Source: an optimization exercise on an open RTL-to-GDS flow (aim: a short achievable clock period and few clock cycles). Production flows keep margins and buffers that such runs may drop. Only simulation tests tie the RTL to the original design; equivalence was not proved. Not every run is shown, and edits may drop behaviour that the tests do not exercise. Power figures rest on the tool's default switching activity, not on a simulated workload.

### The metal 3 layer, run 1

Scale bar: 100 um.
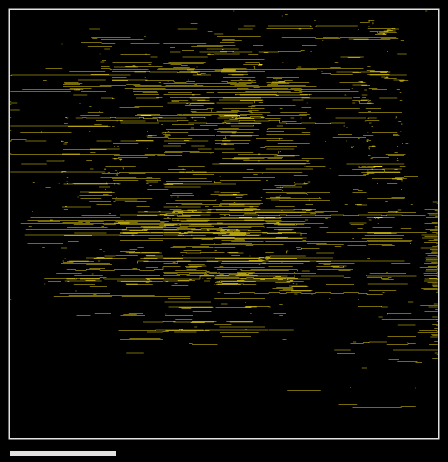
### Met4 routing, run 1

Scale bar: 100 um. Supply wires on this layer in gray.
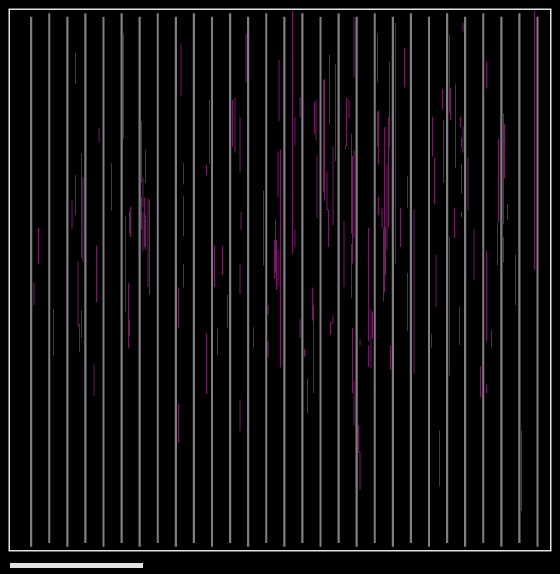
### Register map, names as in the netlist, run 1

Other sequential cells in the stronger gray, the rest of the logic in the fainter gray.
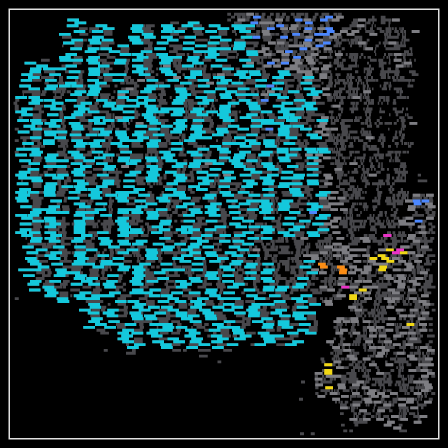
File: config.mk
export PLATFORM = sky130hd
export DESIGN_NAME = pipeline
export DESIGN_NICKNAME = pipeline
export VERILOG_FILES = /design/flow/design.v
export SDC_FILE = /design/flow/constraint.sdc
export NUM_CORES = 4
export LEC_CHECK = 0
export CAP_MARGIN = 20
export CORE_MARGIN = 2
export CORE_UTILIZATION = 40
export SLEW_MARGIN = 20
File: constraint.sdc
create_clock -name core_clock -period 8.0 [get_ports {clk}]
set_input_delay 1.6000 -clock core_clock [delete_from_list [all_inputs] [get_ports {clk}]]
set_output_delay 1.6000 -clock core_clock [all_outputs]
set_load 0.01 [all_outputs]
File: design.v
`timescale 1ns / 1ps
module adder(output [31:0] pcout, input [31:0] pcin);
  assign pcout = pcin + 1;
endmodule
`timescale 1ns / 1ps
module add(
    output [31:0] result,
    input [31:0] a, b
    );
    assign result = a + b;
endmodule
`timescale 1ns / 1ps
module mux(
    output wire [31:0] y,
    input wire [31:0] a, b, 
    input wire sel
    );
    assign y = sel ? a: b;
endmodule
`timescale 1ns / 1ps
module mux5(
    output wire [4:0] y,
    input wire [4:0] a, b, 
    input wire sel
    );
    assign y = sel ? a: b;
endmodule
`timescale 1ns / 1ps
module and_gate(
    input Branch,
    input Zero,
    output PCSrc
    );
    assign PCSrc = Branch & Zero;  
endmodule
`timescale 1ns / 1ps
module sign_extend(
    input wire [15:0] immediate,       
    output wire [31:0] extended        
);
    assign extended = {{16{immediate[15]}}, immediate};   
endmodule
`timescale 1ns / 1ps
module program_counter(output reg [31:0] pc, input [31:0] npc, input clk, reset, en);
  always @(posedge clk) begin
    if (reset)   pc <= 0;
    else if (en) pc <= npc;
  end
endmodule
`timescale 1ns / 1ps
module if_id_latch(
  input clk, reset, en, flush,
  input [31:0] npc, instr,
  output reg [31:0] npcout, instrout
);
  always @(posedge clk) begin
    if (reset || flush) begin
      npcout <= 0;
      instrout <= 0;
    end else if (en) begin
      npcout <= npc;
      instrout <= instr;
    end
  end
endmodule
`timescale 1ns / 1ps
module IF_stage (
    input  wire        clk,
    input  wire        reset,
    input  wire        stall,           
    input  wire        ex_mem_pcrsrc,   
    input  wire [31:0] ex_mem_npc,      
    output wire [31:0] imem_addr,       
    input  wire [31:0] imem_data,       
    output wire [31:0] IF_ID_npc,       
    output wire [31:0] IF_ID_instr      
);
    wire [31:0] pc;          
    wire [31:0] pc_plus_1;   
    wire [31:0] npc;         
    program_counter PC (
        .clk   (clk),
        .reset (reset),
        .en    (~stall | ex_mem_pcrsrc),
        .npc   (npc),
        .pc    (pc)
    );
    adder ADD_PC (
        .pcin  (pc),
        .pcout (pc_plus_1)
    );
    assign npc = ex_mem_pcrsrc ? ex_mem_npc : pc_plus_1;
    assign imem_addr = pc;
    if_id_latch IF_ID (
        .clk      (clk),
        .reset    (reset),
        .en       (~stall),
        .flush    (ex_mem_pcrsrc),
        .npc      (pc_plus_1),
        .instr    (imem_data),
        .npcout   (IF_ID_npc),
        .instrout (IF_ID_instr)
    );
endmodule
`timescale 1ns / 1ps
module control(
    output reg [1:0] wb,             
    output reg [2:0] mem,            
    output reg [3:0] ex,             
    input [5:0] opcode               
    );
    parameter RTYPE = 6'b000000;
    parameter LW = 6'b100011;
    parameter SW = 6'b101011;
    parameter BEQ = 6'b000100;
    always @(*) begin
        case(opcode)
            RTYPE: begin
                wb = 2'b11;          
                mem = 3'b000;        
                ex = 4'b1010;        
            end
            LW: begin
                wb = 2'b10;          
                mem = 3'b001;        
                ex = 4'b0001;        
            end
            SW: begin
                wb = 2'b00;          
                mem = 3'b010;        
                ex = 4'b0001;        
            end
            BEQ: begin
                wb = 2'b00;          
                mem = 3'b100;        
                ex = 4'b0111;        
            end
            default: begin
                wb = 2'b00;          
                mem = 3'b000;        
                ex = 4'b0000;        
            end
        endcase
    end
endmodule
`timescale 1ns / 1ps
module register(
    output [31:0] A_readdat1,       
    output [31:0] B_readdat2,       
    input [4:0] rs,                 
    input [4:0] rt,                 
    input [4:0] rd,                 
    input [31:0] write_data,        
    input regwrite,                 
    input clk                       
    );
    reg [31:0] REG [31:1];
    always @(posedge clk) begin
        if (regwrite && rd != 5'd0)
            REG[rd] <= write_data;
    end
    assign A_readdat1 = (rs == 5'd0) ? 32'b0 : REG[rs];
    assign B_readdat2 = (rt == 5'd0) ? 32'b0 : REG[rt];
endmodule
`timescale 1ns / 1ps
module hazard_unit(
    input [4:0] rs, rt,
    input       ex_regwrite,
    input [4:0] ex_dest,
    input       mem_regwrite,
    input [4:0] mem_dest,
    input       wb_regwrite,
    input [4:0] wb_dest,
    output      stall
    );
    wire ex_hit  = ex_regwrite  && ex_dest  != 5'd0 && (ex_dest  == rs || ex_dest  == rt);
    wire mem_hit = mem_regwrite && mem_dest != 5'd0 && (mem_dest == rs || mem_dest == rt);
    wire wb_hit  = wb_regwrite  && wb_dest  != 5'd0 && (wb_dest  == rs || wb_dest  == rt);
    assign stall = ex_hit | mem_hit | wb_hit;
endmodule
`timescale 1ns / 1ps
module latch(
    output reg [1:0] wb_out,
    output reg [2:0] mem_out,
    output reg [3:0] ctl_out,
    output reg [4:0] instr_bits_20_16_out, instr_bits_15_11_out,
    output reg [31:0] npc_out, readdat1_out, readdat2_out, sign_ext_out,
    input clk,                     
    input rst,                     
    input flush,                   
    input [1:0] ctl_wb,
    input [2:0] ctl_mem,
    input [3:0] ctl_ex,
    input [4:0] instr_bits_20_16, instr_bits_15_11,
    input [31:0] npc, readdat1, readdat2, sign_ext
    );
    always @(posedge clk) begin
        if (rst) begin
            wb_out <= 2'b00;
            mem_out <= 3'b000;
            ctl_out <= 4'b0000;
            instr_bits_20_16_out <= 5'b00000;
            instr_bits_15_11_out <= 5'b00000;
            npc_out <= 32'b0;
            readdat1_out <= 32'b0;
            readdat2_out <= 32'b0;
            sign_ext_out <= 32'b0;
        end
        else begin
            wb_out <= flush ? 2'b00 : ctl_wb;
            mem_out <= flush ? 3'b000 : ctl_mem;
            ctl_out <= ctl_ex;
            instr_bits_20_16_out <= instr_bits_20_16;
            instr_bits_15_11_out <= instr_bits_15_11;
            npc_out <= npc;
            readdat1_out <= readdat1;
            readdat2_out <= readdat2;
            sign_ext_out <= sign_ext;
        end
    end
endmodule
`timescale 1ns / 1ps
module ID_stage(
    input wire          clk,
                        rst,
                        flush,
                        wb_reg_write,
    input wire [4:0]    wb_write_reg_location,
    input wire  [31:0]  mem_wb_write_data,
                        if_id_instr,
                        if_id_npc,
    input wire          ex_regwrite,
    input wire [4:0]    ex_dest,
    input wire          mem_regwrite,
    input wire [4:0]    mem_dest,
    output wire         stall,
    output wire [1:0]   id_ex_wb,
    output wire [2:0]    id_ex_mem,
    output wire [3:0]    id_ex_execute,
    output wire [31:0]   id_ex_npc,
                        id_ex_readdat1,
                        id_ex_readdat2,
                        id_ex_sign_ext,
    output wire [4:0]    id_ex_instr_bits_20_16,
                        id_ex_instr_bits_15_11
);
    wire [31:0] sign_ext_internal,
                readdat1_internal,
                readdat2_internal;
    wire [1:0] wb_internal;
    wire [2:0] mem_internal;
    wire [3:0] ex_internal;
    sign_extend sE0(
        .immediate(if_id_instr[15:0]),   
        .extended(sign_ext_internal)      
    );
    register rf0(
        .clk(clk),                          
        .regwrite(wb_reg_write),            
        .rs(if_id_instr[25:21]),           
        .rt(if_id_instr[20:16]),           
        .rd(wb_write_reg_location),        
        .write_data(mem_wb_write_data),     
        .A_readdat1(readdat1_internal),    
        .B_readdat2(readdat2_internal)     
    );
    control c0(
        .opcode(if_id_instr[31:26]),       
        .wb(wb_internal),                  
        .mem(mem_internal),                
        .ex(ex_internal)                   
    );
    hazard_unit hz0(
        .rs(if_id_instr[25:21]),
        .rt(if_id_instr[20:16]),
        .ex_regwrite(ex_regwrite),
        .ex_dest(ex_dest),
        .mem_regwrite(mem_regwrite),
        .mem_dest(mem_dest),
        .wb_regwrite(wb_reg_write),
        .wb_dest(wb_write_reg_location),
        .stall(stall)
    );
    latch iEL0(
        .clk(clk),                          
        .rst(rst),                          
        .flush(flush | stall),             
        .ctl_wb(wb_internal),               
        .ctl_mem(mem_internal),             
        .ctl_ex(ex_internal),               
        .npc(if_id_npc),                   
        .readdat1(readdat1_internal),      
        .readdat2(readdat2_internal),      
        .sign_ext(sign_ext_internal),      
        .instr_bits_20_16(if_id_instr[20:16]),   
        .instr_bits_15_11(if_id_instr[15:11]),   
        .wb_out(id_ex_wb),                 
        .mem_out(id_ex_mem),               
        .ctl_out(id_ex_execute),           
        .npc_out(id_ex_npc),               
        .readdat1_out(id_ex_readdat1),     
        .readdat2_out(id_ex_readdat2),     
        .sign_ext_out(id_ex_sign_ext),     
        .instr_bits_20_16_out(id_ex_instr_bits_20_16),  
        .instr_bits_15_11_out(id_ex_instr_bits_15_11)   
    );
endmodule
`timescale 1ns / 1ps
module alu_control (
    output reg [2:0] select,
    input [5:0] funct,
    input [1:0] alu_op
    );
    always @(*) begin
        case (alu_op)
            2'b00: select = 3'b010;  
            2'b01: select = 3'b110;  
            2'b10: begin
                case (funct)
                    6'b100000: select = 3'b010;  
                    6'b100010: select = 3'b110;  
                    6'b100100: select = 3'b000;  
                    6'b100101: select = 3'b001;  
                    6'b101010: select = 3'b111;  
                    default:   select = 3'b011;  
                endcase
            end
            default: select = 3'b011;
        endcase
    end
endmodule
`timescale 1ns / 1ps
module alu(
    input  [31:0] a, b,
    input  [2:0] control,
    output reg [31:0] result,
    output zero
    );
    always @(*) begin
        case (control)
            3'b000: result = a & b;        
            3'b001: result = a | b;        
            3'b010: result = a + b;        
            3'b110: result = a - b;        
            3'b111: result = (a < b) ? 1 : 0;  
            default: result = 32'b0;
        endcase
    end
    assign zero = (result == 0);
endmodule
`timescale 1ns / 1ps
module ex_latch #(parameter WIDTH = 32) (
    input wire clk,
    input wire reset,
    input wire [WIDTH-1:0] in,
    output reg [WIDTH-1:0] out
    );
    always @(posedge clk) begin
        if (reset)
            out <= 0;
        else
            out <= in;
    end
endmodule
`timescale 1ns / 1ps
module EX_stage(
    input clk,
    input reset,
    input flush,
    input [1:0] ctlwb_in,
    input [2:0] ctlm_in,
    input [31:0] npc, rdata1, rdata2, s_extend,
    input [4:0] instr_2016, instr_1511,
    input [1:0] alu_op,
    input [5:0] funct,
    input alusrc, regdst,
    output [4:0] dest,
    output [1:0] ctlwb_out,
    output [2:0] ctlm_out,
    output [31:0] adder_out, alu_result_out, rdata2_out,
    output zero_out,
    output [4:0] muxout_out
);
    wire [31:0] alu_in2;
    wire [2:0] alu_control;
    wire alu_zero;
    wire [4:0] regdst_muxout;
    wire [31:0] adder_wire, alu_result;
    add adder_inst(
        .a(npc),
        .b(s_extend),
        .result(adder_wire)
    );
    mux mux32_inst(
        .a(rdata2),
        .b(s_extend),
        .sel(alusrc),
        .y(alu_in2)
    );
    alu_control alu_ctrl_inst(
        .alu_op(alu_op),
        .funct(funct),
        .select(alu_control)
    );
    alu alu(
        .a(rdata1),
        .b(alu_in2),
        .control(alu_control),
        .result(alu_result),
        .zero(alu_zero)
    );
    mux5 regdst_mux(
        .a(instr_2016),
        .b(instr_1511),
        .sel(regdst),
        .y(regdst_muxout)
    );
    assign dest = regdst_muxout;
    ex_latch #(2) ex_mem_reg_ctlwb(
        .clk(clk),
        .reset(reset | flush),
        .in(ctlwb_in),
        .out(ctlwb_out)
    );
    ex_latch #(3) ex_mem_reg_ctlm(
        .clk(clk),
        .reset(reset | flush),
        .in(ctlm_in),
        .out(ctlm_out)
    );
    ex_latch #(32) ex_mem_reg_adder(
        .clk(clk),
        .reset(1'b0),
        .in(adder_wire),
        .out(adder_out)
    );
    ex_latch #(32) ex_mem_reg_alu_result(
        .clk(clk),
        .reset(1'b0),
        .in(alu_result),
        .out(alu_result_out)
    );
    ex_latch #(1) ex_mem_reg_zero(
        .clk(clk),
        .reset(1'b0),
        .in(alu_zero),
        .out(zero_out)
    );
    ex_latch #(32) ex_mem_reg_rdata2(
        .clk(clk),
        .reset(1'b0),
        .in(rdata2),
        .out(rdata2_out)
    );
    ex_latch #(5) ex_mem_reg_muxout(
        .clk(clk),
        .reset(1'b0),
        .in(regdst_muxout),
        .out(muxout_out)
    );
endmodule
`timescale 1ns / 1ps
module mem_wb_latch(
    input clk,
    input reset,
    input [31:0] ALUResult_in,
    input [31:0] ReadData_in,
    input [4:0] WriteReg_in,
    input [1:0] WBControl_in,
    output reg [31:0] ALUResult_out,
    output reg [31:0] ReadData_out,
    output reg [4:0] WriteReg_out,
    output reg [1:0] WBControl_out
    );
    always @(posedge clk) begin
        ALUResult_out <= ALUResult_in;
        ReadData_out <= ReadData_in;
        WriteReg_out <= WriteReg_in;
        WBControl_out <= reset ? 2'b00 : WBControl_in;
    end
endmodule
`timescale 1ns / 1ps
module MEM_stage(
    input clk,
    input reset,
    input [31:0] ALUResult,
    input [31:0] WriteData,
    input [4:0] WriteReg,
    input [1:0] WBControl,
    input MemWrite,
    input MemRead,
    input Branch,
    input Zero,
    output [31:0] dmem_addr,
    output [31:0] dmem_wdata,
    output dmem_we,
    input [31:0] dmem_rdata,
    output [31:0] ReadData,
    output [31:0] ALUResult_out,
    output [4:0] WriteReg_out,
    output [1:0] WBControl_out,
    output PCSrc
    );
    and_gate andGate(
        .Branch(Branch),
        .Zero(Zero),
        .PCSrc(PCSrc)
    );
    assign dmem_addr = ALUResult;
    assign dmem_wdata = WriteData;
    assign dmem_we = MemWrite;
    mem_wb_latch memwb(
        .clk(clk),
        .reset(reset),
        .ALUResult_in(ALUResult),
        .ReadData_in(dmem_rdata),
        .WriteReg_in(WriteReg),
        .WBControl_in(WBControl),
        .ALUResult_out(ALUResult_out),
        .ReadData_out(ReadData),
        .WriteReg_out(WriteReg_out),
        .WBControl_out(WBControl_out)
    );
endmodule
`timescale 1ns / 1ps
module WB_stage (
    input [31:0] mem_Read_data,
    input [31:0] mem_ALU_result,
    input MemtoReg,
    output [31:0] wb_data
    );
    mux mux_wb (
        .a(mem_ALU_result),
        .b(mem_Read_data),
        .sel(MemtoReg),
        .y(wb_data)
    );
endmodule
`timescale 1ns / 1ps
module pipeline (
    input wire clk,
    input wire reset,                         
    output wire [31:0] imem_addr,
    input wire [31:0] imem_data,
    output wire [31:0] dmem_addr,
    output wire [31:0] dmem_wdata,
    output wire dmem_we,
    input wire [31:0] dmem_rdata,
    output wire reg_write_out,                
    output wire [4:0] write_reg_out,          
    output wire [31:0] write_data_out         
);
    wire [31:0] IF_ID_instr;
    wire [31:0] IF_ID_npc;
    wire        stall;
    wire [1:0]  id_ex_wb;
    wire [2:0]  id_ex_mem;
    wire [3:0]  id_ex_execute;
    wire [31:0] id_ex_npc, id_ex_readdat1, id_ex_readdat2, id_ex_sign_ext;
    wire [4:0]  id_ex_instr_bits_20_16, id_ex_instr_bits_15_11;
    wire [1:0]  ex_mem_wb;
    wire [2:0]  ex_mem_mem;
    wire        ex_mem_zero;
    wire [31:0] ex_mem_target, alu_result, ex_mem_rdata2;
    wire [4:0]  ex_mem_muxout, ex_dest;
    wire [1:0]  mem_wb_wb;
    wire [31:0] mem_read_data, mem_alu_result;
    wire [4:0]  mem_write_reg;
    wire        pcsrc;
    wire [31:0] wb_data;
    IF_stage IF (
        .clk(clk),
        .reset(reset),
        .stall(stall),
        .ex_mem_pcrsrc(pcsrc),
        .ex_mem_npc(ex_mem_target),
        .imem_addr(imem_addr),
        .imem_data(imem_data),
        .IF_ID_npc(IF_ID_npc),
        .IF_ID_instr(IF_ID_instr)
    );
    ID_stage ID (
        .clk(clk),
        .rst(reset),
        .flush(pcsrc),
        .wb_reg_write(mem_wb_wb[1]),
        .wb_write_reg_location(mem_write_reg),
        .mem_wb_write_data(wb_data),
        .if_id_instr(IF_ID_instr),
        .if_id_npc(IF_ID_npc),
        .ex_regwrite(id_ex_wb[1]),
        .ex_dest(ex_dest),
        .mem_regwrite(ex_mem_wb[1]),
        .mem_dest(ex_mem_muxout),
        .stall(stall),
        .id_ex_wb(id_ex_wb),
        .id_ex_mem(id_ex_mem),
        .id_ex_execute(id_ex_execute),
        .id_ex_npc(id_ex_npc),
        .id_ex_readdat1(id_ex_readdat1),
        .id_ex_readdat2(id_ex_readdat2),
        .id_ex_sign_ext(id_ex_sign_ext),
        .id_ex_instr_bits_20_16(id_ex_instr_bits_20_16),
        .id_ex_instr_bits_15_11(id_ex_instr_bits_15_11)
    );
    EX_stage EX (
        .clk(clk),
        .reset(reset),
        .flush(pcsrc),
        .ctlwb_in(id_ex_wb),
        .ctlm_in(id_ex_mem),
        .npc(id_ex_npc),
        .rdata1(id_ex_readdat1),
        .rdata2(id_ex_readdat2),
        .s_extend(id_ex_sign_ext),
        .instr_2016(id_ex_instr_bits_20_16),
        .instr_1511(id_ex_instr_bits_15_11),
        .alu_op(id_ex_execute[3:2]),
        .funct(id_ex_sign_ext[5:0]),        
        .alusrc(id_ex_execute[1]),
        .regdst(id_ex_execute[0]),
        .dest(ex_dest),
        .ctlwb_out(ex_mem_wb),
        .ctlm_out(ex_mem_mem),
        .adder_out(ex_mem_target),
        .alu_result_out(alu_result),
        .rdata2_out(ex_mem_rdata2),
        .zero_out(ex_mem_zero),
        .muxout_out(ex_mem_muxout)
    );
    MEM_stage MEM (
        .clk(clk),
        .reset(reset),
        .ALUResult(alu_result),
        .WriteData(ex_mem_rdata2),
        .WriteReg(ex_mem_muxout),
        .WBControl(ex_mem_wb),
        .MemWrite(ex_mem_mem[1]),
        .MemRead(ex_mem_mem[0]),
        .Branch(ex_mem_mem[2]),
        .Zero(ex_mem_zero),
        .dmem_addr(dmem_addr),
        .dmem_wdata(dmem_wdata),
        .dmem_we(dmem_we),
        .dmem_rdata(dmem_rdata),
        .ReadData(mem_read_data),
        .ALUResult_out(mem_alu_result),
        .WriteReg_out(mem_write_reg),
        .WBControl_out(mem_wb_wb),
        .PCSrc(pcsrc)
    );
    WB_stage WB (
        .mem_Read_data(mem_read_data),
        .mem_ALU_result(mem_alu_result),
        .MemtoReg(mem_wb_wb[0]),
        .wb_data(wb_data)
    );
    assign reg_write_out = mem_wb_wb[1] && (mem_write_reg != 5'd0);
    assign write_reg_out = mem_write_reg;    
    assign write_data_out = wb_data;         
endmodule
File: run.sh
#!/bin/bash
# synth_recipe.tcl (not shown) runs the flow's synth.tcl, then flattens the netlist and writes it again
# the make line also repeats each setting of config.mk as NAME=value (left out here)
make -C /OpenROAD-flow-scripts/flow DESIGN_CONFIG=/design/flow/config.mk WORK_HOME=/design/flow/orfs CLKGATE_MAP_FILE= SYNTH_SCRIPT=/design/flow/synth_recipe.tcl finish
==> notes.md, run 1 <==
status=no timing/DRC/antenna violations; P_clk=7.04 mW; Levels on crit path=16; CTS clock-pin slew for the worst setup and hold paths=60 ps; synthesized area per cell=14.89 um^2; metal2 WL=95.12 mm; area share of the largest cell type after synthesis=46.26%; Placed Cells=6473; Slew @ Worst Pin=1231 ps; CP endpoint=EX.ex_mem_reg_zero.out$_DFF_P_; largest net degree at the start of global routing=94; clock skew=49.85 ps; Final #Nets=4671; Die H=405.2 um; DP Area=68920 um^2; Synth Register Bits=1390; predominant post-synthesis flop cell=edfxtp_1; crit path cell chain=mux2i_1 -> inv_1 -> ha_1 -> inv_1 -> fa_1 -> or2_1 -> a21oi_1 -> o311ai_1 -> o31ai_1 -> a211oi_2 -> a21oi_1 -> o221ai_1 -> a22o_1 -> a2111oi_1 -> nand4_1 -> nor2b_1; HPWL Detailed=126.5 mm; fin area=73990 um^2; min Tclk post-route=5091 ps; final non-filler cell total=6746; worst relative slew slack=17.31%; fraction of registers with async set/reset=0%; gr busiest metal=met2; count of pins over their slew limit=0; Synth Instances=4325; peak supply drop=0.2152 mV; Synth top cells by count=edfxtp_1 (992), mux4_2 (422), dfxtp_1 (398); fill count=13.79k; Critical path origin=ID.iEL0.ctl_out[1]$_SDFF_PP0_; yosys warns=13; area of the multi-input gates=25280 um^2; core area=160200 um^2; Hold Crit Start=EX.ex_mem_reg_alu_result.out[3]$_DFF_P_; endpoint type of the worst setup path=flip-flop; kind of critical path=flip-flop to flip-flop; Buffers on Ports=200; fin crit share=63.64%; GP Congestion=0.8823; iteration count of the initial detailed-routing pass=6
Testbench counts for the RTL of run 1, summed over its fixed seeds: cycles 16,158.
## Picture notes: 'The metal 3 layer'
- main direction: horizontal
- nets with wire on the layer: 466
- wire length on this layer: 22.5 mm
- longest straight run: 208 um
Post-Route WL: 208.1 mm
met3 Resource Use GR: 6.054%

## Picture notes: 'Met4 routing'
- longest straight run: 194 um
- main direction: vertical
- nets with wire on the layer: 84
via count: 41.49k

## Picture notes: 'Register map, names as in the netlist'
- yellow: `ID.iEL0.sign_ext_out` (placed flops 16)
- orange: `EX.ex_mem_reg_muxout.out` (placed flops 5; where middle right)
- cyan: `ID.rf0.REG` (placed flops 992)
- magenta: `ID.iEL0.ctl_out` (placed flops 4; where middle right)
- blue: `MEM.memwb.ALUResult_out` (placed flops 32)
sequential share of cell area: 51.08%
Util after Layout: 46.19%
Seq group: 8.12 mW
Reg area: 37800 um^2

[run 1: layout make-up]
type	count	share of cell area [%]
flip-flops and latches	1390	51.08
multi-input cells	2520	34.17
clock buffers	212	5.788
repair buffers	291	3.710
well taps	2160	3.653
clock inverters	60	1.023
inverters	112	0.5682
diodes	1	0.003382
[run 1: cells by family (layout without fill, tap and decap cells)]
logic type                 count (synthesis)  count (layout)  share of synthesized area, %
xor gates and xnor gates                 121             121                         1.646
buffers and inverters                    415             675                         2.606
adders and majority gates                140             140                         2.755
DFF                                     1390            1390                         58.64
AOI/OAI and AO/OA                        801             801                         8.700
other                                      0               1                             0
and+or+nand+nor                          714             714                         5.608
muxes                                    744             744                         20.05
[run 1: cell usage in the layout, fill, tap and decap left out, drive strengths merged, types with 92 or more instances in the layout]
master / instances
inv: 116
mux2i: 178
buf: 92
mux4: 422
a21oi: 190
edfxtp: 992
nor3: 110
o21ai: 148
clkdlybuf4s50: 199
dfxtp: 398
mux2: 144
a221oi: 123
ha: 137
nor2: 176
nand2: 141
clkbuf: 212
--- run 2 (changed files replaced; the others as in run 1) ---
==> design.v <==
`timescale 1ns / 1ps
module pipeline (
    input wire clk,
    input wire reset,                         
    output wire [31:0] imem_addr,
    input wire [31:0] imem_data,
    output wire [31:0] dmem_addr,
    output wire [31:0] dmem_wdata,
    output wire dmem_we,
    input wire [31:0] dmem_rdata,
    output wire reg_write_out,
    output wire [4:0] write_reg_out,
    output wire [31:0] write_data_out
);
    reg [31:0] pc;
    reg        fd_v;
    reg [31:0] fd_ins, fd_pc, fd_ptgt;
    reg        fd_pt, fd_hit;
    reg [1:0]  fd_ctr;
    reg        de_v, de_wr, de_ld, de_st, de_br;
    reg [4:0]  de_dst;
    reg [31:0] de_a, de_b, de_s;
    reg        de_fa, de_fb, de_fs, de_fsl;
    reg        de_sub, de_and, de_or, de_slt, de_zero;
    reg        de_early, de_etaken, de_ebad, de_tok, de_fok, de_hit;
    reg [1:0]  de_ctr;
    reg [31:0] de_tgt, de_pc1;
    reg [15:0] de_pc;
    reg        em_wr, em_ld, em_st;
    reg [4:0]  em_dst;
    reg [31:0] em_res, em_sd;
    reg        mw_wr;
    reg [4:0]  mw_dst;
    reg [31:0] mw_val;
    reg [31:0] rf [1:31];
    reg        bt_v   [0:31];
    reg [10:0] bt_tag [0:31];
    reg [31:0] bt_tgt [0:31];
    reg [1:0]  bt_ctr [0:31];
    wire [4:0]  f_idx  = pc[4:0];
    wire        f_hit  = bt_v[f_idx] && bt_tag[f_idx] == pc[15:5];
    wire [1:0]  f_ctr  = bt_ctr[f_idx];
    wire [31:0] f_tgt  = bt_tgt[f_idx];
    wire        f_pt   = f_hit && f_ctr[1];
    wire [31:0] pc1    = pc + 32'd1;
    assign imem_addr = pc;
    wire [5:0] op = fd_ins[31:26];
    wire [5:0] fn = fd_ins[5:0];
    wire [4:0] rs = fd_ins[25:21];
    wire [4:0] rt = fd_ins[20:16];
    wire [4:0] rd = fd_ins[15:11];
    wire [31:0] imm = {{16{fd_ins[15]}}, fd_ins[15:0]};
    wire isR = op == 6'h00;
    wire isL = op == 6'h23;
    wire isS = op == 6'h2B;
    wire isB = op == 6'h04;
    wire useA = isR | isL | isS | isB;
    wire useB = isR | isB;
    wire [4:0] dst = isR ? rd : rt;
    wire wr = (isR | isL) && dst != 5'd0;
    wire eA = de_v && de_wr && de_dst == rs;
    wire eB = de_v && de_wr && de_dst == rt;
    wire mA = em_wr && em_dst == rs;
    wire mB = em_wr && em_dst == rt;
    wire wA = mw_wr && mw_dst == rs;
    wire wB = mw_wr && mw_dst == rt;
    wire [31:0] rfA = (rs == 5'd0) ? 32'd0 : rf[rs];
    wire [31:0] rfB = (rt == 5'd0) ? 32'd0 : rf[rt];
    wire [31:0] cA = mA ? em_res : wA ? mw_val : rfA;
    wire [31:0] cB = mB ? em_res : wB ? mw_val : rfB;
    wire [31:0] vA = (mA && em_ld) ? dmem_rdata : cA;
    wire [31:0] vB = (mB && em_ld) ? dmem_rdata : cB;
    wire stall = fd_v && de_v && de_ld && ((useA && eA) || (useB && eB));
    wire [31:0] d_pc1 = fd_pc + 32'd1;
    wire [31:0] d_tgt = d_pc1 + imm;
    wire [31:0] d_next = fd_pt ? fd_ptgt : d_pc1;    
    wire d_tok = d_next == d_tgt;
    wire d_fok = !fd_pt;
    wire d_ready  = !eA && !eB && !(mA && em_ld) && !(mB && em_ld);
    wire d_taken  = cA == cB;
    wire d_early  = isB && d_ready;
    wire misD_raw = fd_v && !stall && ((d_early && d_taken != fd_pt) || (fd_pt && !isB));
    wire [31:0] redirD = (isB && d_taken) ? d_tgt : d_pc1;
    wire [31:0] xa = de_fa ? em_res : de_a;
    wire [31:0] xb = de_fb ? em_res : de_b;
    wire        bsub = de_sub | de_slt;
    wire [32:0] sum = {1'b0, xa} + {1'b0, bsub ? ~xb : xb} + {32'd0, bsub};
    wire [31:0] res = de_and  ? (xa & xb) :
                      de_or   ? (xa | xb) :
                      de_slt  ? {31'd0, ~sum[32]} :
                      de_zero ? 32'd0 : sum[31:0];
    wire e_eq    = xa == xb;
    wire e_taken = de_early ? de_etaken : e_eq;
    wire misE    = de_v && de_br && (de_early ? de_ebad : (e_eq ? !de_tok : !de_fok));
    wire [31:0] redirE = e_taken ? de_tgt : de_pc1;
    wire misD    = misD_raw && !misE;
    always @(posedge clk) begin
        if (reset)
            pc <= 32'd0;
        else if (misE)
            pc <= redirE;
        else if (stall)
            pc <= pc;
        else if (misD)
            pc <= redirD;
        else if (f_pt)
            pc <= f_tgt;
        else
            pc <= pc1;
    end
    always @(posedge clk) begin
        if (reset || misE || misD)
            fd_v <= 1'b0;
        else if (!stall)
            fd_v <= 1'b1;
        if (!stall) begin
            fd_ins  <= imem_data;
            fd_pc   <= pc;
            fd_ptgt <= f_tgt;
            fd_pt   <= f_pt;
            fd_hit  <= f_hit;
            fd_ctr  <= f_ctr;
        end
    end
    wire go = fd_v && !stall && !misE && !reset;
    always @(posedge clk) begin
        de_v   <= go;
        de_wr  <= go && wr;
        de_ld  <= go && isL;
        de_st  <= go && isS;
        de_br  <= go && isB;
        de_dst <= dst;
        de_a   <= vA;
        de_b   <= (isL || isS) ? imm : vB;
        de_s   <= vB;
        de_fa  <= eA;
        de_fb  <= eB && useB;
        de_fs  <= eB && !de_ld;
        de_fsl <= eB && de_ld;
        de_sub <= isB || (isR && fn == 6'h22);
        de_and <= isR && fn == 6'h24;
        de_or  <= isR && fn == 6'h25;
        de_slt <= isR && fn == 6'h2A;
        de_zero <= isR && fn != 6'h20 && fn != 6'h22 && fn != 6'h24 && fn != 6'h25 && fn != 6'h2A;
        de_early  <= d_early;
        de_etaken <= d_taken;
        de_ebad   <= d_taken && fd_pt && !d_tok;
        de_tok <= d_tok;
        de_fok <= d_fok;
        de_hit <= fd_hit;
        de_ctr <= fd_ctr;
        de_tgt <= d_tgt;
        de_pc1 <= d_pc1;
        de_pc  <= fd_pc[15:0];
    end
    always @(posedge clk) begin
        em_wr  <= de_v && de_wr && !reset;
        em_ld  <= de_v && de_ld && !reset;
        em_st  <= de_v && de_st && !reset;
        em_dst <= de_dst;
        em_res <= res;
        em_sd  <= de_fsl ? dmem_rdata : de_fs ? em_res : de_s;
    end
    assign dmem_addr  = em_res;
    assign dmem_wdata = em_sd;
    assign dmem_we    = em_st;
    always @(posedge clk) begin
        mw_wr  <= em_wr && !reset;
        mw_dst <= em_dst;
        mw_val <= em_ld ? dmem_rdata : em_res;
    end
    always @(posedge clk) begin
        if (mw_wr)
            rf[mw_dst] <= mw_val;
    end
    assign reg_write_out  = mw_wr;
    assign write_reg_out  = mw_dst;
    assign write_data_out = mw_val;
    wire [4:0] u_idx = de_pc[4:0];
    integer i;
    always @(posedge clk) begin
        if (reset) begin
            for (i = 0; i < 32; i = i + 1)
                bt_v[i] <= 1'b0;
        end else if (de_v && de_br) begin
            if (de_hit) begin
                bt_ctr[u_idx] <= e_taken ? (de_ctr == 2'b11 ? 2'b11 : de_ctr + 2'b01)
                                         : (de_ctr == 2'b00 ? 2'b00 : de_ctr - 2'b01);
            end else if (e_taken) begin
                bt_v[u_idx]   <= 1'b1;
                bt_tag[u_idx] <= de_pc[15:5];
                bt_tgt[u_idx] <= de_tgt;
                bt_ctr[u_idx] <= 2'b10;
            end
        end
    end
endmodule
### The metal 3 layer, run 2

Scale bar: 200 um.
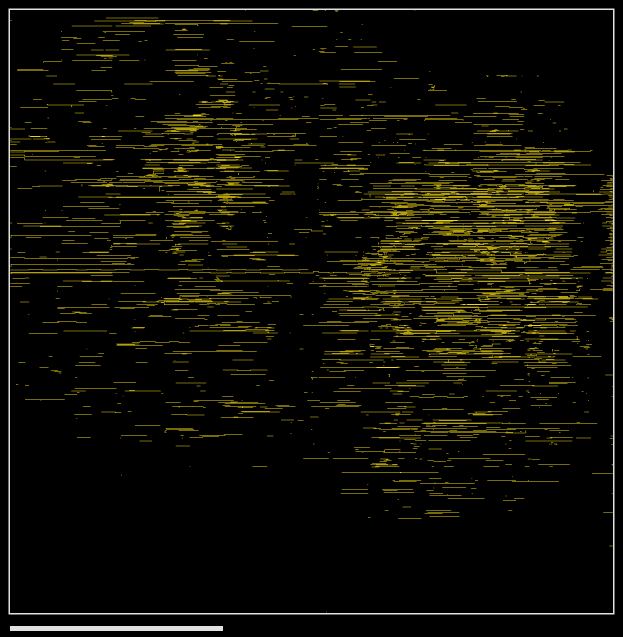
- main direction: horizontal
- wire length on this layer: 38.8 mm
- longest straight run: 167 um
- share of all routed wire: 9.4%
- nets with wire on the layer: 996
Post-Route WL: 415.1 mm
met3 Resource Use GR: 5.399%
via count: 73.95k

==> run 2 against run 1 <==
Critical path depth up 2. Design area up 96%. Sequential power up 130%. Die area up 95%.
==> notes.md, run 2 <==
status=no timing/DRC/antenna violations; endpoint type of the worst setup path=flip-flop; Die H=566.2 um (+40%); Initial Util=40.18%; NonClk Buf Share=3.025% (-0.69 points); fmax=137.6 MHz; slowest CP cell=o22ai_4; min Tclk post-route=7270 ps (+2179 ps); count of pins over their slew limit=0 (unchanged); Power Internal=27.69 mW; kind of critical path=flip-flop to flip-flop; register area share after synthesis=66.36%; GP Congestion=0.9593 (+8.7%); Slew @ Worst Pin=1294 ps (+62.90 ps); iteration count of the initial detailed-routing pass=6 (unchanged); largest net degree at the start of global routing=123 (+31%); main combinational cell family by area after synthesis=multiplexers; fill count=26.53k (+92%); # DRC=0; Yosys top cell by area=edfxtp_1; Synth Register Bits=2925 (+110%); Placed Cells=11.31k (+75%); Simple-Gate Fraction of Synth Area=3.534% (-2.1 points); # rows=206; setup TNS=0 ps; clock share of power=38.9%; P&R area growth vs syn=14.50%; DR WL met3=38.81 mm; Seq group=18.4 mW (+130%); n_taps=4160 (+93%); fraction of registers with async set/reset=0% (unchanged); Top Consumer=sequential cells; clock skew=61.12 ps (+11.27 ps); max-capacitance violation count=0; commonest non-fill, non-tap cells in the layout=edfxtp_1 (2532), mux4_2 (919), dfxtp_1 (344), mux2i_1 (321), clkbuf_16 (318); GRT Residual Overflow=0; CTS clock-pin slew for the worst setup and hold paths=70 ps (about the same); number of global-route vias before repair=73.26k; CP delay by family, top=simple AND/OR/NAND/NOR gates; count of non-CTS buffers in the layout=468 (+61%); yosys warns=1 (-12); # IOs=201; Die ar.=320600 um^2; core area=314700 um^2 (+96%); Synth Cell Area=126400 um^2; metal2 WL=195.4 mm (+110%); Seq pwr share=49.6%; sequential share of cell area=58.02% (+6.9 points); Compound-Gate Fraction of Synth Area=4.791% (-3.9 points); DRT iter0 DRCs=10.10k; Adder-Cell Fraction of Synth Area=1.358% (-1.4 points); TritonCTS clock tree=yes; # diodes=12 (+11); HPWL Detailed=249.2 mm (+97%); multi-input gates=3587 (+42%); antenna violations before repair=28; invs w/o clock=173 (+54%); post-synthesis xor/xnor area fraction=1.695% (+0.049 points); max reg flops=1024; Synth top cells by count=edfxtp_1 (2532), mux4_2 (919), dfxtp_1 (393); FF+latch count=2925 (+110%); hold_buf cts=0; comb pwr=4.26 mW; final non-filler cell total=11.88k (+76%); area share of the largest cell type after synthesis=60.13% (+14 points); gr busiest metal=met2; most common cell after layout, fill and taps aside=edfxtp_1; peak supply drop=0.2280 mV (+5.9%); fin crit share=90.88% (+27 points); clock buffers=408 (+92%); crit path cell chain=xnor2_1 -> nand4_1 -> o22ai_4 -> nor2_2 -> buf_4 -> a222oi_1 -> xnor2_1 -> nand3_1 -> nor4_4 -> nand3_1 -> nor3_1 -> buf_4 -> ha_1 -> a22o_1 -> and3_1 -> nor2_1 -> a221oi_1 -> o32ai_1; synthesized area per cell=17.73 um^2 (+19%); WL/cell=34.93 um; layout cells sized above 1=24.95%; Reg area=83990 um^2 (+120%); Clock Sinks=2925; mux cell area share after synthesis=20.14% (+0.092 points); fraction of area in multi-input gates=27.94% (-6.2 points); area of the multi-input gates=40450 um^2 (+60%); Max-area cell class=registers; worst relative slew slack=13.75% (-3.6 points); Synth Instances=7131 (+65%); predominant post-synthesis flop cell=edfxtp_1; Buffers on Ports=200 (unchanged); Final #Nets=7665 (+64%); CTS Buf Count=308; Buf/Inv on CP=2; vias per cell=6.223; final setup fails=0; P_clk=14.4 mW (+100%); clock-cell share of area=6.948% (+0.14 points); leakage power=46.92 nW; Largest regs=bt_tgt x1024, rf x992, bt_tag x352
Testbench counts for the RTL of run 2, summed over its fixed seeds: cycles 10,703.
### Met4 routing, run 2

Scale bar: 200 um. Supply wires on this layer in gray.
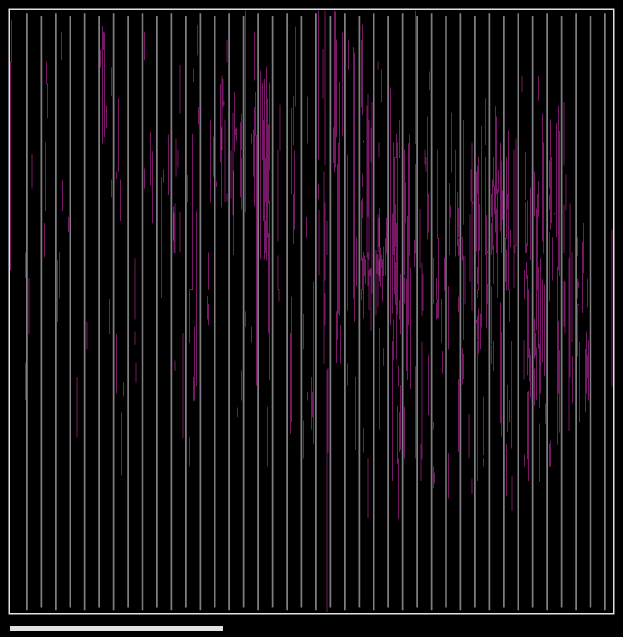
- share of all routed wire: 5.7%
- longest straight run: 252 um
- wire length on this layer: 23.5 mm
- nets with wire on the layer: 245
- main direction: vertical

[run 2: cell count changes after synthesis, sizes merged, moves of 73 or more]
| cell | previous run | this run |
|---|---|---|
| nor2 | 176 | 335 |
| mux4 | 422 | 919 |
| a221oi | 123 | 44 |
| edfxtp | 992 | 2532 |
| buf | 93 | 190 |
| nand2 | 141 | 239 |
| mux2i | 178 | 322 |
| xnor2 | 54 | 127 |
[run 2: per-stage QoR]
step / utilization (%) / cell area, um^2 / setup slack (ps) / power [mW]
floorplan: - / 126400 / 1827 / 20.58
detailed placement: 42.77 / 134600 / 1065 / 22.95
global route: 46.00 / 144800 / 584.5 / 38.08
CTS: 45.97 / 144700 / 991.9 / 37.25
global placement: 42.75 / 134600 / 934.6 / 22.87
finish: 46.00 / 144800 / 729.9 / 37.09
[run 2: worst paths after layout]
path                                           start             endpoint  slack (ps)  depth (start not counted)
worst max-delay path            fd_ins[23]$_DFFE_PN_  pc[29]$_SDFFE_PP0N_         730                         18
worst min-delay path                fd_hit$_DFFE_PN_       de_hit$_DFF_P_         350                          0
worst max register to register  fd_ins[23]$_DFFE_PN_  pc[29]$_SDFFE_PP0N_         730                         18
worst min register to register      fd_hit$_DFFE_PN_       de_hit$_DFF_P_         350                          0
## Run 3: files that changed since run 2, shown whole
==> design.v <==
`timescale 1ns / 1ps
module pipeline (
    input wire clk,
    input wire reset,                         
    output wire [31:0] imem_addr,
    input wire [31:0] imem_data,
    output wire [31:0] dmem_addr,
    output wire [31:0] dmem_wdata,
    output wire dmem_we,
    input wire [31:0] dmem_rdata,
    output wire reg_write_out,
    output wire [4:0] write_reg_out,
    output wire [31:0] write_data_out
);
    reg [31:0] pc;
    reg        fd_v;
    reg [31:0] fd_ins, fd_tgt;
    reg [31:1] fd_rsoh, fd_rtoh;              
    reg        de_v, de_wr, de_ld, de_st, de_br, de_sub;
    reg [4:0]  de_dst;
    reg [31:0] de_a, de_b, de_s, de_tgt;
    reg        de_fa, de_fb, de_fs, de_fsl;
    reg        de_oadd, de_osub, de_oand, de_oor, de_oslt;
    reg        em_wr, em_ld, em_st;
    reg [4:0]  em_dst;
    reg [31:0] em_res, em_addr, em_sd;
    reg        mw_wr;
    reg [4:0]  mw_dst;
    reg [31:0] mw_val, mw_out;
    reg [31:0] rf [1:31];
    wire [31:0] pc1    = pc + 32'd1;
    wire [31:0] f_tgt  = pc1 + {{16{imem_data[15]}}, imem_data[15:0]};
    wire        f_jump = imem_data[31:26] == 6'h04 && imem_data[25:21] == imem_data[20:16];
    assign imem_addr = pc;
    wire [5:0] op = fd_ins[31:26];
    wire [5:0] fn = fd_ins[5:0];
    wire [4:0] rs = fd_ins[25:21];
    wire [4:0] rt = fd_ins[20:16];
    wire [4:0] rd = fd_ins[15:11];
    wire [31:0] imm = {{16{fd_ins[15]}}, fd_ins[15:0]};
    wire isR = op == 6'h00;
    wire isL = op == 6'h23;
    wire isS = op == 6'h2B;
    wire isB = op == 6'h04 && rs != rt;       
    wire useA = isR | isL | isS | isB;
    wire useB = isR | isB;
    wire [4:0] dst = isR ? rd : rt;
    wire wr = (isR | isL) && dst != 5'd0;
    wire eA = de_v && de_wr && de_dst == rs;
    wire eB = de_v && de_wr && de_dst == rt;
    wire mA = em_wr && em_dst == rs;
    wire mB = em_wr && em_dst == rt;
    wire wA = mw_wr && mw_dst == rs;
    wire wB = mw_wr && mw_dst == rt;
    reg [31:0] rfA, rfB;
    integer k;
    always @(*) begin
        rfA = 32'd0;
        rfB = 32'd0;
        for (k = 1; k < 32; k = k + 1) begin
            rfA = rfA | ({32{fd_rsoh[k]}} & rf[k]);
            rfB = rfB | ({32{fd_rtoh[k]}} & rf[k]);
        end
    end
    wire [31:0] vA = mA ? (em_ld ? dmem_rdata : em_res) : wA ? mw_val : rfA;
    wire [31:0] vB = mB ? (em_ld ? dmem_rdata : em_res) : wB ? mw_val : rfB;
    wire stall = fd_v && de_v && de_ld && ((useA && eA) || (useB && eB));
    wire dv    = fd_v && !stall;
    wire d_fuse = isB && de_sub &&
                  ((rs == de_dst && rt == 5'd0) || (rt == de_dst && rs == 5'd0));
    wire [31:0] xa = de_fa ? em_res : de_a;
    wire [31:0] xb = de_fb ? em_res : de_b;
    wire [31:0] s_add = xa + xb;
    wire [32:0] s_sub = {1'b0, xa} - {1'b0, xb};
    wire [31:0] res = ({32{de_oadd}} & s_add) |
                      ({32{de_osub}} & s_sub[31:0]) |
                      ({32{de_oand}} & (xa & xb)) |
                      ({32{de_oor}}  & (xa | xb)) |
                      {31'd0, de_oslt & s_sub[32]};
    wire e_eq = xa == xb;
    wire misE = e_eq && de_br;
    wire misD = e_eq && !de_br && dv && d_fuse;
    wire [31:0] base = stall ? pc : f_jump ? f_tgt : pc1;
    wire [31:0] redir = de_br ? de_tgt : fd_tgt;
    always @(posedge clk) begin
        if (reset)
            pc <= 32'd0;
        else if (e_eq && (de_br || (dv && d_fuse)))
            pc <= redir;
        else
            pc <= base;
    end
    integer j;
    always @(posedge clk) begin
        if (reset || misE || misD)
            fd_v <= 1'b0;
        else if (!stall)
            fd_v <= 1'b1;
        if (!stall) begin
            fd_ins <= imem_data;
            fd_tgt <= f_tgt;
            for (j = 1; j < 32; j = j + 1) begin
                fd_rsoh[j] <= imem_data[25:21] == j;
                fd_rtoh[j] <= imem_data[20:16] == j;
            end
        end
    end
    wire go = dv && !misE && !reset;
    always @(posedge clk) begin
        de_v   <= go;
        de_wr  <= go && wr;
        de_ld  <= go && isL;
        de_st  <= go && isS;
        de_br  <= go && isB && !d_fuse;
        de_sub <= go && wr && isR && fn == 6'h22;
        de_dst <= dst;
        de_a   <= vA;
        de_b   <= (isL || isS) ? imm : vB;
        de_s   <= vB;
        de_tgt <= fd_tgt;
        de_fa  <= eA;
        de_fb  <= eB && useB;
        de_fs  <= eB && !de_ld;
        de_fsl <= eB && de_ld;
        de_oadd <= isL || isS || (isR && fn == 6'h20);
        de_osub <= isR && fn == 6'h22;
        de_oand <= isR && fn == 6'h24;
        de_oor  <= isR && fn == 6'h25;
        de_oslt <= isR && fn == 6'h2A;
    end
    always @(posedge clk) begin
        em_wr   <= de_v && de_wr && !reset;
        em_ld   <= de_v && de_ld && !reset;
        em_st   <= de_v && de_st && !reset;
        em_dst  <= de_dst;
        em_res  <= res;
        em_addr <= s_add;
        em_sd   <= de_fsl ? dmem_rdata : de_fs ? em_res : de_s;
    end
    assign dmem_addr  = em_addr;
    assign dmem_wdata = em_sd;
    assign dmem_we    = em_st;
    always @(posedge clk) begin
        mw_wr  <= em_wr && !reset;
        mw_dst <= em_dst;
        mw_val <= em_ld ? dmem_rdata : em_res;
        if (em_wr)
            mw_out <= em_ld ? dmem_rdata : em_res;
    end
    always @(posedge clk) begin
        if (mw_wr)
            rf[mw_dst] <= mw_val;
    end
    assign reg_write_out  = mw_wr;
    assign write_reg_out  = mw_dst;
    assign write_data_out = mw_out;
endmodule
==> config.mk <==
export PLATFORM = sky130hd
export DESIGN_NAME = pipeline
export DESIGN_NICKNAME = pipeline
export VERILOG_FILES = /design/flow/design.v
export SDC_FILE = /design/flow/constraint.sdc
export NUM_CORES = 4
export LEC_CHECK = 0
export ABC_CLOCK_PERIOD_IN_PS = 2500
export CAP_MARGIN = 20
export CORE_MARGIN = 2
export CORE_UTILIZATION = 40
export SETUP_SLACK_MARGIN = 5
export SLEW_MARGIN = 20
### Static IR drop, run 3

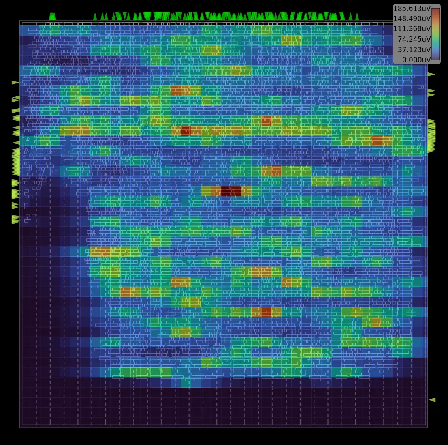
Cell Pwr Density: 240.0 nW/um^2
Design Power: 19.57 mW

==> run 3 against run 2 <==
Combinational power down 26%. First-iteration DRC count up 14%. Largest cell class unchanged. Highest routed layer unchanged. Area after synthesis decreased by 49%. Design area is 44% lower. Maximum frequency is 93% higher. Register-to-register slack gained 3500 ps. Sequential share of layout area fell by 7.5 points.
==> notes.md, run 3 <==
Synth top cells by count=edfxtp_1 (1150), a22oi_1 (380), dfxtp_1 (323); antenna violations before repair=7 (-75%); Hold Path Sink=de_tgt[1]$_DFF_P_; post-synthesis xor/xnor area fraction=1.825% (+0.13 points); via count=54.49k (-26%); HPWL Detailed=150.6 mm (-40%); CTS clock-pin slew for the worst setup and hold paths=60 ps (about the same); H-tree depth=4; vias per cell=7.050 (+13%); final non-filler cell total=7728 (-35%); Critical path origin=pc[6]$_SDFFE_PP0P_; register area share after synthesis=63.74% (-2.6 points); reg2reg setup slack=4240 ps (+3510 ps); area share of the largest cell type after synthesis=53.69% (-6.4 points); Synth Register Bits=1473 (-50%); Clock Sinks=1473 (-50%); root buf cell=clkbuf_16; Simple-Gate Fraction of Synth Area=7.351% (+3.8 points); Initial Util=40.15% (about the same); DRT iter0 DRCs=11.49k (+14%); FF-to-FF path depth=16 (-2); GP Congestion=0.9589 (about the same); gr busiest metal=met2; core area=160200 um^2 (-49%); setup TNS=0 ps (unchanged); Compound-Gate Fraction of Synth Area=18.37% (+14 points); worst slack at placement=3077 ps (+2012 ps); Synth Instances=4933 (-31%); fraction of registers with async set/reset=0% (unchanged); worst relative slew slack=22.78% (+9.0 points); predominant post-synthesis flop cell=edfxtp_1; endpoint type of the worst setup path=flip-flop; met1 usage=44.12%; WL/cell=37.83 um (+8.3%); Adder-Cell Fraction of Synth Area=2.583% (+1.2 points); Clock Latency Late Sink=800 ps; most common cell after layout, fill and taps aside=edfxtp_1; DP Area=69870 um^2 (-48%); GRT Residual Overflow=0 (unchanged); P&R area growth vs syn=26.77%; CTS Buf Count=150 (-51%); max-capacitance violation count=0 (unchanged); hold_buf cts=0 (unchanged); status=no timing/DRC/antenna violations; Final #Nets=5637 (-26%); Post-Route WL=292.3 mm (-30%); commonest non-fill, non-tap cells in the layout=edfxtp_1 (1150), a22oi_1 (379), buf_4 (334), dfxtp_1 (270), a221oi_1 (266); # IOs=201 (unchanged); all-layer global routing usage=34.29%; final setup fails=0 (unchanged); hold depth=0 (unchanged); largest net degree at the start of global routing=65 (-47%); synthesized area per cell=13.04 um^2 (-26%); Synth Cell Area=64320 um^2 (-49%); fmax=265.9 MHz (+93%); Util after Layout=50.90% (+4.9 points); Slew @ Worst Pin=1157 ps (-137.1 ps); max reg flops=992 (-3.1%); Post-Route M1 WL=101.4 mm; iteration count of the initial detailed-routing pass=11 (+5); metal2 WL=119.9 mm (-39%); # DRC=0 (unchanged); leakage power=28.32 nW (-40%); Yosys top cell by area=edfxtp_1; count of pins over their slew limit=0 (unchanged); worst r2r dst=pc[25]$_SDFFE_PP0P_; Hold Crit Start=fd_tgt[1]$_DFFE_PN_; Placed Cells=7111 (-37%); TritonCTS clock tree=yes; Worst Slack Setup Final=4240 ps (+3510 ps); kind of critical path=flip-flop to flip-flop; Die H=405.0 um (-28%); number of global-route vias before repair=52.37k (-29%); largest cells by area after synthesis=edfxtp_1 (54%), dfxtp_1 (10%), a22oi_1 (4.4%), a221oi_1 (3.8%), a22o_1 (3.5%); main combinational cell family by area after synthesis=compound AO/OA/AOI/OAI gates; # rows=147 (-29%); fin area=81550 um^2 (-44%); Die ar.=164000 um^2 (-49%); Die X-Extent=405.0 um; met3 Resource Use GR=13.98% (+8.6 points); min Tclk post-route=3760 ps (-3510 ps); layout cells sized above 1=26.10% (+1.1 points); mux cell area share after synthesis=3.301% (-17 points); post-synthesis cell type count=85; fin crit share=47.00% (-44 points); Buffers on Ports=200 (unchanged); clock skew=35.08 ps (-26.04 ps); DR WL met3=48.97 mm (+26%); FF-to-FF Start=pc[6]$_SDFFE_PP0P_; CP endpoint=pc[25]$_SDFFE_PP0P_; peak supply drop=0.2696 mV (+18%); yosys warns=1 (unchanged)
Testbench counts for the RTL of run 3, summed over its fixed seeds: cycles 10,255.
### Met4 routing, run 3

Scale bar: 100 um. Supply wires on this layer in gray.
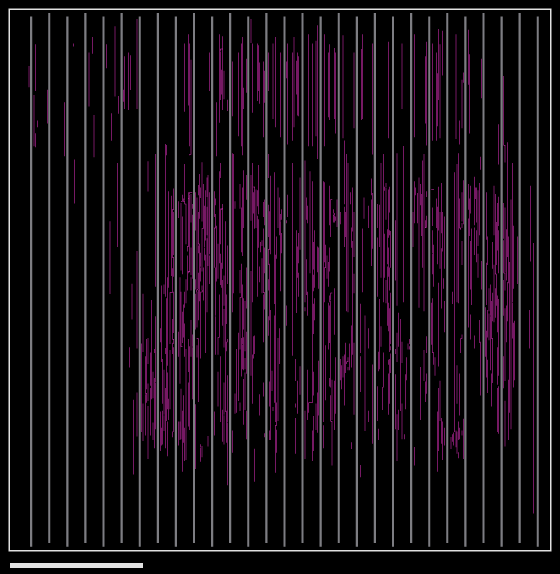
- wire length on this layer: 21.8 mm
- longest straight run: 203 um

[run 3: cell types whose count changed after synthesis, sizes merged, moves of 174 or more]
cell / change
mux4: -919
mux2i: -174
a221oi: +233
a22oi: +345
a22o: +224
edfxtp: -1382
[run 3: cells by family after synthesis]
family,Yosys count
and+or+nand+nor,973
AOI/OAI and AO/OA,1543
buffers and inverters,474
muxes,205
adders and majority gates,131
DFF,1473
xor gates and xnor gates,134
[run 3: power by group]
| part | internal, mW | switching, mW |
|---|---|---|
| clock | 4.03 | 3.09 |
| combinational | 1.32 | 1.84 |
| sequential | 8.85 | 0.440 |
[run 3: critical path: stages (launching register included)]
cell and delay, ps:
dfxtp_4 350, nand4_1 180, or3_4 470, buf_4 180, xnor2_4 130, ha_4 300
nand2_1 70, o21ai_2 190, a211o_1 200, nand2_4 100, a2111o_1 490, buf_4 200
a21boi_1 230, xor2_1 140, mux2_4 280, nand2_1 60, a21oi_1 50
[run 3: cell type report]
cell class	instances	area [um^2]
antenna	4	10.01
clock buffer	192	4068
clock inverter	84	819.5
fill	13397	78650
inverter	139	541.8
multi-input combinational	2989	25680
sequential	1473	41160
tap	2160	2703
timing repair buffer	686	6558
timing repair inverter	1	7.507
==> run 4: changes to the inputs <==
--- a/design.v
+++ b/design.v
@@ -1,3 +1,34 @@
+`timescale 1ns / 1ps
+module ks_add #(parameter W = 32) (
+    input  wire [W-1:0] a,
+    input  wire [W-1:0] b,
+    input  wire         cin,
+    output wire [W-1:0] sum,
+    output wire         cout
+);
+    parameter L = 6;    
+    wire [W:0] g [0:L];
+    wire [W:0] p [0:L];
+    wire [W-1:0] x = a ^ b;
+    assign g[0] = {a & b, cin};
+    assign p[0] = {x, 1'b0};
+    genvar l, i;
+    generate
+        for (l = 0; l < L; l = l + 1) begin : lvl
+            for (i = 0; i <= W; i = i + 1) begin : bitn
+                if (i >= (1 << l)) begin : op
+                    assign g[l+1][i] = g[l][i] | (p[l][i] & g[l][i-(1<<l)]);
+                    assign p[l+1][i] = p[l][i] & p[l][i-(1<<l)];
+                end else begin : pass
+                    assign g[l+1][i] = g[l][i];
+                    assign p[l+1][i] = p[l][i];
+                end
+            end
+        end
+    endgenerate
+    assign sum  = x ^ g[L][W-1:0];
+    assign cout = g[L][W];
+endmodule
 `timescale 1ns / 1ps
 module pipeline (
     input wire clk,
@@ -28,8 +59,11 @@
     reg [4:0]  mw_dst;
     reg [31:0] mw_val, mw_out;
     reg [31:0] rf [1:31];
-    wire [31:0] pc1    = pc + 32'd1;
-    wire [31:0] f_tgt  = pc1 + {{16{imem_data[15]}}, imem_data[15:0]};
+    wire [31:0] pc1, f_tgt;
+    wire        pc1_c, f_tgt_c;
+    ks_add #(32) add_pc1 (.a(pc), .b(32'd0), .cin(1'b1), .sum(pc1), .cout(pc1_c));
+    ks_add #(32) add_tgt (.a(pc), .b({{16{imem_data[15]}}, imem_data[15:0]}), .cin(1'b1),
+                          .sum(f_tgt), .cout(f_tgt_c));
     wire        f_jump = imem_data[31:26] == 6'h04 && imem_data[25:21] == imem_data[20:16];
     assign imem_addr = pc;
     wire [5:0] op = fd_ins[31:26];
@@ -70,13 +104,15 @@
                   ((rs == de_dst && rt == 5'd0) || (rt == de_dst && rs == 5'd0));
     wire [31:0] xa = de_fa ? em_res : de_a;
     wire [31:0] xb = de_fb ? em_res : de_b;
-    wire [31:0] s_add = xa + xb;
-    wire [32:0] s_sub = {1'b0, xa} - {1'b0, xb};
+    wire [31:0] s_add, s_sub;
+    wire        c_add, c_sub;
+    ks_add #(32) add_e (.a(xa), .b(xb),  .cin(1'b0), .sum(s_add), .cout(c_add));
+    ks_add #(32) sub_e (.a(xa), .b(~xb), .cin(1'b1), .sum(s_sub), .cout(c_sub));
     wire [31:0] res = ({32{de_oadd}} & s_add) |
-                      ({32{de_osub}} & s_sub[31:0]) |
+                      ({32{de_osub}} & s_sub) |
                       ({32{de_oand}} & (xa & xb)) |
                       ({32{de_oor}}  & (xa | xb)) |
-                      {31'd0, de_oslt & s_sub[32]};
+                      {31'd0, de_oslt & !c_sub};
     wire e_eq = xa == xb;
     wire misE = e_eq && de_br;
     wire misD = e_eq && !de_br && dv && d_fuse;
--- a/config.mk
+++ b/config.mk
@@ -11,3 +11,5 @@
 export CORE_UTILIZATION = 40
 export SETUP_SLACK_MARGIN = 5
 export SLEW_MARGIN = 20
+export SYNTH_HIERARCHICAL = 1
+export SYNTH_MINIMUM_KEEP_SIZE = 0
### Register map, names as in the netlist, run 4

Other sequential cells in the stronger gray, the rest of the logic in the fainter gray.
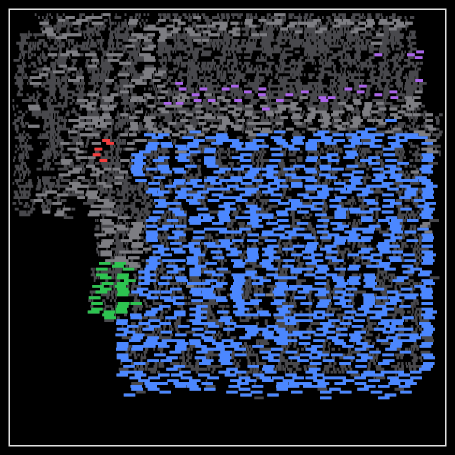
- purple: `em_res` (placed flops 32)
- green: `fd_rsoh` (placed flops 31)
- blue: `rf` (placed flops 992)
- red: `de_dst` (placed flops 5)

==> run 4 against run 3 <==
Still clean. Area after synthesis is 4.4% higher. Routed wire length grew 4.7%. Maximum frequency is 3.2% higher. Sequential power down 3.0%. Worst setup slack improved by 120 ps. Sequential cell count unchanged. Cell count is 4.4% higher. Clock power up 2%. First-iteration DRC count grew 2.6%. Clock-buffer cell count up 30. Synthesized cell count increased by 8.1%. Design area is 0.51% higher. Largest power group unchanged.
==> notes.md, run 4 <==
status=no timing/DRC/antenna violations; worst slack at placement=2595 ps (-481.3 ps); DRT iter0 DRCs=11.79k (+2.6%); commonest non-fill, non-tap cells in the layout=edfxtp_1 (1150), a22oi_1 (869), buf_4 (307), nor2_1 (293), dfxtp_1 (264); crit path cell chain=buf_12 -> buf_16 -> mux2i_4 -> ha_1 -> nor4_1 -> nand4_1 -> nor2_4 -> nand2_2 -> o41ai_4 -> buf_4 -> clkbuf_16 -> mux2_4; H-tree depth=4 (unchanged); endpoints failing hold=0; Clock Sinks=1473 (unchanged); RSZ-0062 raised after global routing=yes; CTS Buf Count=156 (+4.0%); worst relative slew slack=22.63% (-0.15 points); kind of critical path=flip-flop to flip-flop; GRT Residual Overflow=0 (unchanged); number of global-route vias before repair=53.46k (+2.1%); setup TNS=0 ps (unchanged); clock skew=25.96 ps (-9.125 ps); CP delay by family, top=simple AND/OR/NAND/NOR gates; Synth Instances=5335 (+8.1%); peak supply drop=0.2228 mV (-17%); Clock Latency Late Sink=810 ps (about the same); fill count=14.55k (+8.6%); Placed Cells=7545 (+6.1%); vias per cell=7.028 (-0.32%); fin crit share=45.57% (-1.4 points); fin area=81960 um^2 (+0.51%); final setup fails=0 (unchanged); CTS clock-pin slew for the worst setup and hold paths=60 ps (about the same); root buf cell=clkbuf_16; largest net degree at the start of global routing=76 (+17%); synthesized area per cell=12.59 um^2 (-3.4%); DP Area=72420 um^2 (+3.7%); Die ar.=171300 um^2 (+4.4%); endpoint type of the worst setup path=flip-flop; Initial Util=40.22% (+0.069 points); TritonCTS clock tree=yes; Slew @ Worst Pin=1161 ps (+3.855 ps); area of the multi-input gates=27810 um^2 (+8.3%); count of pins over their slew limit=0 (unchanged); Die X-Extent=413.8 um (+2.2%); slowest CP cell=nor4_1; GP Congestion=0.9578 (-0.11%); WL/cell=37.93 um (+0.27%); fmax=274.3 MHz (+3.2%); all-layer global routing usage=34.33% (+0.038 points); Design Power=20.81 mW (+6.4%); # rows=150 (+2.0%); Worst path max stage delay=530 ps (+40 ps); buffer levels on the longest clock path=3; Reg area=41180 um^2 (about the same); Buffers on Ports=200 (unchanged); Cell Pwr Density=253.9 nW/um^2 (+5.8%); Buf/Inv on CP=4 (+2); # DRC=0 (unchanged); leakage power=27.39 nW (-3.3%); core area=167000 um^2 (+4.3%); Worst Slack Setup Final=4355 ps (+115.0 ps); Die H=413.8 um (+2.2%); # IOs=201 (unchanged); hold_buf cts=0 (unchanged); antenna violations before repair=2 (-5); iteration count of the initial detailed-routing pass=10 (-1); # resized after CTS=820; max reg flops=992 (unchanged); yosys warns=8 (+7); min Tclk post-route=3645 ps (-115.0 ps); worst endpoint required time=8660 ps; Post-Route WL=306.1 mm (+4.7%); max-capacitance violation count=0 (unchanged); P&R area growth vs syn=22.00%; via count=56.72k (+4.1%); Synth Cell Area=67180 um^2 (+4.4%); Util after Layout=49.07% (-1.8 points); Final #Nets=5994 (+6.3%); HPWL Detailed=157.4 mm (+4.5%); layout cells sized above 1=21.04% (-5.1 points)
Testbench counts for the RTL of run 4, summed over its fixed seeds: cycles 10,255.
### Gate families picked out, run 4

Scale bar: 100 um.
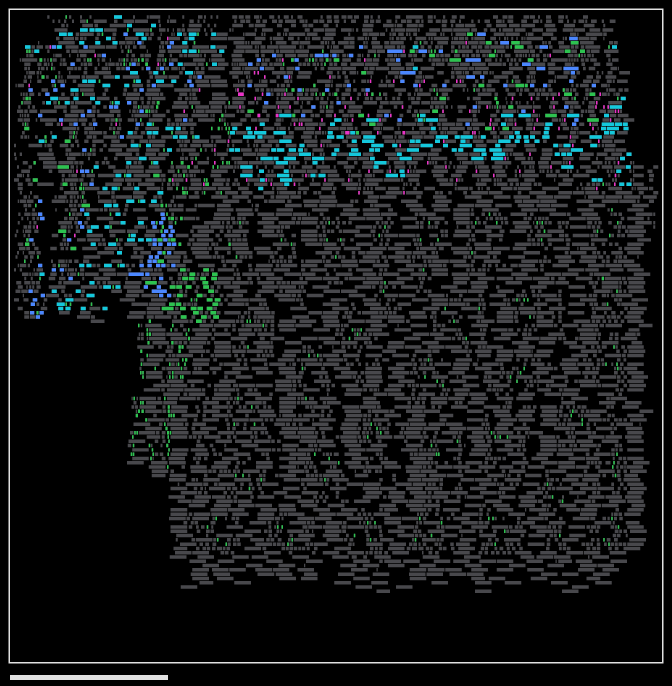
- cyan: mux cells (cells 242; most used mux2i_1)
- blue: xor and xnor cells (cells 148; most used xor2_1)
- magenta: inv cells (cells 125; most used inv_1; where a band across the top)
- green: nor cells (cells 437; most used nor2_1; where spread over the die)
most common cell after layout, fill and taps aside: edfxtp_1
fraction of area in multi-input gates: 33.93%
final non-filler cell total: 8070

## run 4: worst paths after layout
path,depth (start not counted),endpoint,slack [ps],from
worst min register to register,0,de_tgt[11]$_DFF_P_,360,fd_tgt[11]$_DFFE_PN_
worst max register to register,12,pc[30]$_SDFFE_PP0P_,4350,de_fa$_DFF_P_
worst max-delay path,12,pc[30]$_SDFFE_PP0P_,4350,de_fa$_DFF_P_
worst min-delay path,0,de_tgt[11]$_DFF_P_,360,fd_tgt[11]$_DFFE_PN_
## run 4: final cells by class
type,instances,area share [%]
antenna,7,0.02137
clock buffer,222,5.338
clock inverter,63,0.7953
inverter,125,0.5969
multi-input combinational,3421,33.93
sequential,1473,50.24
tap,2204,3.364
timing repair buffer,555,5.721
## run 4: routing by layer
layer	up-vias	routed length, um	track usage [%]
li1	22179	-	-
met1	27816	108200	44.46
met2	5359	125900	48.36
met3	1359	49300	13.92
met4	2	22670	19.59
met5	-	13	0
## run 4: power by group
group	switching (mW)	total [mW]	internal (mW)
registers	0.300	9.01	8.71
logic	2.59	4.54	1.95
clock network	3.14	7.26	4.12
total	6.03	20.8	14.8
--- run 5 (changed files replaced; the others as in run 4) ---
==> design.v <==
`timescale 1ns / 1ps
module ks_add #(parameter W = 32) (
    input  wire [W-1:0] a,
    input  wire [W-1:0] b,
    input  wire         cin,
    output wire [W-1:0] sum,
    output wire         cout
);
    parameter L = 6;    
    wire [W:0] g [0:L];
    wire [W:0] p [0:L];
    wire [W-1:0] x = a ^ b;
    assign g[0] = {a & b, cin};
    assign p[0] = {x, 1'b0};
    genvar l, i;
    generate
        for (l = 0; l < L; l = l + 1) begin : lvl
            for (i = 0; i <= W; i = i + 1) begin : bitn
                if (i >= (1 << l)) begin : op
                    assign g[l+1][i] = g[l][i] | (p[l][i] & g[l][i-(1<<l)]);
                    assign p[l+1][i] = p[l][i] & p[l][i-(1<<l)];
                end else begin : pass
                    assign g[l+1][i] = g[l][i];
                    assign p[l+1][i] = p[l][i];
                end
            end
        end
    endgenerate
    assign sum  = x ^ g[L][W-1:0];
    assign cout = g[L][W];
endmodule
`timescale 1ns / 1ps
module pipeline (
    input wire clk,
    input wire reset,                         
    output wire [31:0] imem_addr,
    input wire [31:0] imem_data,
    output wire [31:0] dmem_addr,
    output wire [31:0] dmem_wdata,
    output wire dmem_we,
    input wire [31:0] dmem_rdata,
    output wire reg_write_out,
    output wire [4:0] write_reg_out,
    output wire [31:0] write_data_out
);
    reg [31:0] pc;                            
    reg [31:0] pc_n;                          
    reg        fd_v;
    reg [31:0] fd_ins, fd_tgt;
    reg [31:1] fd_rsoh, fd_rtoh;              
    reg        stall_r;                       
    reg        de_v, de_wr, de_ld, de_st, de_br, de_sub;
    reg [4:0]  de_dst;
    reg [31:0] de_a, de_b, de_s, de_tgt;
    reg        de_fa, de_fb, de_fs, de_fsl, de_eqab;
    reg [4:0]  de_op_ab, de_op_rb, de_op_ar, de_op_rr;    
    reg        em_wr, em_ld, em_st;
    reg [4:0]  em_dst;
    reg [31:0] em_res, em_addr, em_sd;
    reg        mw_wr;
    reg [4:0]  mw_dst;
    reg [31:0] mw_val, mw_out;
    reg [31:0] rf [1:31];
    wire [31:0] pci = ~pc_n;
    wire [31:0] pc1;
    wire        pc1_c;
    ks_add #(32) add_pc1 (.a(pci), .b(32'd0), .cin(1'b1), .sum(pc1), .cout(pc1_c));
    wire [15:0] t_lo, hi_p1, hi_m1;
    wire        t_c, hi_p1_c, hi_m1_c;
    ks_add #(16) add_tlo (.a(pci[15:0]), .b(imem_data[15:0]), .cin(1'b1), .sum(t_lo), .cout(t_c));
    ks_add #(16) add_hp1 (.a(pci[31:16]), .b(16'd0), .cin(1'b1), .sum(hi_p1), .cout(hi_p1_c));
    ks_add #(16) add_hm1 (.a(pci[31:16]), .b(16'hFFFF), .cin(1'b0), .sum(hi_m1), .cout(hi_m1_c));
    wire [15:0] t_hi = (t_c == imem_data[15]) ? pci[31:16] : t_c ? hi_p1 : hi_m1;
    wire [31:0] f_tgt = {t_hi, t_lo};
    wire        f_jump = imem_data[31:26] == 6'h04 && imem_data[25:21] == imem_data[20:16];
    assign imem_addr = pc;
    wire [5:0] op = fd_ins[31:26];
    wire [5:0] fn = fd_ins[5:0];
    wire [4:0] rs = fd_ins[25:21];
    wire [4:0] rt = fd_ins[20:16];
    wire [4:0] rd = fd_ins[15:11];
    wire [31:0] imm = {{16{fd_ins[15]}}, fd_ins[15:0]};
    wire isR = op == 6'h00;
    wire isL = op == 6'h23;
    wire isS = op == 6'h2B;
    wire isB = op == 6'h04 && rs != rt;       
    wire useA = isR | isL | isS | isB;
    wire useB = isR | isB;
    wire [4:0] dst = isR ? rd : rt;
    wire wr = (isR | isL) && dst != 5'd0;
    wire eA = de_v && de_wr && de_dst == rs;
    wire eB = de_v && de_wr && de_dst == rt;
    wire mA = em_wr && em_dst == rs;
    wire mB = em_wr && em_dst == rt;
    wire wA = mw_wr && mw_dst == rs;
    wire wB = mw_wr && mw_dst == rt;
    reg [31:0] rfA, rfB;
    integer k;
    always @(*) begin
        rfA = 32'd0;
        rfB = 32'd0;
        for (k = 1; k < 32; k = k + 1) begin
            rfA = rfA | ({32{fd_rsoh[k]}} & rf[k]);
            rfB = rfB | ({32{fd_rtoh[k]}} & rf[k]);
        end
    end
    wire [31:0] vA = mA ? (em_ld ? dmem_rdata : em_res) : wA ? mw_val : rfA;
    wire [31:0] vB = mB ? (em_ld ? dmem_rdata : em_res) : wB ? mw_val : rfB;
    wire stall = stall_r && fd_v && de_v;
    wire [5:0] f_op = imem_data[31:26];
    wire f_isB  = f_op == 6'h04 && imem_data[25:21] != imem_data[20:16];
    wire f_useA = f_op == 6'h00 || f_op == 6'h23 || f_op == 6'h2B || f_isB;
    wire f_useB = f_op == 6'h00 || f_isB;
    wire stall_n = fd_v && !stall && isL && wr &&
                   ((f_useA && imem_data[25:21] == dst) || (f_useB && imem_data[20:16] == dst));
    wire dv = fd_v && !stall;
    wire d_fuse = isB && de_sub &&
                  ((rs == de_dst && rt == 5'd0) || (rt == de_dst && rs == 5'd0));
    wire [4:0] d_op = {isR && fn == 6'h2A, isR && fn == 6'h25, isR && fn == 6'h24,
                       isR && fn == 6'h22, isL || isS || (isR && fn == 6'h20)};
    wire d_fa = eA;
    wire d_fb = eB && useB;
    wire [31:0] ad_ab, su_ab, ad_rb, su_rb, ad_ar, su_ar;
    wire        ac_ab, sc_ab, ac_rb, sc_rb, ac_ar, sc_ar;
    ks_add #(32) add_ab (.a(de_a),   .b(de_b),    .cin(1'b0), .sum(ad_ab), .cout(ac_ab));
    ks_add #(32) sub_ab (.a(de_a),   .b(~de_b),   .cin(1'b1), .sum(su_ab), .cout(sc_ab));
    ks_add #(32) add_rb (.a(em_res), .b(de_b),    .cin(1'b0), .sum(ad_rb), .cout(ac_rb));
    ks_add #(32) sub_rb (.a(em_res), .b(~de_b),   .cin(1'b1), .sum(su_rb), .cout(sc_rb));
    ks_add #(32) add_ar (.a(de_a),   .b(em_res),  .cin(1'b0), .sum(ad_ar), .cout(ac_ar));
    ks_add #(32) sub_ar (.a(de_a),   .b(~em_res), .cin(1'b1), .sum(su_ar), .cout(sc_ar));
    wire [31:0] res =
        ({32{de_op_ab[0]}} & ad_ab) | ({32{de_op_ab[1]}} & su_ab) |
        ({32{de_op_ab[2]}} & (de_a & de_b)) | ({32{de_op_ab[3]}} & (de_a | de_b)) |
        {31'd0, de_op_ab[4] & !sc_ab} |
        ({32{de_op_rb[0]}} & ad_rb) | ({32{de_op_rb[1]}} & su_rb) |
        ({32{de_op_rb[2]}} & (em_res & de_b)) | ({32{de_op_rb[3]}} & (em_res | de_b)) |
        {31'd0, de_op_rb[4] & !sc_rb} |
        ({32{de_op_ar[0]}} & ad_ar) | ({32{de_op_ar[1]}} & su_ar) |
        ({32{de_op_ar[2]}} & (de_a & em_res)) | ({32{de_op_ar[3]}} & (de_a | em_res)) |
        {31'd0, de_op_ar[4] & !sc_ar} |
        ({32{de_op_rr[0]}} & {em_res[30:0], 1'b0}) | ({32{de_op_rr[2] | de_op_rr[3]}} & em_res);
    wire [31:0] s_add = de_fa ? ad_rb : ad_ab;    
    wire e_eq = (de_fa && de_fb) ? 1'b1 :
                de_fa ? em_res == de_b :
                de_fb ? de_a == em_res : de_eqab;
    wire misE = e_eq && de_br;
    wire misD = e_eq && !de_br && dv && d_fuse;
    wire        take_red = e_eq && (de_br || (dv && d_fuse));
    wire [31:0] redir = de_br ? de_tgt : fd_tgt;
    wire [31:0] other = reset ? 32'd0 : take_red ? redir : stall ? pci : pc1;
    wire        pick_tgt = f_jump && !reset && !take_red && !stall;
    wire [31:0] npc = pick_tgt ? f_tgt : other;
    always @(posedge clk) begin
        pc   <= npc;
        pc_n <= ~npc;
    end
    integer j;
    always @(posedge clk) begin
        stall_r <= stall_n && !reset;
        if (reset || misE || misD)
            fd_v <= 1'b0;
        else if (!stall)
            fd_v <= 1'b1;
        if (!stall) begin
            fd_ins <= imem_data;
            fd_tgt <= f_tgt;
            for (j = 1; j < 32; j = j + 1) begin
                fd_rsoh[j] <= imem_data[25:21] == j;
                fd_rtoh[j] <= imem_data[20:16] == j;
            end
        end
    end
    wire go = dv && !misE && !reset;
    always @(posedge clk) begin
        de_v   <= go;
        de_wr  <= go && wr;
        de_ld  <= go && isL;
        de_st  <= go && isS;
        de_br  <= go && isB && !d_fuse;
        de_sub <= go && wr && isR && fn == 6'h22;
        de_dst <= dst;
        de_a   <= vA;
        de_b   <= (isL || isS) ? imm : vB;
        de_s   <= vB;
        de_eqab <= vA == vB;
        de_tgt <= fd_tgt;
        de_fa  <= d_fa;
        de_fb  <= d_fb;
        de_fs  <= eB && !de_ld;
        de_fsl <= eB && de_ld;
        de_op_ab <= d_op & {5{!d_fa && !d_fb}};
        de_op_rb <= d_op & {5{d_fa && !d_fb}};
        de_op_ar <= d_op & {5{!d_fa && d_fb}};
        de_op_rr <= d_op & {5{d_fa && d_fb}};
    end
    always @(posedge clk) begin
        em_wr   <= de_v && de_wr && !reset;
        em_ld   <= de_v && de_ld && !reset;
        em_st   <= de_v && de_st && !reset;
        em_dst  <= de_dst;
        em_res  <= res;
        em_addr <= s_add;
        em_sd   <= de_fsl ? dmem_rdata : de_fs ? em_res : de_s;
    end
    assign dmem_addr  = em_addr;
    assign dmem_wdata = em_sd;
    assign dmem_we    = em_st;
    always @(posedge clk) begin
        mw_wr  <= em_wr && !reset;
        mw_dst <= em_dst;
        mw_val <= em_ld ? dmem_rdata : em_res;
        if (em_wr)
            mw_out <= em_ld ? dmem_rdata : em_res;
    end
    always @(posedge clk) begin
        if (mw_wr)
            rf[mw_dst] <= mw_val;
    end
    assign reg_write_out  = mw_wr;
    assign write_reg_out  = mw_dst;
    assign write_data_out = mw_out;
endmodule
==> config.mk <==
export PLATFORM = sky130hd
export DESIGN_NAME = pipeline
export DESIGN_NICKNAME = pipeline
export VERILOG_FILES = /design/flow/design.v
export SDC_FILE = /design/flow/constraint.sdc
export NUM_CORES = 4
export LEC_CHECK = 0
export ABC_CLOCK_PERIOD_IN_PS = 2500
export CAP_MARGIN = 20
export CORE_MARGIN = 2
export CORE_UTILIZATION = 55
export SETUP_SLACK_MARGIN = 5
export SLEW_MARGIN = 20
export SYNTH_HIERARCHICAL = 1
export SYNTH_MINIMUM_KEEP_SIZE = 0
### Static IR drop, run 5

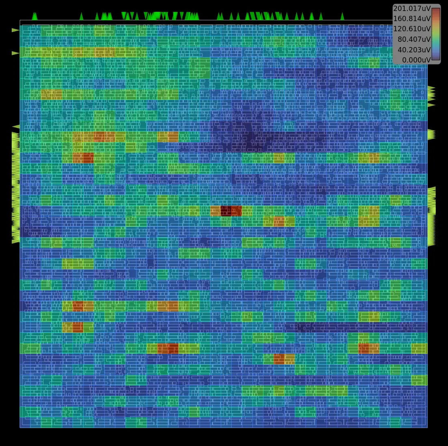
Net Switching: 8.451 mW
Design Power: 24.68 mW
Power Internal: 16.23 mW
Cell Pwr Density: 250.3 nW/um^2

==> run 5 against run 4 <==
Highest routed layer unchanged. Die area down 13%. Utilization is 19 points higher. Critical path type is now primary input to flip-flop. Hold slack improved by 5.8 ps. Sequential power is 4.8% higher. Non-clock buffer count increased by 147. Sequential share of layout area fell by 7.4 points. Total power is 19% higher.
==> notes.md, run 5 <==
kind of critical path=primary input to flip-flop; area of the multi-input gates=41070 um^2 (+48%); Synth Cell Area=79920 um^2 (+19%); Hold Path Sink=de_tgt[31]$_DFF_P_; status=no timing/DRC/antenna violations; vias per cell=7.661 (+9.0%); most common cell after layout, fill and taps aside=edfxtp_1; Util after Layout=68.48% (+19 points); metal2 WL=147.3 mm (+17%); fin area=98620 um^2 (+20%); Reg area=42230 um^2 (+2.6%); final setup fails=0 (unchanged); H-tree depth=4 (unchanged); P_clk=7.64 mW (+5.2%); P&R area growth vs syn=23.39%; comb pwr=7.60 mW (+67%); peak supply drop=0.2723 mV (+22%); yosys warns=9 (+1); FF-to-FF Start=de_b[25]$_DFF_P_; count of pins over their slew limit=0 (unchanged); Placed Cells=8998 (+19%); Post-Route WL=375.3 mm (+23%); combinational power share=30.8% (+9.0 points); GRT Residual Overflow=0 (unchanged); reg2reg setup slack=4700 ps (+350 ps); met3 Resource Use GR=22.31% (+8.4 points); Die X-Extent=385.2 um (-6.9%); GP Congestion=1.022 (+6.7%); max reg flops=992 (unchanged); # rows=139 (-7.3%); RSZ-0062 raised after global routing=yes; Hold Crit Start=fd_tgt[31]$_DFFE_PN_; met2 usage=65.91% (+18 points); fin crit share=41.68% (-3.9 points); # IOs=201 (unchanged); commonest non-fill, non-tap cells in the layout=edfxtp_1 (1150), a22oi_1 (750), nand2_1 (355), buf_4 (347), nor2_1 (317); Slew @ Worst Pin=1198 ps (+37.47 ps); # DRC=0 (unchanged); met1 usage=62.67% (+18 points); CP endpoint=pc[16]$_DFF_P_; Post-Route M1 WL=130.8 mm (+21%); fill count=10.62k (-27%); Top Consumer=sequential cells; worst endpoint required time=8710 ps (+50 ps); min Tclk post-route=3334 ps (-311.2 ps); DRT iter0 DRCs=13.99k (+19%); DR WL met3=66.31 mm (+34%); root buf cell=clkbuf_16; largest net degree at the start of global routing=80 (+5.3%)
Testbench counts for the RTL of run 5, summed over its fixed seeds: cycles 10,255.
### Gate families picked out, run 5

Scale bar: 100 um.
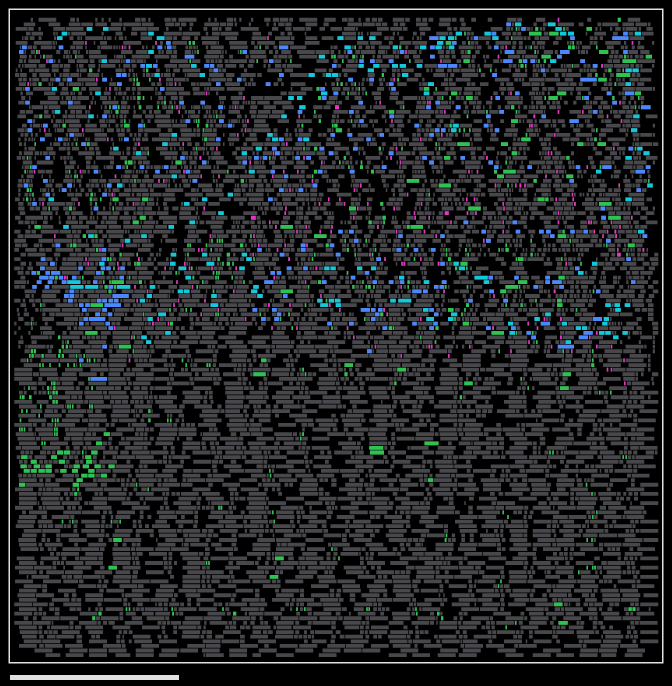
- green: nor cells (cells 562; most used nor2_1; where spread over the die)
- blue: xor and xnor cells (cells 312; most used xnor2_1)
- magenta: inv cells (cells 248; most used inv_1)
- cyan: mux cells (cells 162; most used mux2i_1)
final non-filler cell total: 9621
fraction of area in multi-input gates: 41.65%

## run 5: changes by cell type in the layout (fill, tap and decap cells not counted), sizes merged, moves of 93 or more
| cell | delta |
|---|---|
| a21oi | +169 |
| a221oi | +161 |
| a22o | +131 |
| a22oi | -93 |
| buf | +157 |
| ha | +208 |
| inv | +118 |
| nand2 | +227 |
| o21ai | +125 |
| xnor2 | +116 |
## run 5: critical path: stages
cell,delay (ps)
buf_8,100
ha_4,250
a21oi_4,150
o21bai_1,100
a221oi_2,350
o41ai_4,180
buf_6,180
buf_6,120
a221o_4,510
o21ai_2,170
a21oi_2,80
a22o_1,230
## run 5: cell type report
| type | count | area share (%) |
|---|---|---|
| sequential | 1520 | 42.82 |
| multi-input combinational | 4945 | 41.65 |
| timing repair buffer | 702 | 6.766 |
| clock buffer | 203 | 4.351 |
| tap | 1903 | 2.414 |
| clock inverter | 93 | 1.024 |
| inverter | 248 | 0.9604 |
| antenna | 7 | 0.01776 |
## run 5: what timing repair did
| item | CTS | global route |
|---|---|---|
| pin swaps | 206 | 156 |
| gates cloned | 24 | 8 |
| resized for setup | 1358 | 387 |
| endpoints found under the setup margin | 734 | 199 |
| setup buffers | 218 | 70 |
==> run 6: changes to the inputs <==
--- a/design.v
+++ b/design.v
@@ -46,32 +46,34 @@
     reg [31:0] pc;                            
     reg [31:0] pc_n;                          
     reg        fd_v;
-    reg [31:0] fd_ins, fd_tgt;
+    reg [31:0] fd_ins;
+    reg [15:0] fd_tlo, fd_pchi;               
+    reg        fd_tc, fd_cross;               
     reg [31:1] fd_rsoh, fd_rtoh;              
     reg        stall_r;                       
     reg        de_v, de_wr, de_ld, de_st, de_br, de_sub;
     reg [4:0]  de_dst;
     reg [31:0] de_a, de_b, de_s, de_tgt;
-    reg        de_fa, de_fb, de_fs, de_fsl, de_eqab;
+    reg        de_fa, de_fb, de_fs, de_fsl;
     reg [4:0]  de_op_ab, de_op_rb, de_op_ar, de_op_rr;    
     reg        em_wr, em_ld, em_st;
     reg [4:0]  em_dst;
     reg [31:0] em_res, em_addr, em_sd;
-    reg        mw_wr;
-    reg [4:0]  mw_dst;
-    reg [31:0] mw_val, mw_out;
+    reg        mw_wr;                         
+    reg [4:0]  mw_dst;                        
+    reg [31:0] mw_val;                        
+    reg [31:0] mw_out;                        
+    reg [31:1] mw_we;                         
     reg [31:0] rf [1:31];
     wire [31:0] pci = ~pc_n;
     wire [31:0] pc1;
     wire        pc1_c;
     ks_add #(32) add_pc1 (.a(pci), .b(32'd0), .cin(1'b1), .sum(pc1), .cout(pc1_c));
-    wire [15:0] t_lo, hi_p1, hi_m1;
-    wire        t_c, hi_p1_c, hi_m1_c;
+    wire [15:0] t_lo;
+    wire        t_c;
     ks_add #(16) add_tlo (.a(pci[15:0]), .b(imem_data[15:0]), .cin(1'b1), .sum(t_lo), .cout(t_c));
-    ks_add #(16) add_hp1 (.a(pci[31:16]), .b(16'd0), .cin(1'b1), .sum(hi_p1), .cout(hi_p1_c));
-    ks_add #(16) add_hm1 (.a(pci[31:16]), .b(16'hFFFF), .cin(1'b0), .sum(hi_m1), .cout(hi_m1_c));
-    wire [15:0] t_hi = (t_c == imem_data[15]) ? pci[31:16] : t_c ? hi_p1 : hi_m1;
-    wire [31:0] f_tgt = {t_hi, t_lo};
+    wire [31:0] f_tgt  = {pci[31:16], t_lo};
+    wire        f_cross = t_c != imem_data[15];
     wire        f_jump = imem_data[31:26] == 6'h04 && imem_data[25:21] == imem_data[20:16];
     assign imem_addr = pc;
     wire [5:0] op = fd_ins[31:26];
@@ -114,6 +116,12 @@
     wire stall_n = fd_v && !stall && isL && wr &&
                    ((f_useA && imem_data[25:21] == dst) || (f_useB && imem_data[20:16] == dst));
     wire dv = fd_v && !stall;
+    wire [15:0] d_hp1, d_hm1;
+    wire        d_hp1_c, d_hm1_c;
+    ks_add #(16) add_hp1 (.a(fd_pchi), .b(16'd0), .cin(1'b1), .sum(d_hp1), .cout(d_hp1_c));
+    ks_add #(16) add_hm1 (.a(fd_pchi), .b(16'hFFFF), .cin(1'b0), .sum(d_hm1), .cout(d_hm1_c));
+    wire [15:0] d_thi = (fd_tc == fd_ins[15]) ? fd_pchi : fd_tc ? d_hp1 : d_hm1;
+    wire [31:0] d_tgt = {d_thi, fd_tlo};
     wire d_fuse = isB && de_sub &&
                   ((rs == de_dst && rt == 5'd0) || (rt == de_dst && rs == 5'd0));
     wire [4:0] d_op = {isR && fn == 6'h2A, isR && fn == 6'h25, isR && fn == 6'h24,
@@ -131,22 +139,24 @@
     wire [31:0] res =
         ({32{de_op_ab[0]}} & ad_ab) | ({32{de_op_ab[1]}} & su_ab) |
         ({32{de_op_ab[2]}} & (de_a & de_b)) | ({32{de_op_ab[3]}} & (de_a | de_b)) |
-        {31'd0, de_op_ab[4] & !sc_ab} |
+        {31'd0, de_op_ab[4] & (de_a < de_b)} |
         ({32{de_op_rb[0]}} & ad_rb) | ({32{de_op_rb[1]}} & su_rb) |
         ({32{de_op_rb[2]}} & (em_res & de_b)) | ({32{de_op_rb[3]}} & (em_res | de_b)) |
-        {31'd0, de_op_rb[4] & !sc_rb} |
+        {31'd0, de_op_rb[4] & (em_res < de_b)} |
         ({32{de_op_ar[0]}} & ad_ar) | ({32{de_op_ar[1]}} & su_ar) |
         ({32{de_op_ar[2]}} & (de_a & em_res)) | ({32{de_op_ar[3]}} & (de_a | em_res)) |
-        {31'd0, de_op_ar[4] & !sc_ar} |
+        {31'd0, de_op_ar[4] & (de_a < em_res)} |
         ({32{de_op_rr[0]}} & {em_res[30:0], 1'b0}) | ({32{de_op_rr[2] | de_op_rr[3]}} & em_res);
     wire [31:0] s_add = de_fa ? ad_rb : ad_ab;    
     wire e_eq = (de_fa && de_fb) ? 1'b1 :
                 de_fa ? em_res == de_b :
-                de_fb ? de_a == em_res : de_eqab;
-    wire misE = e_eq && de_br;
-    wire misD = e_eq && !de_br && dv && d_fuse;
-    wire        take_red = e_eq && (de_br || (dv && d_fuse));
-    wire [31:0] redir = de_br ? de_tgt : fd_tgt;
+                de_fb ? de_a == em_res : de_a == de_b;
+    wire red_E = e_eq && de_br;
+    wire red_D = !red_E && dv && ((e_eq && d_fuse) || fd_cross);
+    wire misE = red_E;
+    wire misD = red_D;
+    wire        take_red = red_E || red_D;
+    wire [31:0] redir = red_E ? de_tgt : d_tgt;
     wire [31:0] other = reset ? 32'd0 : take_red ? redir : stall ? pci : pc1;
     wire        pick_tgt = f_jump && !reset && !take_red && !stall;
     wire [31:0] npc = pick_tgt ? f_tgt : other;
@@ -163,7 +173,10 @@
             fd_v <= 1'b1;
         if (!stall) begin
             fd_ins <= imem_data;
-            fd_tgt <= f_tgt;
+            fd_tlo   <= t_lo;
+            fd_tc    <= t_c;
+            fd_pchi  <= pci[31:16];
+            fd_cross <= f_jump && f_cross;
             for (j = 1; j < 32; j = j + 1) begin
                 fd_rsoh[j] <= imem_data[25:21] == j;
                 fd_rtoh[j] <= imem_data[20:16] == j;
@@ -182,8 +195,7 @@
         de_a   <= vA;
         de_b   <= (isL || isS) ? imm : vB;
         de_s   <= vB;
-        de_eqab <= vA == vB;
-        de_tgt <= fd_tgt;
+        de_tgt <= d_tgt;
         de_fa  <= d_fa;
         de_fb  <= d_fb;
         de_fs  <= eB && !de_ld;
@@ -209,12 +221,15 @@
         mw_wr  <= em_wr && !reset;
         mw_dst <= em_dst;
         mw_val <= em_ld ? dmem_rdata : em_res;
-        if (em_wr)
-            mw_out <= em_ld ? dmem_rdata : em_res;
-    end
-    always @(posedge clk) begin
-        if (mw_wr)
-            rf[mw_dst] <= mw_val;
+        mw_out <= em_wr ? (em_ld ? dmem_rdata : em_res) : 32'd0;
+        for (j = 1; j < 32; j = j + 1)
+            mw_we[j] <= em_wr && !reset && em_dst == j;
+    end
+    integer w;
+    always @(posedge clk) begin
+        for (w = 1; w < 32; w = w + 1)
+            if (mw_we[w])
+                rf[w] <= mw_val;
     end
     assign reg_write_out  = mw_wr;
     assign write_reg_out  = mw_dst;
### Gate families picked out, run 6

Scale bar: 100 um.
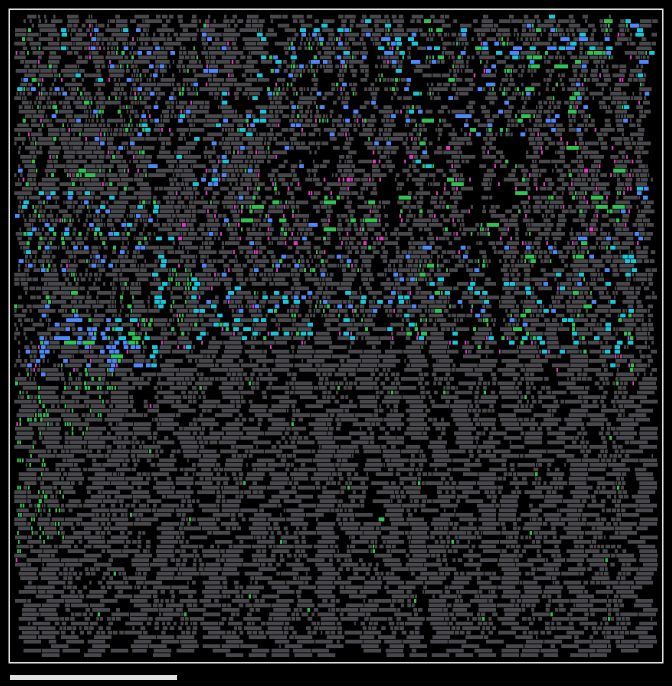
- blue: xor and xnor cells (cells 279; most used xnor2_1)
- green: nor cells (cells 566; most used nor2_1; where spread over the die)
- cyan: mux cells (cells 203; most used mux2i_1)
- magenta: inv cells (cells 244; most used inv_1)

==> run 6 against run 5 <==
Routed wire length rose by 0.26%. Still clean. Critical path depth rose by 1. Critical path type is now flip-flop to flip-flop. Non-clock buffer count fell by 71. Clock skew rose by 25 ps. Sequential cell count rose by 32. Utilization fell by 2.2 points. Synthesized cell count rose by 0.31%. Hold slack got worse by 0.90 ps. Cell count rose by 0.78%.
==> notes.md, run 6 <==
Buf/Inv on CP=3 (unchanged); fill count=11.42k (+7.6%); Placed Cells=9107 (+1.2%); hold_buf cts=0; Die H=391.5 um; # IOs=201 (unchanged); Slew @ Worst Pin=1188 ps (-10.43 ps); endpoint type of the worst setup path=flip-flop; Buffers on Ports=200; via count=73.45k; crit path DAT=3960 ps; DRT iter0 DRCs=14.71k (+5.1%); slowest CP cell=a222oi_1; Worst Slack Setup Final=4697 ps; clock skew=89.69 ps; Clock Sinks=1552; CTS Buf Count=165; most common cell after layout, fill and taps aside=edfxtp_1; vias per cell=7.575 (-1.1%); Reg area=42690 um^2 (+1.1%); comb pwr=7.88 mW (+3.7%); Initial Util=55.28%; crit path cell chain=buf_6 -> fa_2 -> a211oi_2 -> o21ai_2 -> buf_6 -> a211oi_4 -> buf_6 -> nor2_4 -> a31oi_4 -> xnor2_2 -> a222oi_1 -> and3_1 -> nand3_1; all-layer global routing usage=47.03%; fin area=99000 um^2 (+0.39%); # DRC=0 (unchanged); GRT Residual Overflow=0 (unchanged); RSZ-0062 raised after global routing=yes; WL/cell=38.81 um; Worst path max stage delay=650 ps (+140 ps); Post-Route WL=376.3 mm (+0.26%); post-route ant nets=0; Worst Setup Start Kind=flip-flop; number of global-route vias before repair=68.69k; CP dominant cell by count=buf_6; iteration count of the initial detailed-routing pass=17; commonest non-fill, non-tap cells in the layout=edfxtp_1 (1120), ha_1 (444), buf_4 (373), a221oi_1 (337), nand2_1 (323); # resized after CTS=1080 (-20%); layout cells sized above 1=21.95%; Top Consumer=sequential cells; GP Congestion=1.013 (-0.91%); Die X-Extent=391.5 um (+1.6%); Util after Layout=66.26% (-2.2 points); worst relative slew slack=20.83%; kind of critical path=flip-flop to flip-flop; worst hold path type=flip-flop to flip-flop; fin crit share=41.28% (-0.39 points); TritonCTS clock tree=yes; final non-filler cell total=9696 (+0.78%); P_clk=7.92 mW (+3.7%); setup TNS=0 ps; count of pins over their slew limit=0 (unchanged); clock share of power=31.2%; final setup fails=0 (unchanged); Die ar.=153300 um^2; sw frac=34.01%; leakage power=37.53 nW; min Tclk post-route=3303 ps (-31.38 ps); worst endpoint required time=8650 ps (-60 ps); Final #Nets=8168; Seq pwr share=37.8%; first-pass GRT wire length=508.3 mm; largest net degree at the start of global routing=79 (-1.3%); most flop-heavy register=rf; # rows=142 (+2.2%); P&R area growth vs syn=19.86%; Design Power=25.41 mW (+2.9%); fmax=302.8 MHz; Clock Latency Late Sink=870 ps; Cell Pwr Density=256.7 nW/um^2 (+2.5%); root buf cell=clkbuf_16; buffer levels on the longest clock path=3; synthesized area per cell=11.68 um^2; combinational power share=31.0% (+0.2 points); DP Area=87190 um^2; worst slack at placement=3093 ps; yosys warns=10 (+1); antenna violations before repair=11; CTS clock-pin slew for the worst setup and hold paths=60 ps; CP delay by family, top=compound AO/OA/AOI/OAI gates; HPWL Detailed=221.3 mm; Synth Instances=7070; Synth Cell Area=82600 um^2 (+3.3%); peak supply drop=0.2411 mV (-11%); Seq group=9.60 mW; H-tree depth=4 (unchanged); max reg flops=992 (unchanged); setup repair bufs after CTS=154 (-29%); endpoints failing hold=0; CP max FO=6; area of the multi-input gates=41890 um^2 (+2.0%); core area=149400 um^2; WHS=366.6 ps; status=no timing/DRC/antenna violations; max-capacitance violation count=0
Testbench counts for the RTL of run 6, summed over its fixed seeds: cycles 10,255.
### Static IR drop, run 6

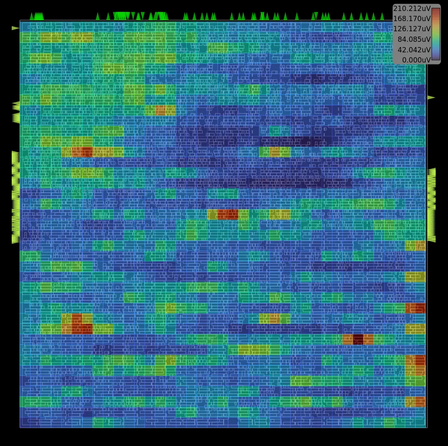
Net Switching: 8.643 mW
Power Internal: 16.77 mW

run 6: final timing paths:
kind	from	to	slack, ps	cells after the start
min reg2reg	fd_tlo[3]$_DFFE_PN_	de_tgt[3]$_DFF_P_	370	0
min	fd_tlo[3]$_DFFE_PN_	de_tgt[3]$_DFF_P_	370	0
max	de_b[0]$_DFF_P_	em_res[21]$_DFF_P_	4700	13
max reg2reg	de_b[0]$_DFF_P_	em_res[21]$_DFF_P_	4700	13
run 6: final cells by class:
| class | instances | share of cell area (%) |
|---|---|---|
| Tap cell | 2016 | 2.548 |
| Timing Repair Buffer | 631 | 5.419 |
| Inverter | 244 | 0.9643 |
| Sequential cell | 1552 | 43.12 |
| Clock inverter | 71 | 1.001 |
| Multi-Input combinational cell | 4938 | 42.32 |
| Clock buffer | 239 | 4.617 |
| Antenna cell | 5 | 0.01264 |
run 6: per-layer routing:
layer | global-route usage, % | vias to the layer above | wire length [um]
met1 | 60.38 | 35424 | 132800
met4 | 29.18 | 21 | 30200
met3 | 20.20 | 1873 | 62830
met5 | 0.2871 | - | 208
li1 | - | 29145 | -
met2 | 64.99 | 6989 | 150200
## Run 7: files that changed since run 6, shown whole
==> design.v <==
`timescale 1ns / 1ps
module ks_add #(parameter W = 32) (
    input  wire [W-1:0] a,
    input  wire [W-1:0] b,
    input  wire         cin,
    output wire [W-1:0] sum,
    output wire         cout
);
    parameter L = 6;    
    wire [W:0] g [0:L];
    wire [W:0] p [0:L];
    wire [W-1:0] x = a ^ b;
    assign g[0] = {a & b, cin};
    assign p[0] = {x, 1'b0};
    genvar l, i;
    generate
        for (l = 0; l < L; l = l + 1) begin : lvl
            for (i = 0; i <= W; i = i + 1) begin : bitn
                if (i >= (1 << l)) begin : op
                    assign g[l+1][i] = g[l][i] | (p[l][i] & g[l][i-(1<<l)]);
                    assign p[l+1][i] = p[l][i] & p[l][i-(1<<l)];
                end else begin : pass
                    assign g[l+1][i] = g[l][i];
                    assign p[l+1][i] = p[l][i];
                end
            end
        end
    endgenerate
    assign sum  = x ^ g[L][W-1:0];
    assign cout = g[L][W];
endmodule
`timescale 1ns / 1ps
module pipeline (
    input wire clk,
    input wire reset,                         
    output wire [31:0] imem_addr,
    input wire [31:0] imem_data,
    output wire [31:0] dmem_addr,
    output wire [31:0] dmem_wdata,
    output wire dmem_we,
    input wire [31:0] dmem_rdata,
    output wire reg_write_out,
    output wire [4:0] write_reg_out,
    output wire [31:0] write_data_out
);
    reg [31:0] pc;                            
    reg [31:0] pc_n;                          
    reg        fd_v;
    reg [31:0] fd_ins;
    reg [15:0] fd_tlo, fd_thi;                
    reg        fd_cross;                      
    reg [31:1] fd_rsoh, fd_rtoh;              
    reg        stall_r;                       
    reg        de_v, de_wr, de_ld, de_st, de_br, de_sub;
    reg [4:0]  de_dst;
    reg [31:0] de_a, de_b, de_bx, de_s, de_tgt;
    reg        de_bsub;                       
    reg        de_fa, de_fb, de_fs, de_fsl;
    reg [4:0]  de_op_ab, de_op_rb, de_op_ar, de_op_rr;    
    reg        em_wr, em_ld, em_st;
    reg [4:0]  em_dst;
    reg [31:0] em_res, em_addr, em_sd;
    reg        mw_wr;                         
    reg [4:0]  mw_dst;                        
    reg [31:0] mw_val;                        
    reg [31:0] mw_out;                        
    reg [31:1] mw_we;                         
    reg [31:0] rf [1:31];
    wire [31:0] pci = ~pc_n;
    wire [31:0] pc1;
    wire        pc1_c;
    ks_add #(32) add_pc1 (.a(pci), .b(32'd0), .cin(1'b1), .sum(pc1), .cout(pc1_c));
    wire [15:0] t_lo;
    wire        t_c;
    ks_add #(16) add_tlo (.a(pci[15:0]), .b(imem_data[15:0]), .cin(1'b1), .sum(t_lo), .cout(t_c));
    wire [31:0] f_tgt  = {pci[31:16], t_lo};
    wire        f_cross = t_c != imem_data[15];
    wire [15:0] f_hp1, f_hm1;
    wire        f_hp1_c, f_hm1_c;
    ks_add #(16) add_hp1 (.a(pci[31:16]), .b(16'd0), .cin(1'b1), .sum(f_hp1), .cout(f_hp1_c));
    ks_add #(16) add_hm1 (.a(pci[31:16]), .b(16'hFFFF), .cin(1'b0), .sum(f_hm1), .cout(f_hm1_c));
    wire [15:0] f_thi = !f_cross ? pci[31:16] : t_c ? f_hp1 : f_hm1;
    wire        f_jump = imem_data[31:26] == 6'h04 && imem_data[25:21] == imem_data[20:16];
    assign imem_addr = pc;
    wire [5:0] op = fd_ins[31:26];
    wire [5:0] fn = fd_ins[5:0];
    wire [4:0] rs = fd_ins[25:21];
    wire [4:0] rt = fd_ins[20:16];
    wire [4:0] rd = fd_ins[15:11];
    wire [31:0] imm = {{16{fd_ins[15]}}, fd_ins[15:0]};
    wire isR = op == 6'h00;
    wire isL = op == 6'h23;
    wire isS = op == 6'h2B;
    wire isB = op == 6'h04 && rs != rt;       
    wire useA = isR | isL | isS | isB;
    wire useB = isR | isB;
    wire [4:0] dst = isR ? rd : rt;
    wire wr = (isR | isL) && dst != 5'd0;
    wire eA = de_v && de_wr && de_dst == rs;
    wire eB = de_v && de_wr && de_dst == rt;
    wire mA = em_wr && em_dst == rs;
    wire mB = em_wr && em_dst == rt;
    wire wA = mw_wr && mw_dst == rs;
    wire wB = mw_wr && mw_dst == rt;
    reg [31:0] rfA, rfB;
    integer k;
    always @(*) begin
        rfA = 32'd0;
        rfB = 32'd0;
        for (k = 1; k < 32; k = k + 1) begin
            rfA = rfA | ({32{fd_rsoh[k]}} & rf[k]);
            rfB = rfB | ({32{fd_rtoh[k]}} & rf[k]);
        end
    end
    wire [31:0] vA = mA ? (em_ld ? dmem_rdata : em_res) : wA ? mw_val : rfA;
    wire [31:0] vB = mB ? (em_ld ? dmem_rdata : em_res) : wB ? mw_val : rfB;
    wire stall = stall_r && fd_v && de_v;
    wire [5:0] f_op = imem_data[31:26];
    wire f_isB  = f_op == 6'h04 && imem_data[25:21] != imem_data[20:16];
    wire f_useA = f_op == 6'h00 || f_op == 6'h23 || f_op == 6'h2B || f_isB;
    wire f_useB = f_op == 6'h00 || f_isB;
    wire stall_n = fd_v && !stall && isL && wr &&
                   ((f_useA && imem_data[25:21] == dst) || (f_useB && imem_data[20:16] == dst));
    wire dv = fd_v && !stall;
    wire [31:0] d_tgt = {fd_thi, fd_tlo};
    wire d_fuse = isB && de_sub &&
                  ((rs == de_dst && rt == 5'd0) || (rt == de_dst && rs == 5'd0));
    wire [4:0] d_op = {isR && fn == 6'h2A, isR && fn == 6'h25, isR && fn == 6'h24,
                       isR && fn == 6'h22, isL || isS || (isR && fn == 6'h20)};
    wire d_fa = eA;
    wire d_fb = eB && useB;
    wire [31:0] as_ab, as_rb, ad_ar, su_ar;
    wire        ac_ab, ac_rb, ac_ar, sc_ar;
    ks_add #(32) as_ab_u (.a(de_a),   .b(de_bx),    .cin(de_bsub), .sum(as_ab), .cout(ac_ab));
    ks_add #(32) as_rb_u (.a(em_res), .b(de_bx),    .cin(de_bsub), .sum(as_rb), .cout(ac_rb));
    ks_add #(32) add_ar  (.a(de_a),   .b(em_res),   .cin(1'b0),    .sum(ad_ar), .cout(ac_ar));
    ks_add #(32) sub_ar  (.a(de_a),   .b(~em_res),  .cin(1'b1),    .sum(su_ar), .cout(sc_ar));
    wire [31:0] res_early =
        ({32{de_op_ab[2]}} & (de_a & de_b)) | ({32{de_op_ab[3]}} & (de_a | de_b)) |
        {31'd0, de_op_ab[4] & (de_a < de_b)} |
        ({32{de_op_rb[2]}} & (em_res & de_b)) | ({32{de_op_rb[3]}} & (em_res | de_b)) |
        {31'd0, de_op_rb[4] & (em_res < de_b)} |
        ({32{de_op_ar[2]}} & (de_a & em_res)) | ({32{de_op_ar[3]}} & (de_a | em_res)) |
        {31'd0, de_op_ar[4] & (de_a < em_res)} |
        ({32{de_op_rr[0]}} & {em_res[30:0], 1'b0}) | ({32{de_op_rr[2] | de_op_rr[3]}} & em_res);
    wire [31:0] res =
        ({32{de_op_ab[0] | de_op_ab[1]}} & as_ab) |
        ({32{de_op_rb[0] | de_op_rb[1]}} & as_rb) |
        ({32{de_op_ar[0]}} & ad_ar) | ({32{de_op_ar[1]}} & su_ar) |
        res_early;
    wire [31:0] s_add = de_fa ? as_rb : as_ab;    
    wire e_eq = (de_fa && de_fb) ? 1'b1 :
                de_fa ? em_res == de_b :
                de_fb ? de_a == em_res : de_a == de_b;
    wire red_E = e_eq && de_br;
    wire red_D = !red_E && dv && ((e_eq && d_fuse) || fd_cross);
    wire misE = red_E;
    wire misD = red_D;
    wire        redD_eq = dv && (d_fuse || fd_cross);    
    wire        redD_ne = dv && fd_cross;
    wire [31:0] oth_eq = reset ? 32'd0 : de_br ? de_tgt : redD_eq ? d_tgt : stall ? pci : pc1;
    wire [31:0] oth_ne = reset ? 32'd0 : redD_ne ? d_tgt : stall ? pci : pc1;
    wire        ft_eq  = f_jump && !reset && !de_br && !redD_eq && !stall;
    wire        ft_ne  = f_jump && !reset && !redD_ne && !stall;
    wire [31:0] npc = (e_eq ? ft_eq : ft_ne) ? f_tgt : e_eq ? oth_eq : oth_ne;
    always @(posedge clk) begin
        pc   <= npc;
        pc_n <= ~npc;
    end
    integer j;
    always @(posedge clk) begin
        stall_r <= stall_n && !reset;
        if (reset || misE || misD)
            fd_v <= 1'b0;
        else if (!stall)
            fd_v <= 1'b1;
        if (!stall) begin
            fd_ins <= imem_data;
            fd_tlo   <= t_lo;
            fd_thi   <= f_thi;
            fd_cross <= f_jump && f_cross;
            for (j = 1; j < 32; j = j + 1) begin
                fd_rsoh[j] <= imem_data[25:21] == j;
                fd_rtoh[j] <= imem_data[20:16] == j;
            end
        end
    end
    wire go = dv && !misE && !reset;
    always @(posedge clk) begin
        de_v   <= go;
        de_wr  <= go && wr;
        de_ld  <= go && isL;
        de_st  <= go && isS;
        de_br  <= go && isB && !d_fuse;
        de_sub <= go && wr && isR && fn == 6'h22;
        de_dst <= dst;
        de_a   <= vA;
        de_b   <= (isL || isS) ? imm : vB;
        de_bx  <= ((isL || isS) ? imm : vB) ^ {32{d_op[1]}};
        de_bsub <= d_op[1];
        de_s   <= vB;
        de_tgt <= d_tgt;
        de_fa  <= d_fa;
        de_fb  <= d_fb;
        de_fs  <= eB && !de_ld;
        de_fsl <= eB && de_ld;
        de_op_ab <= d_op & {5{!d_fa && !d_fb}};
        de_op_rb <= d_op & {5{d_fa && !d_fb}};
        de_op_ar <= d_op & {5{!d_fa && d_fb}};
        de_op_rr <= d_op & {5{d_fa && d_fb}};
    end
    always @(posedge clk) begin
        em_wr   <= de_v && de_wr && !reset;
        em_ld   <= de_v && de_ld && !reset;
        em_st   <= de_v && de_st && !reset;
        em_dst  <= de_dst;
        em_res  <= res;
        em_addr <= s_add;
        em_sd   <= de_fsl ? dmem_rdata : de_fs ? em_res : de_s;
    end
    assign dmem_addr  = em_addr;
    assign dmem_wdata = em_sd;
    assign dmem_we    = em_st;
    always @(posedge clk) begin
        mw_wr  <= em_wr && !reset;
        mw_dst <= em_dst;
        mw_val <= em_ld ? dmem_rdata : em_res;
        mw_out <= em_wr ? (em_ld ? dmem_rdata : em_res) : 32'd0;
        for (j = 1; j < 32; j = j + 1)
            mw_we[j] <= em_wr && !reset && em_dst == j;
    end
    integer w;
    always @(posedge clk) begin
        for (w = 1; w < 32; w = w + 1)
            if (mw_we[w])
                rf[w] <= mw_val;
    end
    assign reg_write_out  = mw_wr;
    assign write_reg_out  = mw_dst;
    assign write_data_out = mw_out;
endmodule
==> config.mk <==
export PLATFORM = sky130hd
export DESIGN_NAME = pipeline
export DESIGN_NICKNAME = pipeline
export VERILOG_FILES = /design/flow/design.v
export SDC_FILE = /design/flow/constraint.sdc
export NUM_CORES = 4
export LEC_CHECK = 0
export ABC_CLOCK_PERIOD_IN_PS = 2500
export CAP_MARGIN = 20
export CORE_MARGIN = 2
export CORE_UTILIZATION = 45
export SETUP_SLACK_MARGIN = 5
export SLEW_MARGIN = 20
export SYNTH_HIERARCHICAL = 1
export SYNTH_MINIMUM_KEEP_SIZE = 0
### Register map, names as in the netlist, run 7

Other sequential cells in the stronger gray, the rest of the logic in the fainter gray.
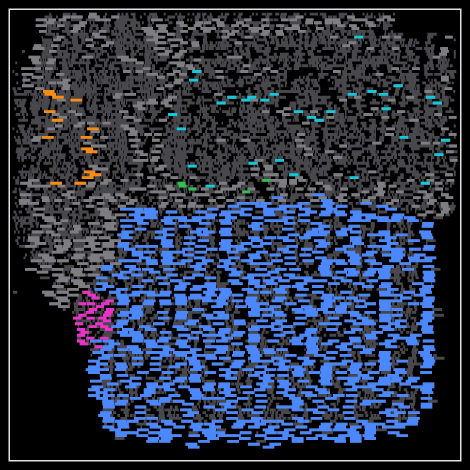
- magenta: `mw_we` (placed flops 31)
- cyan: `em_res` (placed flops 32)
- blue: `rf` (placed flops 992)
- green: `de_op_ar` (placed flops 5; where center)
- orange: `fd_thi` (placed flops 16; where upper left)

==> run 7 against run 6 <==
Clock power is 1% higher. Register-to-register slack improved by 90 ps. Worst setup slack gained 88 ps. Clock-buffer cell count fell by 4. Via count decreased by 3.3%. Maximum frequency increased by 2.7%. Hold slack improved by 23 ps. Cell count is 2.4% higher. Sequential share of layout area is 0.98 points higher. Clock skew shrank 44 ps. Non-clock buffer count is 48 higher. Sequential power up 2.5%. Critical endpoint is now pc[8]$_DFF_P_. Largest power group unchanged.
==> notes.md, run 7 <==
status=no timing/DRC/antenna violations; invs w/o clock=265 (+8.6%); Reg area=43300 um^2 (+1.4%); worst endpoint required time=8680 ps (+30 ps); GRT Residual Overflow=0 (unchanged); clock-cell share of area=5.700% (+0.082 points); leakage power=37.15 nW (-1.0%); endpoint type of the worst setup path=flip-flop; count of non-CTS buffers in the layout=679 (+7.6%); crit path DAT=3890 ps (-70 ps); peak supply drop=0.1931 mV (-20%); Power Internal=16.93 mW (+0.99%); number of global-route vias before repair=67.35k (-2.0%); root buf cell=clkbuf_16; H-tree depth=4 (unchanged); slowest CP cell=dfxtp_4; final setup fails=0 (unchanged); largest net degree at the start of global routing=90 (+14%); Max-area cell class=registers; commonest non-fill, non-tap cells in the layout=edfxtp_1 (1119), a22oi_1 (631), buf_4 (420), ha_1 (367), nor2_1 (362); hold_buf cts=0 (unchanged); endpoints failing hold=0 (unchanged); RSZ-0062 raised after global routing=yes; Clock Latency Late Sink=860 ps (about the same); fin crit share=40.19% (-1.1 points); Cell Pwr Density=257.7 nW/um^2 (+0.39%); sw frac=33.07% (-0.94 points); combinational power share=29.4% (-1.6 points); Net Switching=8.366 mW (-3.2%); # DRC=0 (unchanged); Top Consumer=sequential cells; Final #Nets=7995 (-2.1%); count of pins over their slew limit=0 (unchanged); synthesized area per cell=11.62 um^2 (-0.54%); clock share of power=31.7% (+0.5 points); area of the multi-input gates=39570 um^2 (-5.5%); n_taps=2355 (+17%); Buffers on Ports=200 (unchanged); final non-filler cell total=9928 (+2.4%); Seq group=9.84 mW (+2.5%); GP Congestion=1.003 (-0.91%); Placed Cells=9304 (+2.2%); Worst Setup Start Kind=flip-flop; # resized after CTS=1185 (+9.7%); FF+latch count=1584 (+2.1%); Worst path max stage delay=410 ps (-240 ps); most common cell after layout, fill and taps aside=edfxtp_1; Clock Sinks=1584 (+2.1%); setup repair bufs after CTS=154 (unchanged); iteration count of the initial detailed-routing pass=10 (-7); Die ar.=182200 um^2 (+19%); yosys warns=10 (unchanged); setup TNS=0 ps (unchanged); fraction of area in multi-input gates=40.30% (-2.0 points); WL/cell=37.31 um (-3.9%); # rows=155 (+9.2%); multi-input gates=4726 (-4.3%); core area=178000 um^2 (+19%); post-route ant nets=0 (unchanged); first-pass GRT wire length=502.2 mm (-1.2%); antenna violations before repair=10 (-1); vias per cell=7.153 (-5.6%); all-layer global routing usage=38.88% (-8.1 points); # IOs=201 (unchanged); Design Power=25.30 mW (-0.44%); CP delay by family, top=compound AO/OA/AOI/OAI gates; Die X-Extent=426.9 um (+9.0%); min Tclk post-route=3215 ps (-87.81 ps); CP max FO=6 (unchanged); clock buffers=235 (-1.7%); sequential share of cell area=44.10% (+0.98 points); clock skew=45.50 ps (-44.19 ps); NonClk Buf Share=5.815% (+0.40 points); CTS clock-pin slew for the worst setup and hold paths=60 ps (about the same); Slew @ Worst Pin=1170 ps (-18.02 ps); # diodes=6 (+1); most flop-heavy register=rf; DRT iter0 DRCs=13.99k (-4.9%); Synth Instances=6925 (-2.1%); max-capacitance violation count=0 (unchanged); fill count=14.94k (+31%); CTS Buf Count=169 (+2.4%); TritonCTS clock tree=yes; HPWL Detailed=213.6 mm (-3.5%); max reg flops=992 (unchanged); Initial Util=45.20% (-10 points); crit path cell chain=inv_1 -> ha_1 -> nor4_2 -> nand4_1 -> buf_6 -> o311ai_4 -> nand3_2 -> buf_12 -> o21a_4 -> buf_12 -> buf_12 -> a311oi_4 -> a211oi_2; layout cells sized above 1=23.79% (+1.8 points); P_clk=8.02 mW (+1%); Seq pwr share=38.9% (+1.1 points); P&R area growth vs syn=22.01%; Die H=426.9 um (+9.0%); worst hold path type=flip-flop to flip-flop; worst relative slew slack=22.03% (+1.2 points); Buf/Inv on CP=5 (+2); Synth Cell Area=80470 um^2 (-2.6%); buffer levels on the longest clock path=3 (unchanged); WHS=389.7 ps (+23.14 ps); fmax=311.1 MHz (+2.7%); comb pwr=7.44 mW (-5.6%); kind of critical path=flip-flop to flip-flop; CP dominant cell by count=buf_12
Testbench counts for the RTL of run 7, summed over its fixed seeds: cycles 10,255.
### The metal 3 layer, run 7

Scale bar: 100 um.
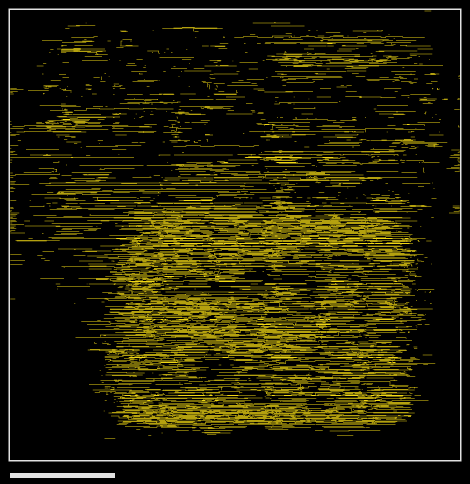
- wire length on this layer: 57.5 mm
- nets with wire on the layer: 1244
Post-Route WL: 370.5 mm
met3 Resource Use GR: 13.54%
via count: 71.01k

==> run 7: changes by cell type in the layout (fill, tap and decap cells not counted), sizes merged, moves of 49 or more <==
cell,change
a22oi,+333
a22o,-180
a221oi,-154
buf,+94
nor2,+81
nand4,+73
ha,-64
mux2i,-62
a21oi,-49
==> run 7: stage by stage <==
step	util [%]	instance area, um^2	setup slack [ps]
floorplan	-	81270	4179
global placement	48.18	85780	2703
detailed placement	48.19	85790	2693
CTS	53.46	95180	4839
global route	55.14	98170	4719
finish	55.15	98180	4785
==> run 7: worst paths after layout <==
path	slack, ps	cells past startpoint	start	endpoint
max	4790	13	de_a[18]$_DFF_P_	pc[8]$_DFF_P_
min reg2reg	390	0	fd_tlo[2]$_DFFE_PN_	de_tgt[2]$_DFF_P_
max reg2reg	4790	13	de_a[18]$_DFF_P_	pc[8]$_DFF_P_
min	390	0	fd_tlo[2]$_DFFE_PN_	de_tgt[2]$_DFF_P_
==> run 7: layer usage <==
metal | part of all wire, % | vias to the layer above | track usage, %
met2 | 41 | 6435 | 54.97
li1 | - | 28245 | -
met1 | 36 | 34719 | 50.71
met3 | 16 | 1608 | 13.54
met4 | 7.9 | 6 | 24.45
met5 | 0.017 | - | 0
==> run 8: changes to the inputs <==
--- a/design.v
+++ b/design.v
@@ -49,6 +49,7 @@
     reg [31:0] fd_ins;
     reg [15:0] fd_tlo, fd_thi;                
     reg        fd_cross;                      
+    reg        fd_bz_rs, fd_bz_rt;            
     reg [31:1] fd_rsoh, fd_rtoh;              
     reg        stall_r;                       
     reg        de_v, de_wr, de_ld, de_st, de_br, de_sub;
@@ -123,8 +124,7 @@
                    ((f_useA && imem_data[25:21] == dst) || (f_useB && imem_data[20:16] == dst));
     wire dv = fd_v && !stall;
     wire [31:0] d_tgt = {fd_thi, fd_tlo};
-    wire d_fuse = isB && de_sub &&
-                  ((rs == de_dst && rt == 5'd0) || (rt == de_dst && rs == 5'd0));
+    wire d_fuse = de_sub && ((fd_bz_rs && rs == de_dst) || (fd_bz_rt && rt == de_dst));
     wire [4:0] d_op = {isR && fn == 6'h2A, isR && fn == 6'h25, isR && fn == 6'h24,
                        isR && fn == 6'h22, isL || isS || (isR && fn == 6'h20)};
     wire d_fa = eA;
@@ -178,6 +178,8 @@
             fd_ins <= imem_data;
             fd_tlo   <= t_lo;
             fd_thi   <= f_thi;
+            fd_bz_rs <= f_isB && imem_data[20:16] == 5'd0;
+            fd_bz_rt <= f_isB && imem_data[25:21] == 5'd0;
             fd_cross <= f_jump && f_cross;
             for (j = 1; j < 32; j = j + 1) begin
                 fd_rsoh[j] <= imem_data[25:21] == j;
--- a/config.mk
+++ b/config.mk
@@ -8,7 +8,7 @@
 export ABC_CLOCK_PERIOD_IN_PS = 2500
 export CAP_MARGIN = 20
 export CORE_MARGIN = 2
-export CORE_UTILIZATION = 45
+export CORE_UTILIZATION = 55
 export SETUP_SLACK_MARGIN = 5
 export SLEW_MARGIN = 20
 export SYNTH_HIERARCHICAL = 1
### Gate families picked out, run 8

Scale bar: 100 um.
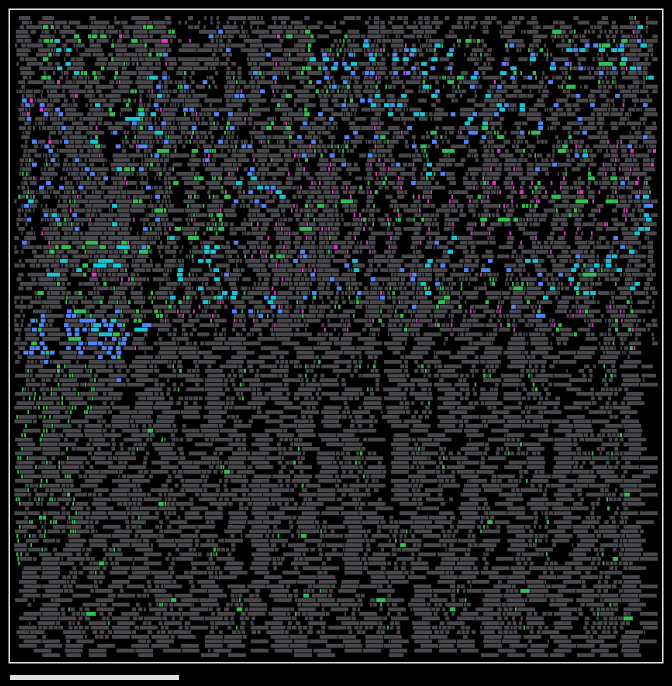
- cyan: mux cells (cells 140; most used mux2i_1)
- magenta: inv cells (cells 238; most used inv_1)
- green: nor cells (cells 607; most used nor2_1; where spread over the die)
- blue: xor and xnor cells (cells 259; most used xor2_1)

==> run 8 against run 7 <==
Register-to-register slack got worse by 260 ps. Worst setup slack lost 260 ps. Cell count is 5.2% lower. Utilization rose by 12 points. Via count grew 0.51%. Design area is 0.54% lower. Die area decreased by 18%. Hold slack got worse by 3.8 ps. Global-route usage is 7.4 points higher. Clock-buffer cell count shrank 16. Area after synthesis grew 0.21%. Sequential share of layout area grew 0.29 points.
==> notes.md, run 8 <==
worst hold path type=flip-flop to flip-flop; # rows=140 (-9.7%); # DRC=0 (unchanged); most common cell after layout, fill and taps aside=edfxtp_1; final non-filler cell total=9410 (-5.2%); leakage power=36.02 nW (-3.0%); buffer levels on the longest clock path=3 (unchanged); endpoint type of the worst setup path=flip-flop; worst slack at placement=3059 ps (+366.0 ps); hold depth=0 (unchanged); Top Consumer=sequential cells; iteration count of the initial detailed-routing pass=14 (+4); Worst path max stage delay=460 ps (+50 ps); clock skew=66.22 ps (+20.72 ps); Initial Util=55.40% (+10 points); P_clk=8.39 mW (+4.6%); Die ar.=149700 um^2 (-18%); CP max FO=8 (+2); RSZ-0062 raised after global routing=yes; Clock Latency Late Sink=840 ps (-20 ps); all-layer global routing usage=46.28% (+7.4 points); comb pwr=7.51 mW (+0.9%); # IOs=201 (unchanged); fin area=97660 um^2 (-0.54%); GRT Residual Overflow=0 (unchanged); FF-to-FF path depth=11 (-2); Worst Slack Setup Final=4527 ps (-258.5 ps); P&R area growth vs syn=21.11%; Post-Route WL=362.7 mm (-2.1%); fill count=10.94k (-27%); CP delay by family, top=simple AND/OR/NAND/NOR gates; status=no timing/DRC/antenna violations; via count=71.38k (+0.51%); Placed Cells=8825 (-5.1%); final setup fails=0 (unchanged); WL/cell=38.55 um (+3.3%); Clock Sinks=1586 (+0.13%); yosys warns=10 (unchanged); post-route ant nets=0 (unchanged); metal2 WL=145.1 mm (-3.9%); GP Congestion=0.9700 (-3.3%); fmax=287.9 MHz (-7.4%); antenna violations before repair=14 (+4); Final #Nets=7915 (-1.0%); Die H=386.9 um (-9.4%); worst relative slew slack=21.56% (-0.47 points); CTS clock-pin slew for the worst setup and hold paths=60 ps (about the same); Die X-Extent=386.9 um (-9.4%); Util after Layout=67.09% (+12 points); worst endpoint required time=8640 ps (-40 ps); root buf cell=clkbuf_16; vias per cell=7.585 (+6.0%); Seq group=9.96 mW (+1%); fin crit share=43.42% (+3.2 points); first-pass GRT wire length=494.8 mm (-1.5%); crit path cell chain=inv_1 -> ha_1 -> or4_4 -> nor4_4 -> nand4_1 -> nand4b_1 -> buf_12 -> buf_12 -> mux2_8 -> a2111oi_4 -> a211oi_1; Synth Instances=6913 (-0.17%); crit path DAT=4110 ps (+220 ps); Buf/Inv on CP=3 (-2); min Tclk post-route=3473 ps (+258.5 ps); WHS=385.9 ps (-3.848 ps); Seq pwr share=38.5% (-0.4 points); number of global-route vias before repair=67.01k (-0.50%); Post-Route M1 WL=127.2 mm (-4.1%); combinational power share=29.0% (-0.4 points); Slew @ Worst Pin=1177 ps (+7.122 ps); peak supply drop=0.2045 mV (+5.9%); endpoints failing hold=0 (unchanged); Buffers on Ports=200 (unchanged); clock share of power=32.4% (+0.7 points); Levels on crit path=11 (-2); slowest CP cell=mux2_8; layout cells sized above 1=22.68% (-1.1 points); sw frac=32.40% (-0.66 points); Top Metal Used=met5; CP dominant cell by count=buf_12; H-tree depth=4 (unchanged); largest net degree at the start of global routing=114 (+27%); CTS Buf Count=166 (-1.8%); HPWL Detailed=207.4 mm (-2.9%); synthesized area per cell=11.66 um^2 (+0.38%); most flop-heavy register=rf; count of pins over their slew limit=0 (unchanged); max reg flops=992 (unchanged); Worst Setup Start Kind=flip-flop; kind of critical path=flip-flop to flip-flop; setup TNS=0 ps (unchanged); max-capacitance violation count=0 (unchanged); Synth Cell Area=80640 um^2 (+0.21%); core area=145600 um^2 (-18%); DP Area=85150 um^2 (-0.76%); DR WL met3=61.95 mm (+7.7%); TritonCTS clock tree=yes; DRT iter0 DRCs=13.95k (-0.25%); commonest non-fill, non-tap cells in the layout=edfxtp_1 (1121), a22oi_1 (652), ha_1 (372), buf_4 (336), nor2_1 (330)
Testbench counts for the RTL of run 8, summed over its fixed seeds: cycles 10,255.
### Static IR drop, run 8

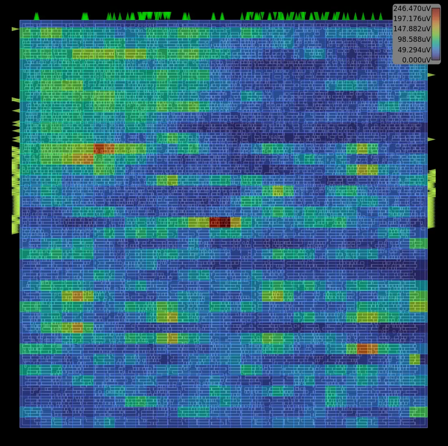
Net Switching: 8.378 mW
Design Power: 25.85 mW
Power Internal: 17.48 mW
Cell Pwr Density: 264.7 nW/um^2

run 8: per-layer routing:
| layer | GRT usage (%) | vias to the layer above |
|---|---|---|
| met5 | 0.4147 | - |
| met4 | 27.53 | 20 |
| met3 | 19.40 | 1703 |
| met2 | 64.07 | 6919 |
| met1 | 60.22 | 34588 |
| li1 | - | 28145 |
run 8: final cells by class:
cell class	count	area [um^2]	area share, %
Multi-Input combinational cell	4749	39730	40.68
Inverter	238	952.2	0.9750
Sequential cell	1586	43350	44.39
Clock buffer	219	4619	4.730
Antenna cell	9	22.52	0.02306
Tap cell	1917	2399	2.456
Clock inverter	88	1301	1.332
Timing Repair Buffer	604	5285	5.412
run 8: final timing paths:
kind	startpoint	endpoint	slack, ps
setup reg to reg	de_b[17]$_DFF_P_	pc[25]$_DFF_P_	4530
setup / recovery	de_b[17]$_DFF_P_	pc[25]$_DFF_P_	4530
hold reg to reg	de_dst[4]$_DFF_P_	em_dst[4]$_DFF_P_	390
hold / removal	de_dst[4]$_DFF_P_	em_dst[4]$_DFF_P_	390
run 8: timing repair:
item                                    CTS  global route
endpoints found under the setup margin  366           190
setup buffers                           123           123
cloned                                   21             2
pin swaps                               138           208
hold buffers                              0             0
gates resized for setup                 982           426

==> notes/layouts.md <==
Pictures saved along the way, in no particular order.

Register map, names as in the netlist.
Other sequential cells in the stronger gray, the rest of the logic in the fainter gray.
(a)
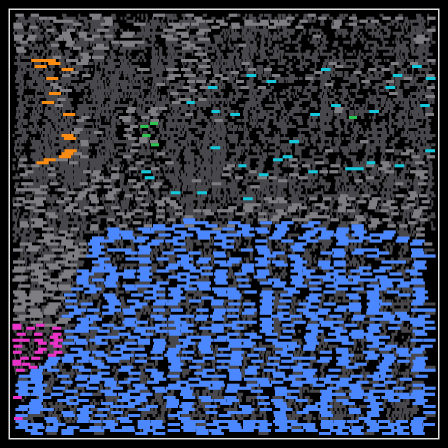
(b)
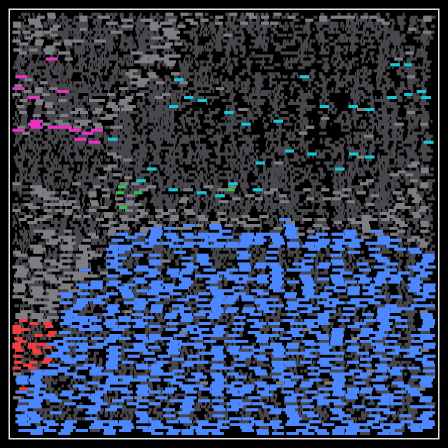
(c)
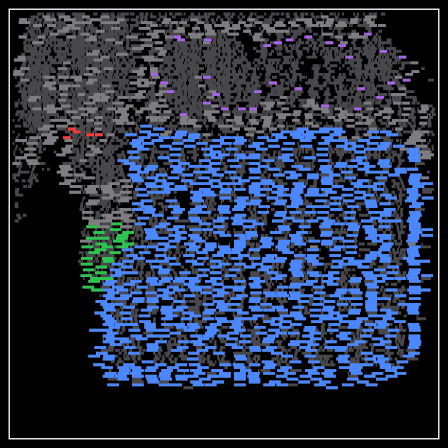
(d)
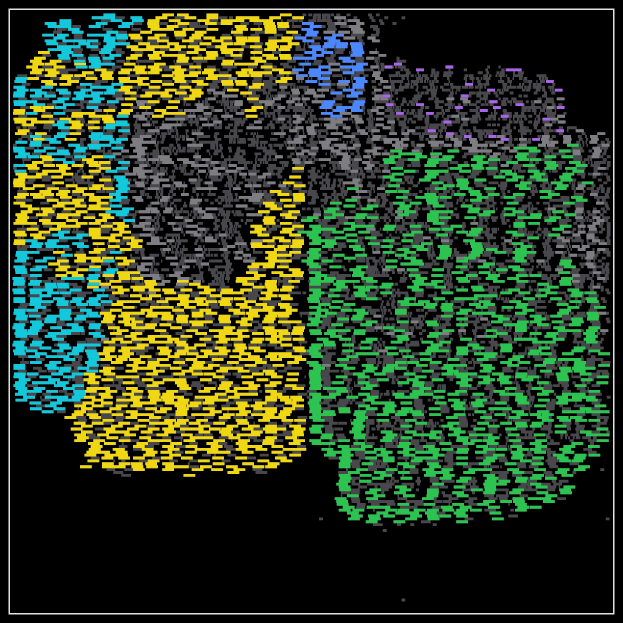
- run 8 = (a)
- run 6 = (b)
- run 3 = (c)
- run 2 = (d)
Of these, most cells: (d)
Of these, fewest cells: (c)


==> screenshots <==
The metal 3 layer.
Scale bar: 100 um.
shot_01.png
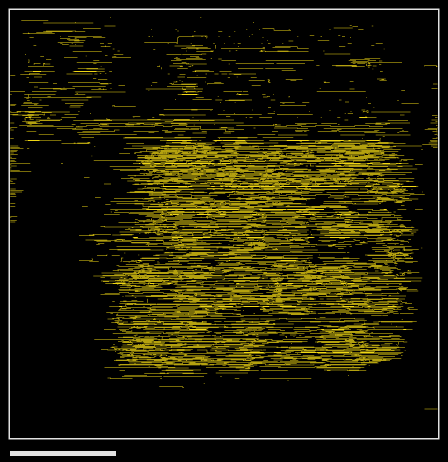
shot_02.png
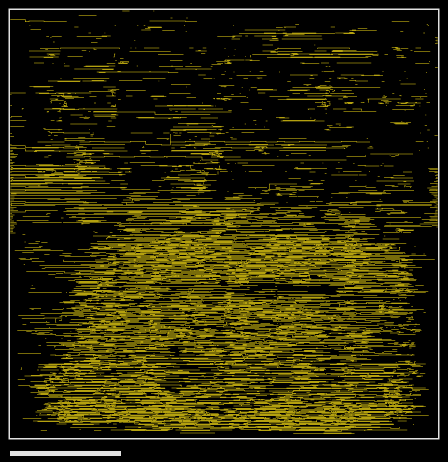
shot_03.png
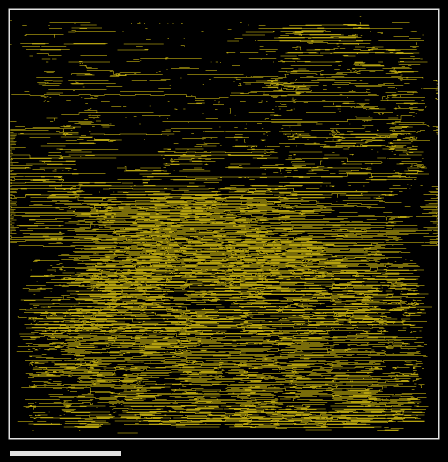
Run 3 is shot_01.png.
Run 8 is shot_02.png.
Run 5 is shot_03.png.

Key to shot_03.png:
- wire length on this layer: 66.3 mm
- nets with wire on the layer: 1516
- longest straight run: 197 um

separate check: timing with driven ports:
The flow's constraints put no driver on any port. The routed layouts listed below were extracted and timed again, unchanged, in two steps.
Step 1 (the two cells are an assumption about what drives the block):
set clk [get_ports {clk}]
set_driving_cell -lib_cell sky130_fd_sc_hd__clkbuf_16 $clk
set_driving_cell -lib_cell sky130_fd_sc_hd__buf_2 [delete_from_list [all_inputs] $clk]
Step 2, shift: input delay + t, output delay - t, t = (earliest + latest rising clock arrival at the registers) / 2. This alone moves slack from input paths to output paths.
Slacks: no drivers / after step 1 / after step 2; pairs: no drivers / after step 1.
run	shift t [ns]	setup slack, ns	worst setup path after step 2
run 1	0.865	2.909 / 2.909 / 2.909	register to register
run 2	0.956	0.730 / 0.730 / 0.730	register to register
run 3	0.873	4.240 / 4.240 / 3.587	input to register
run 4	0.883	4.355 / 4.355 / 3.715	input to register
run 5	0.893	4.666 / 4.701 / 3.822	input to register
run 6	0.916	4.697 / 4.697 / 3.887	input to register
run 7	0.922	4.785 / 4.785 / 4.030	input to register
run 8	0.901	4.527 / 4.527 / 3.869	input to register
After both steps every run listed still meets setup and hold. The setup slack of run 5, which loses most, moves by +0.035 ns with the drivers and by -0.844 ns with both steps.
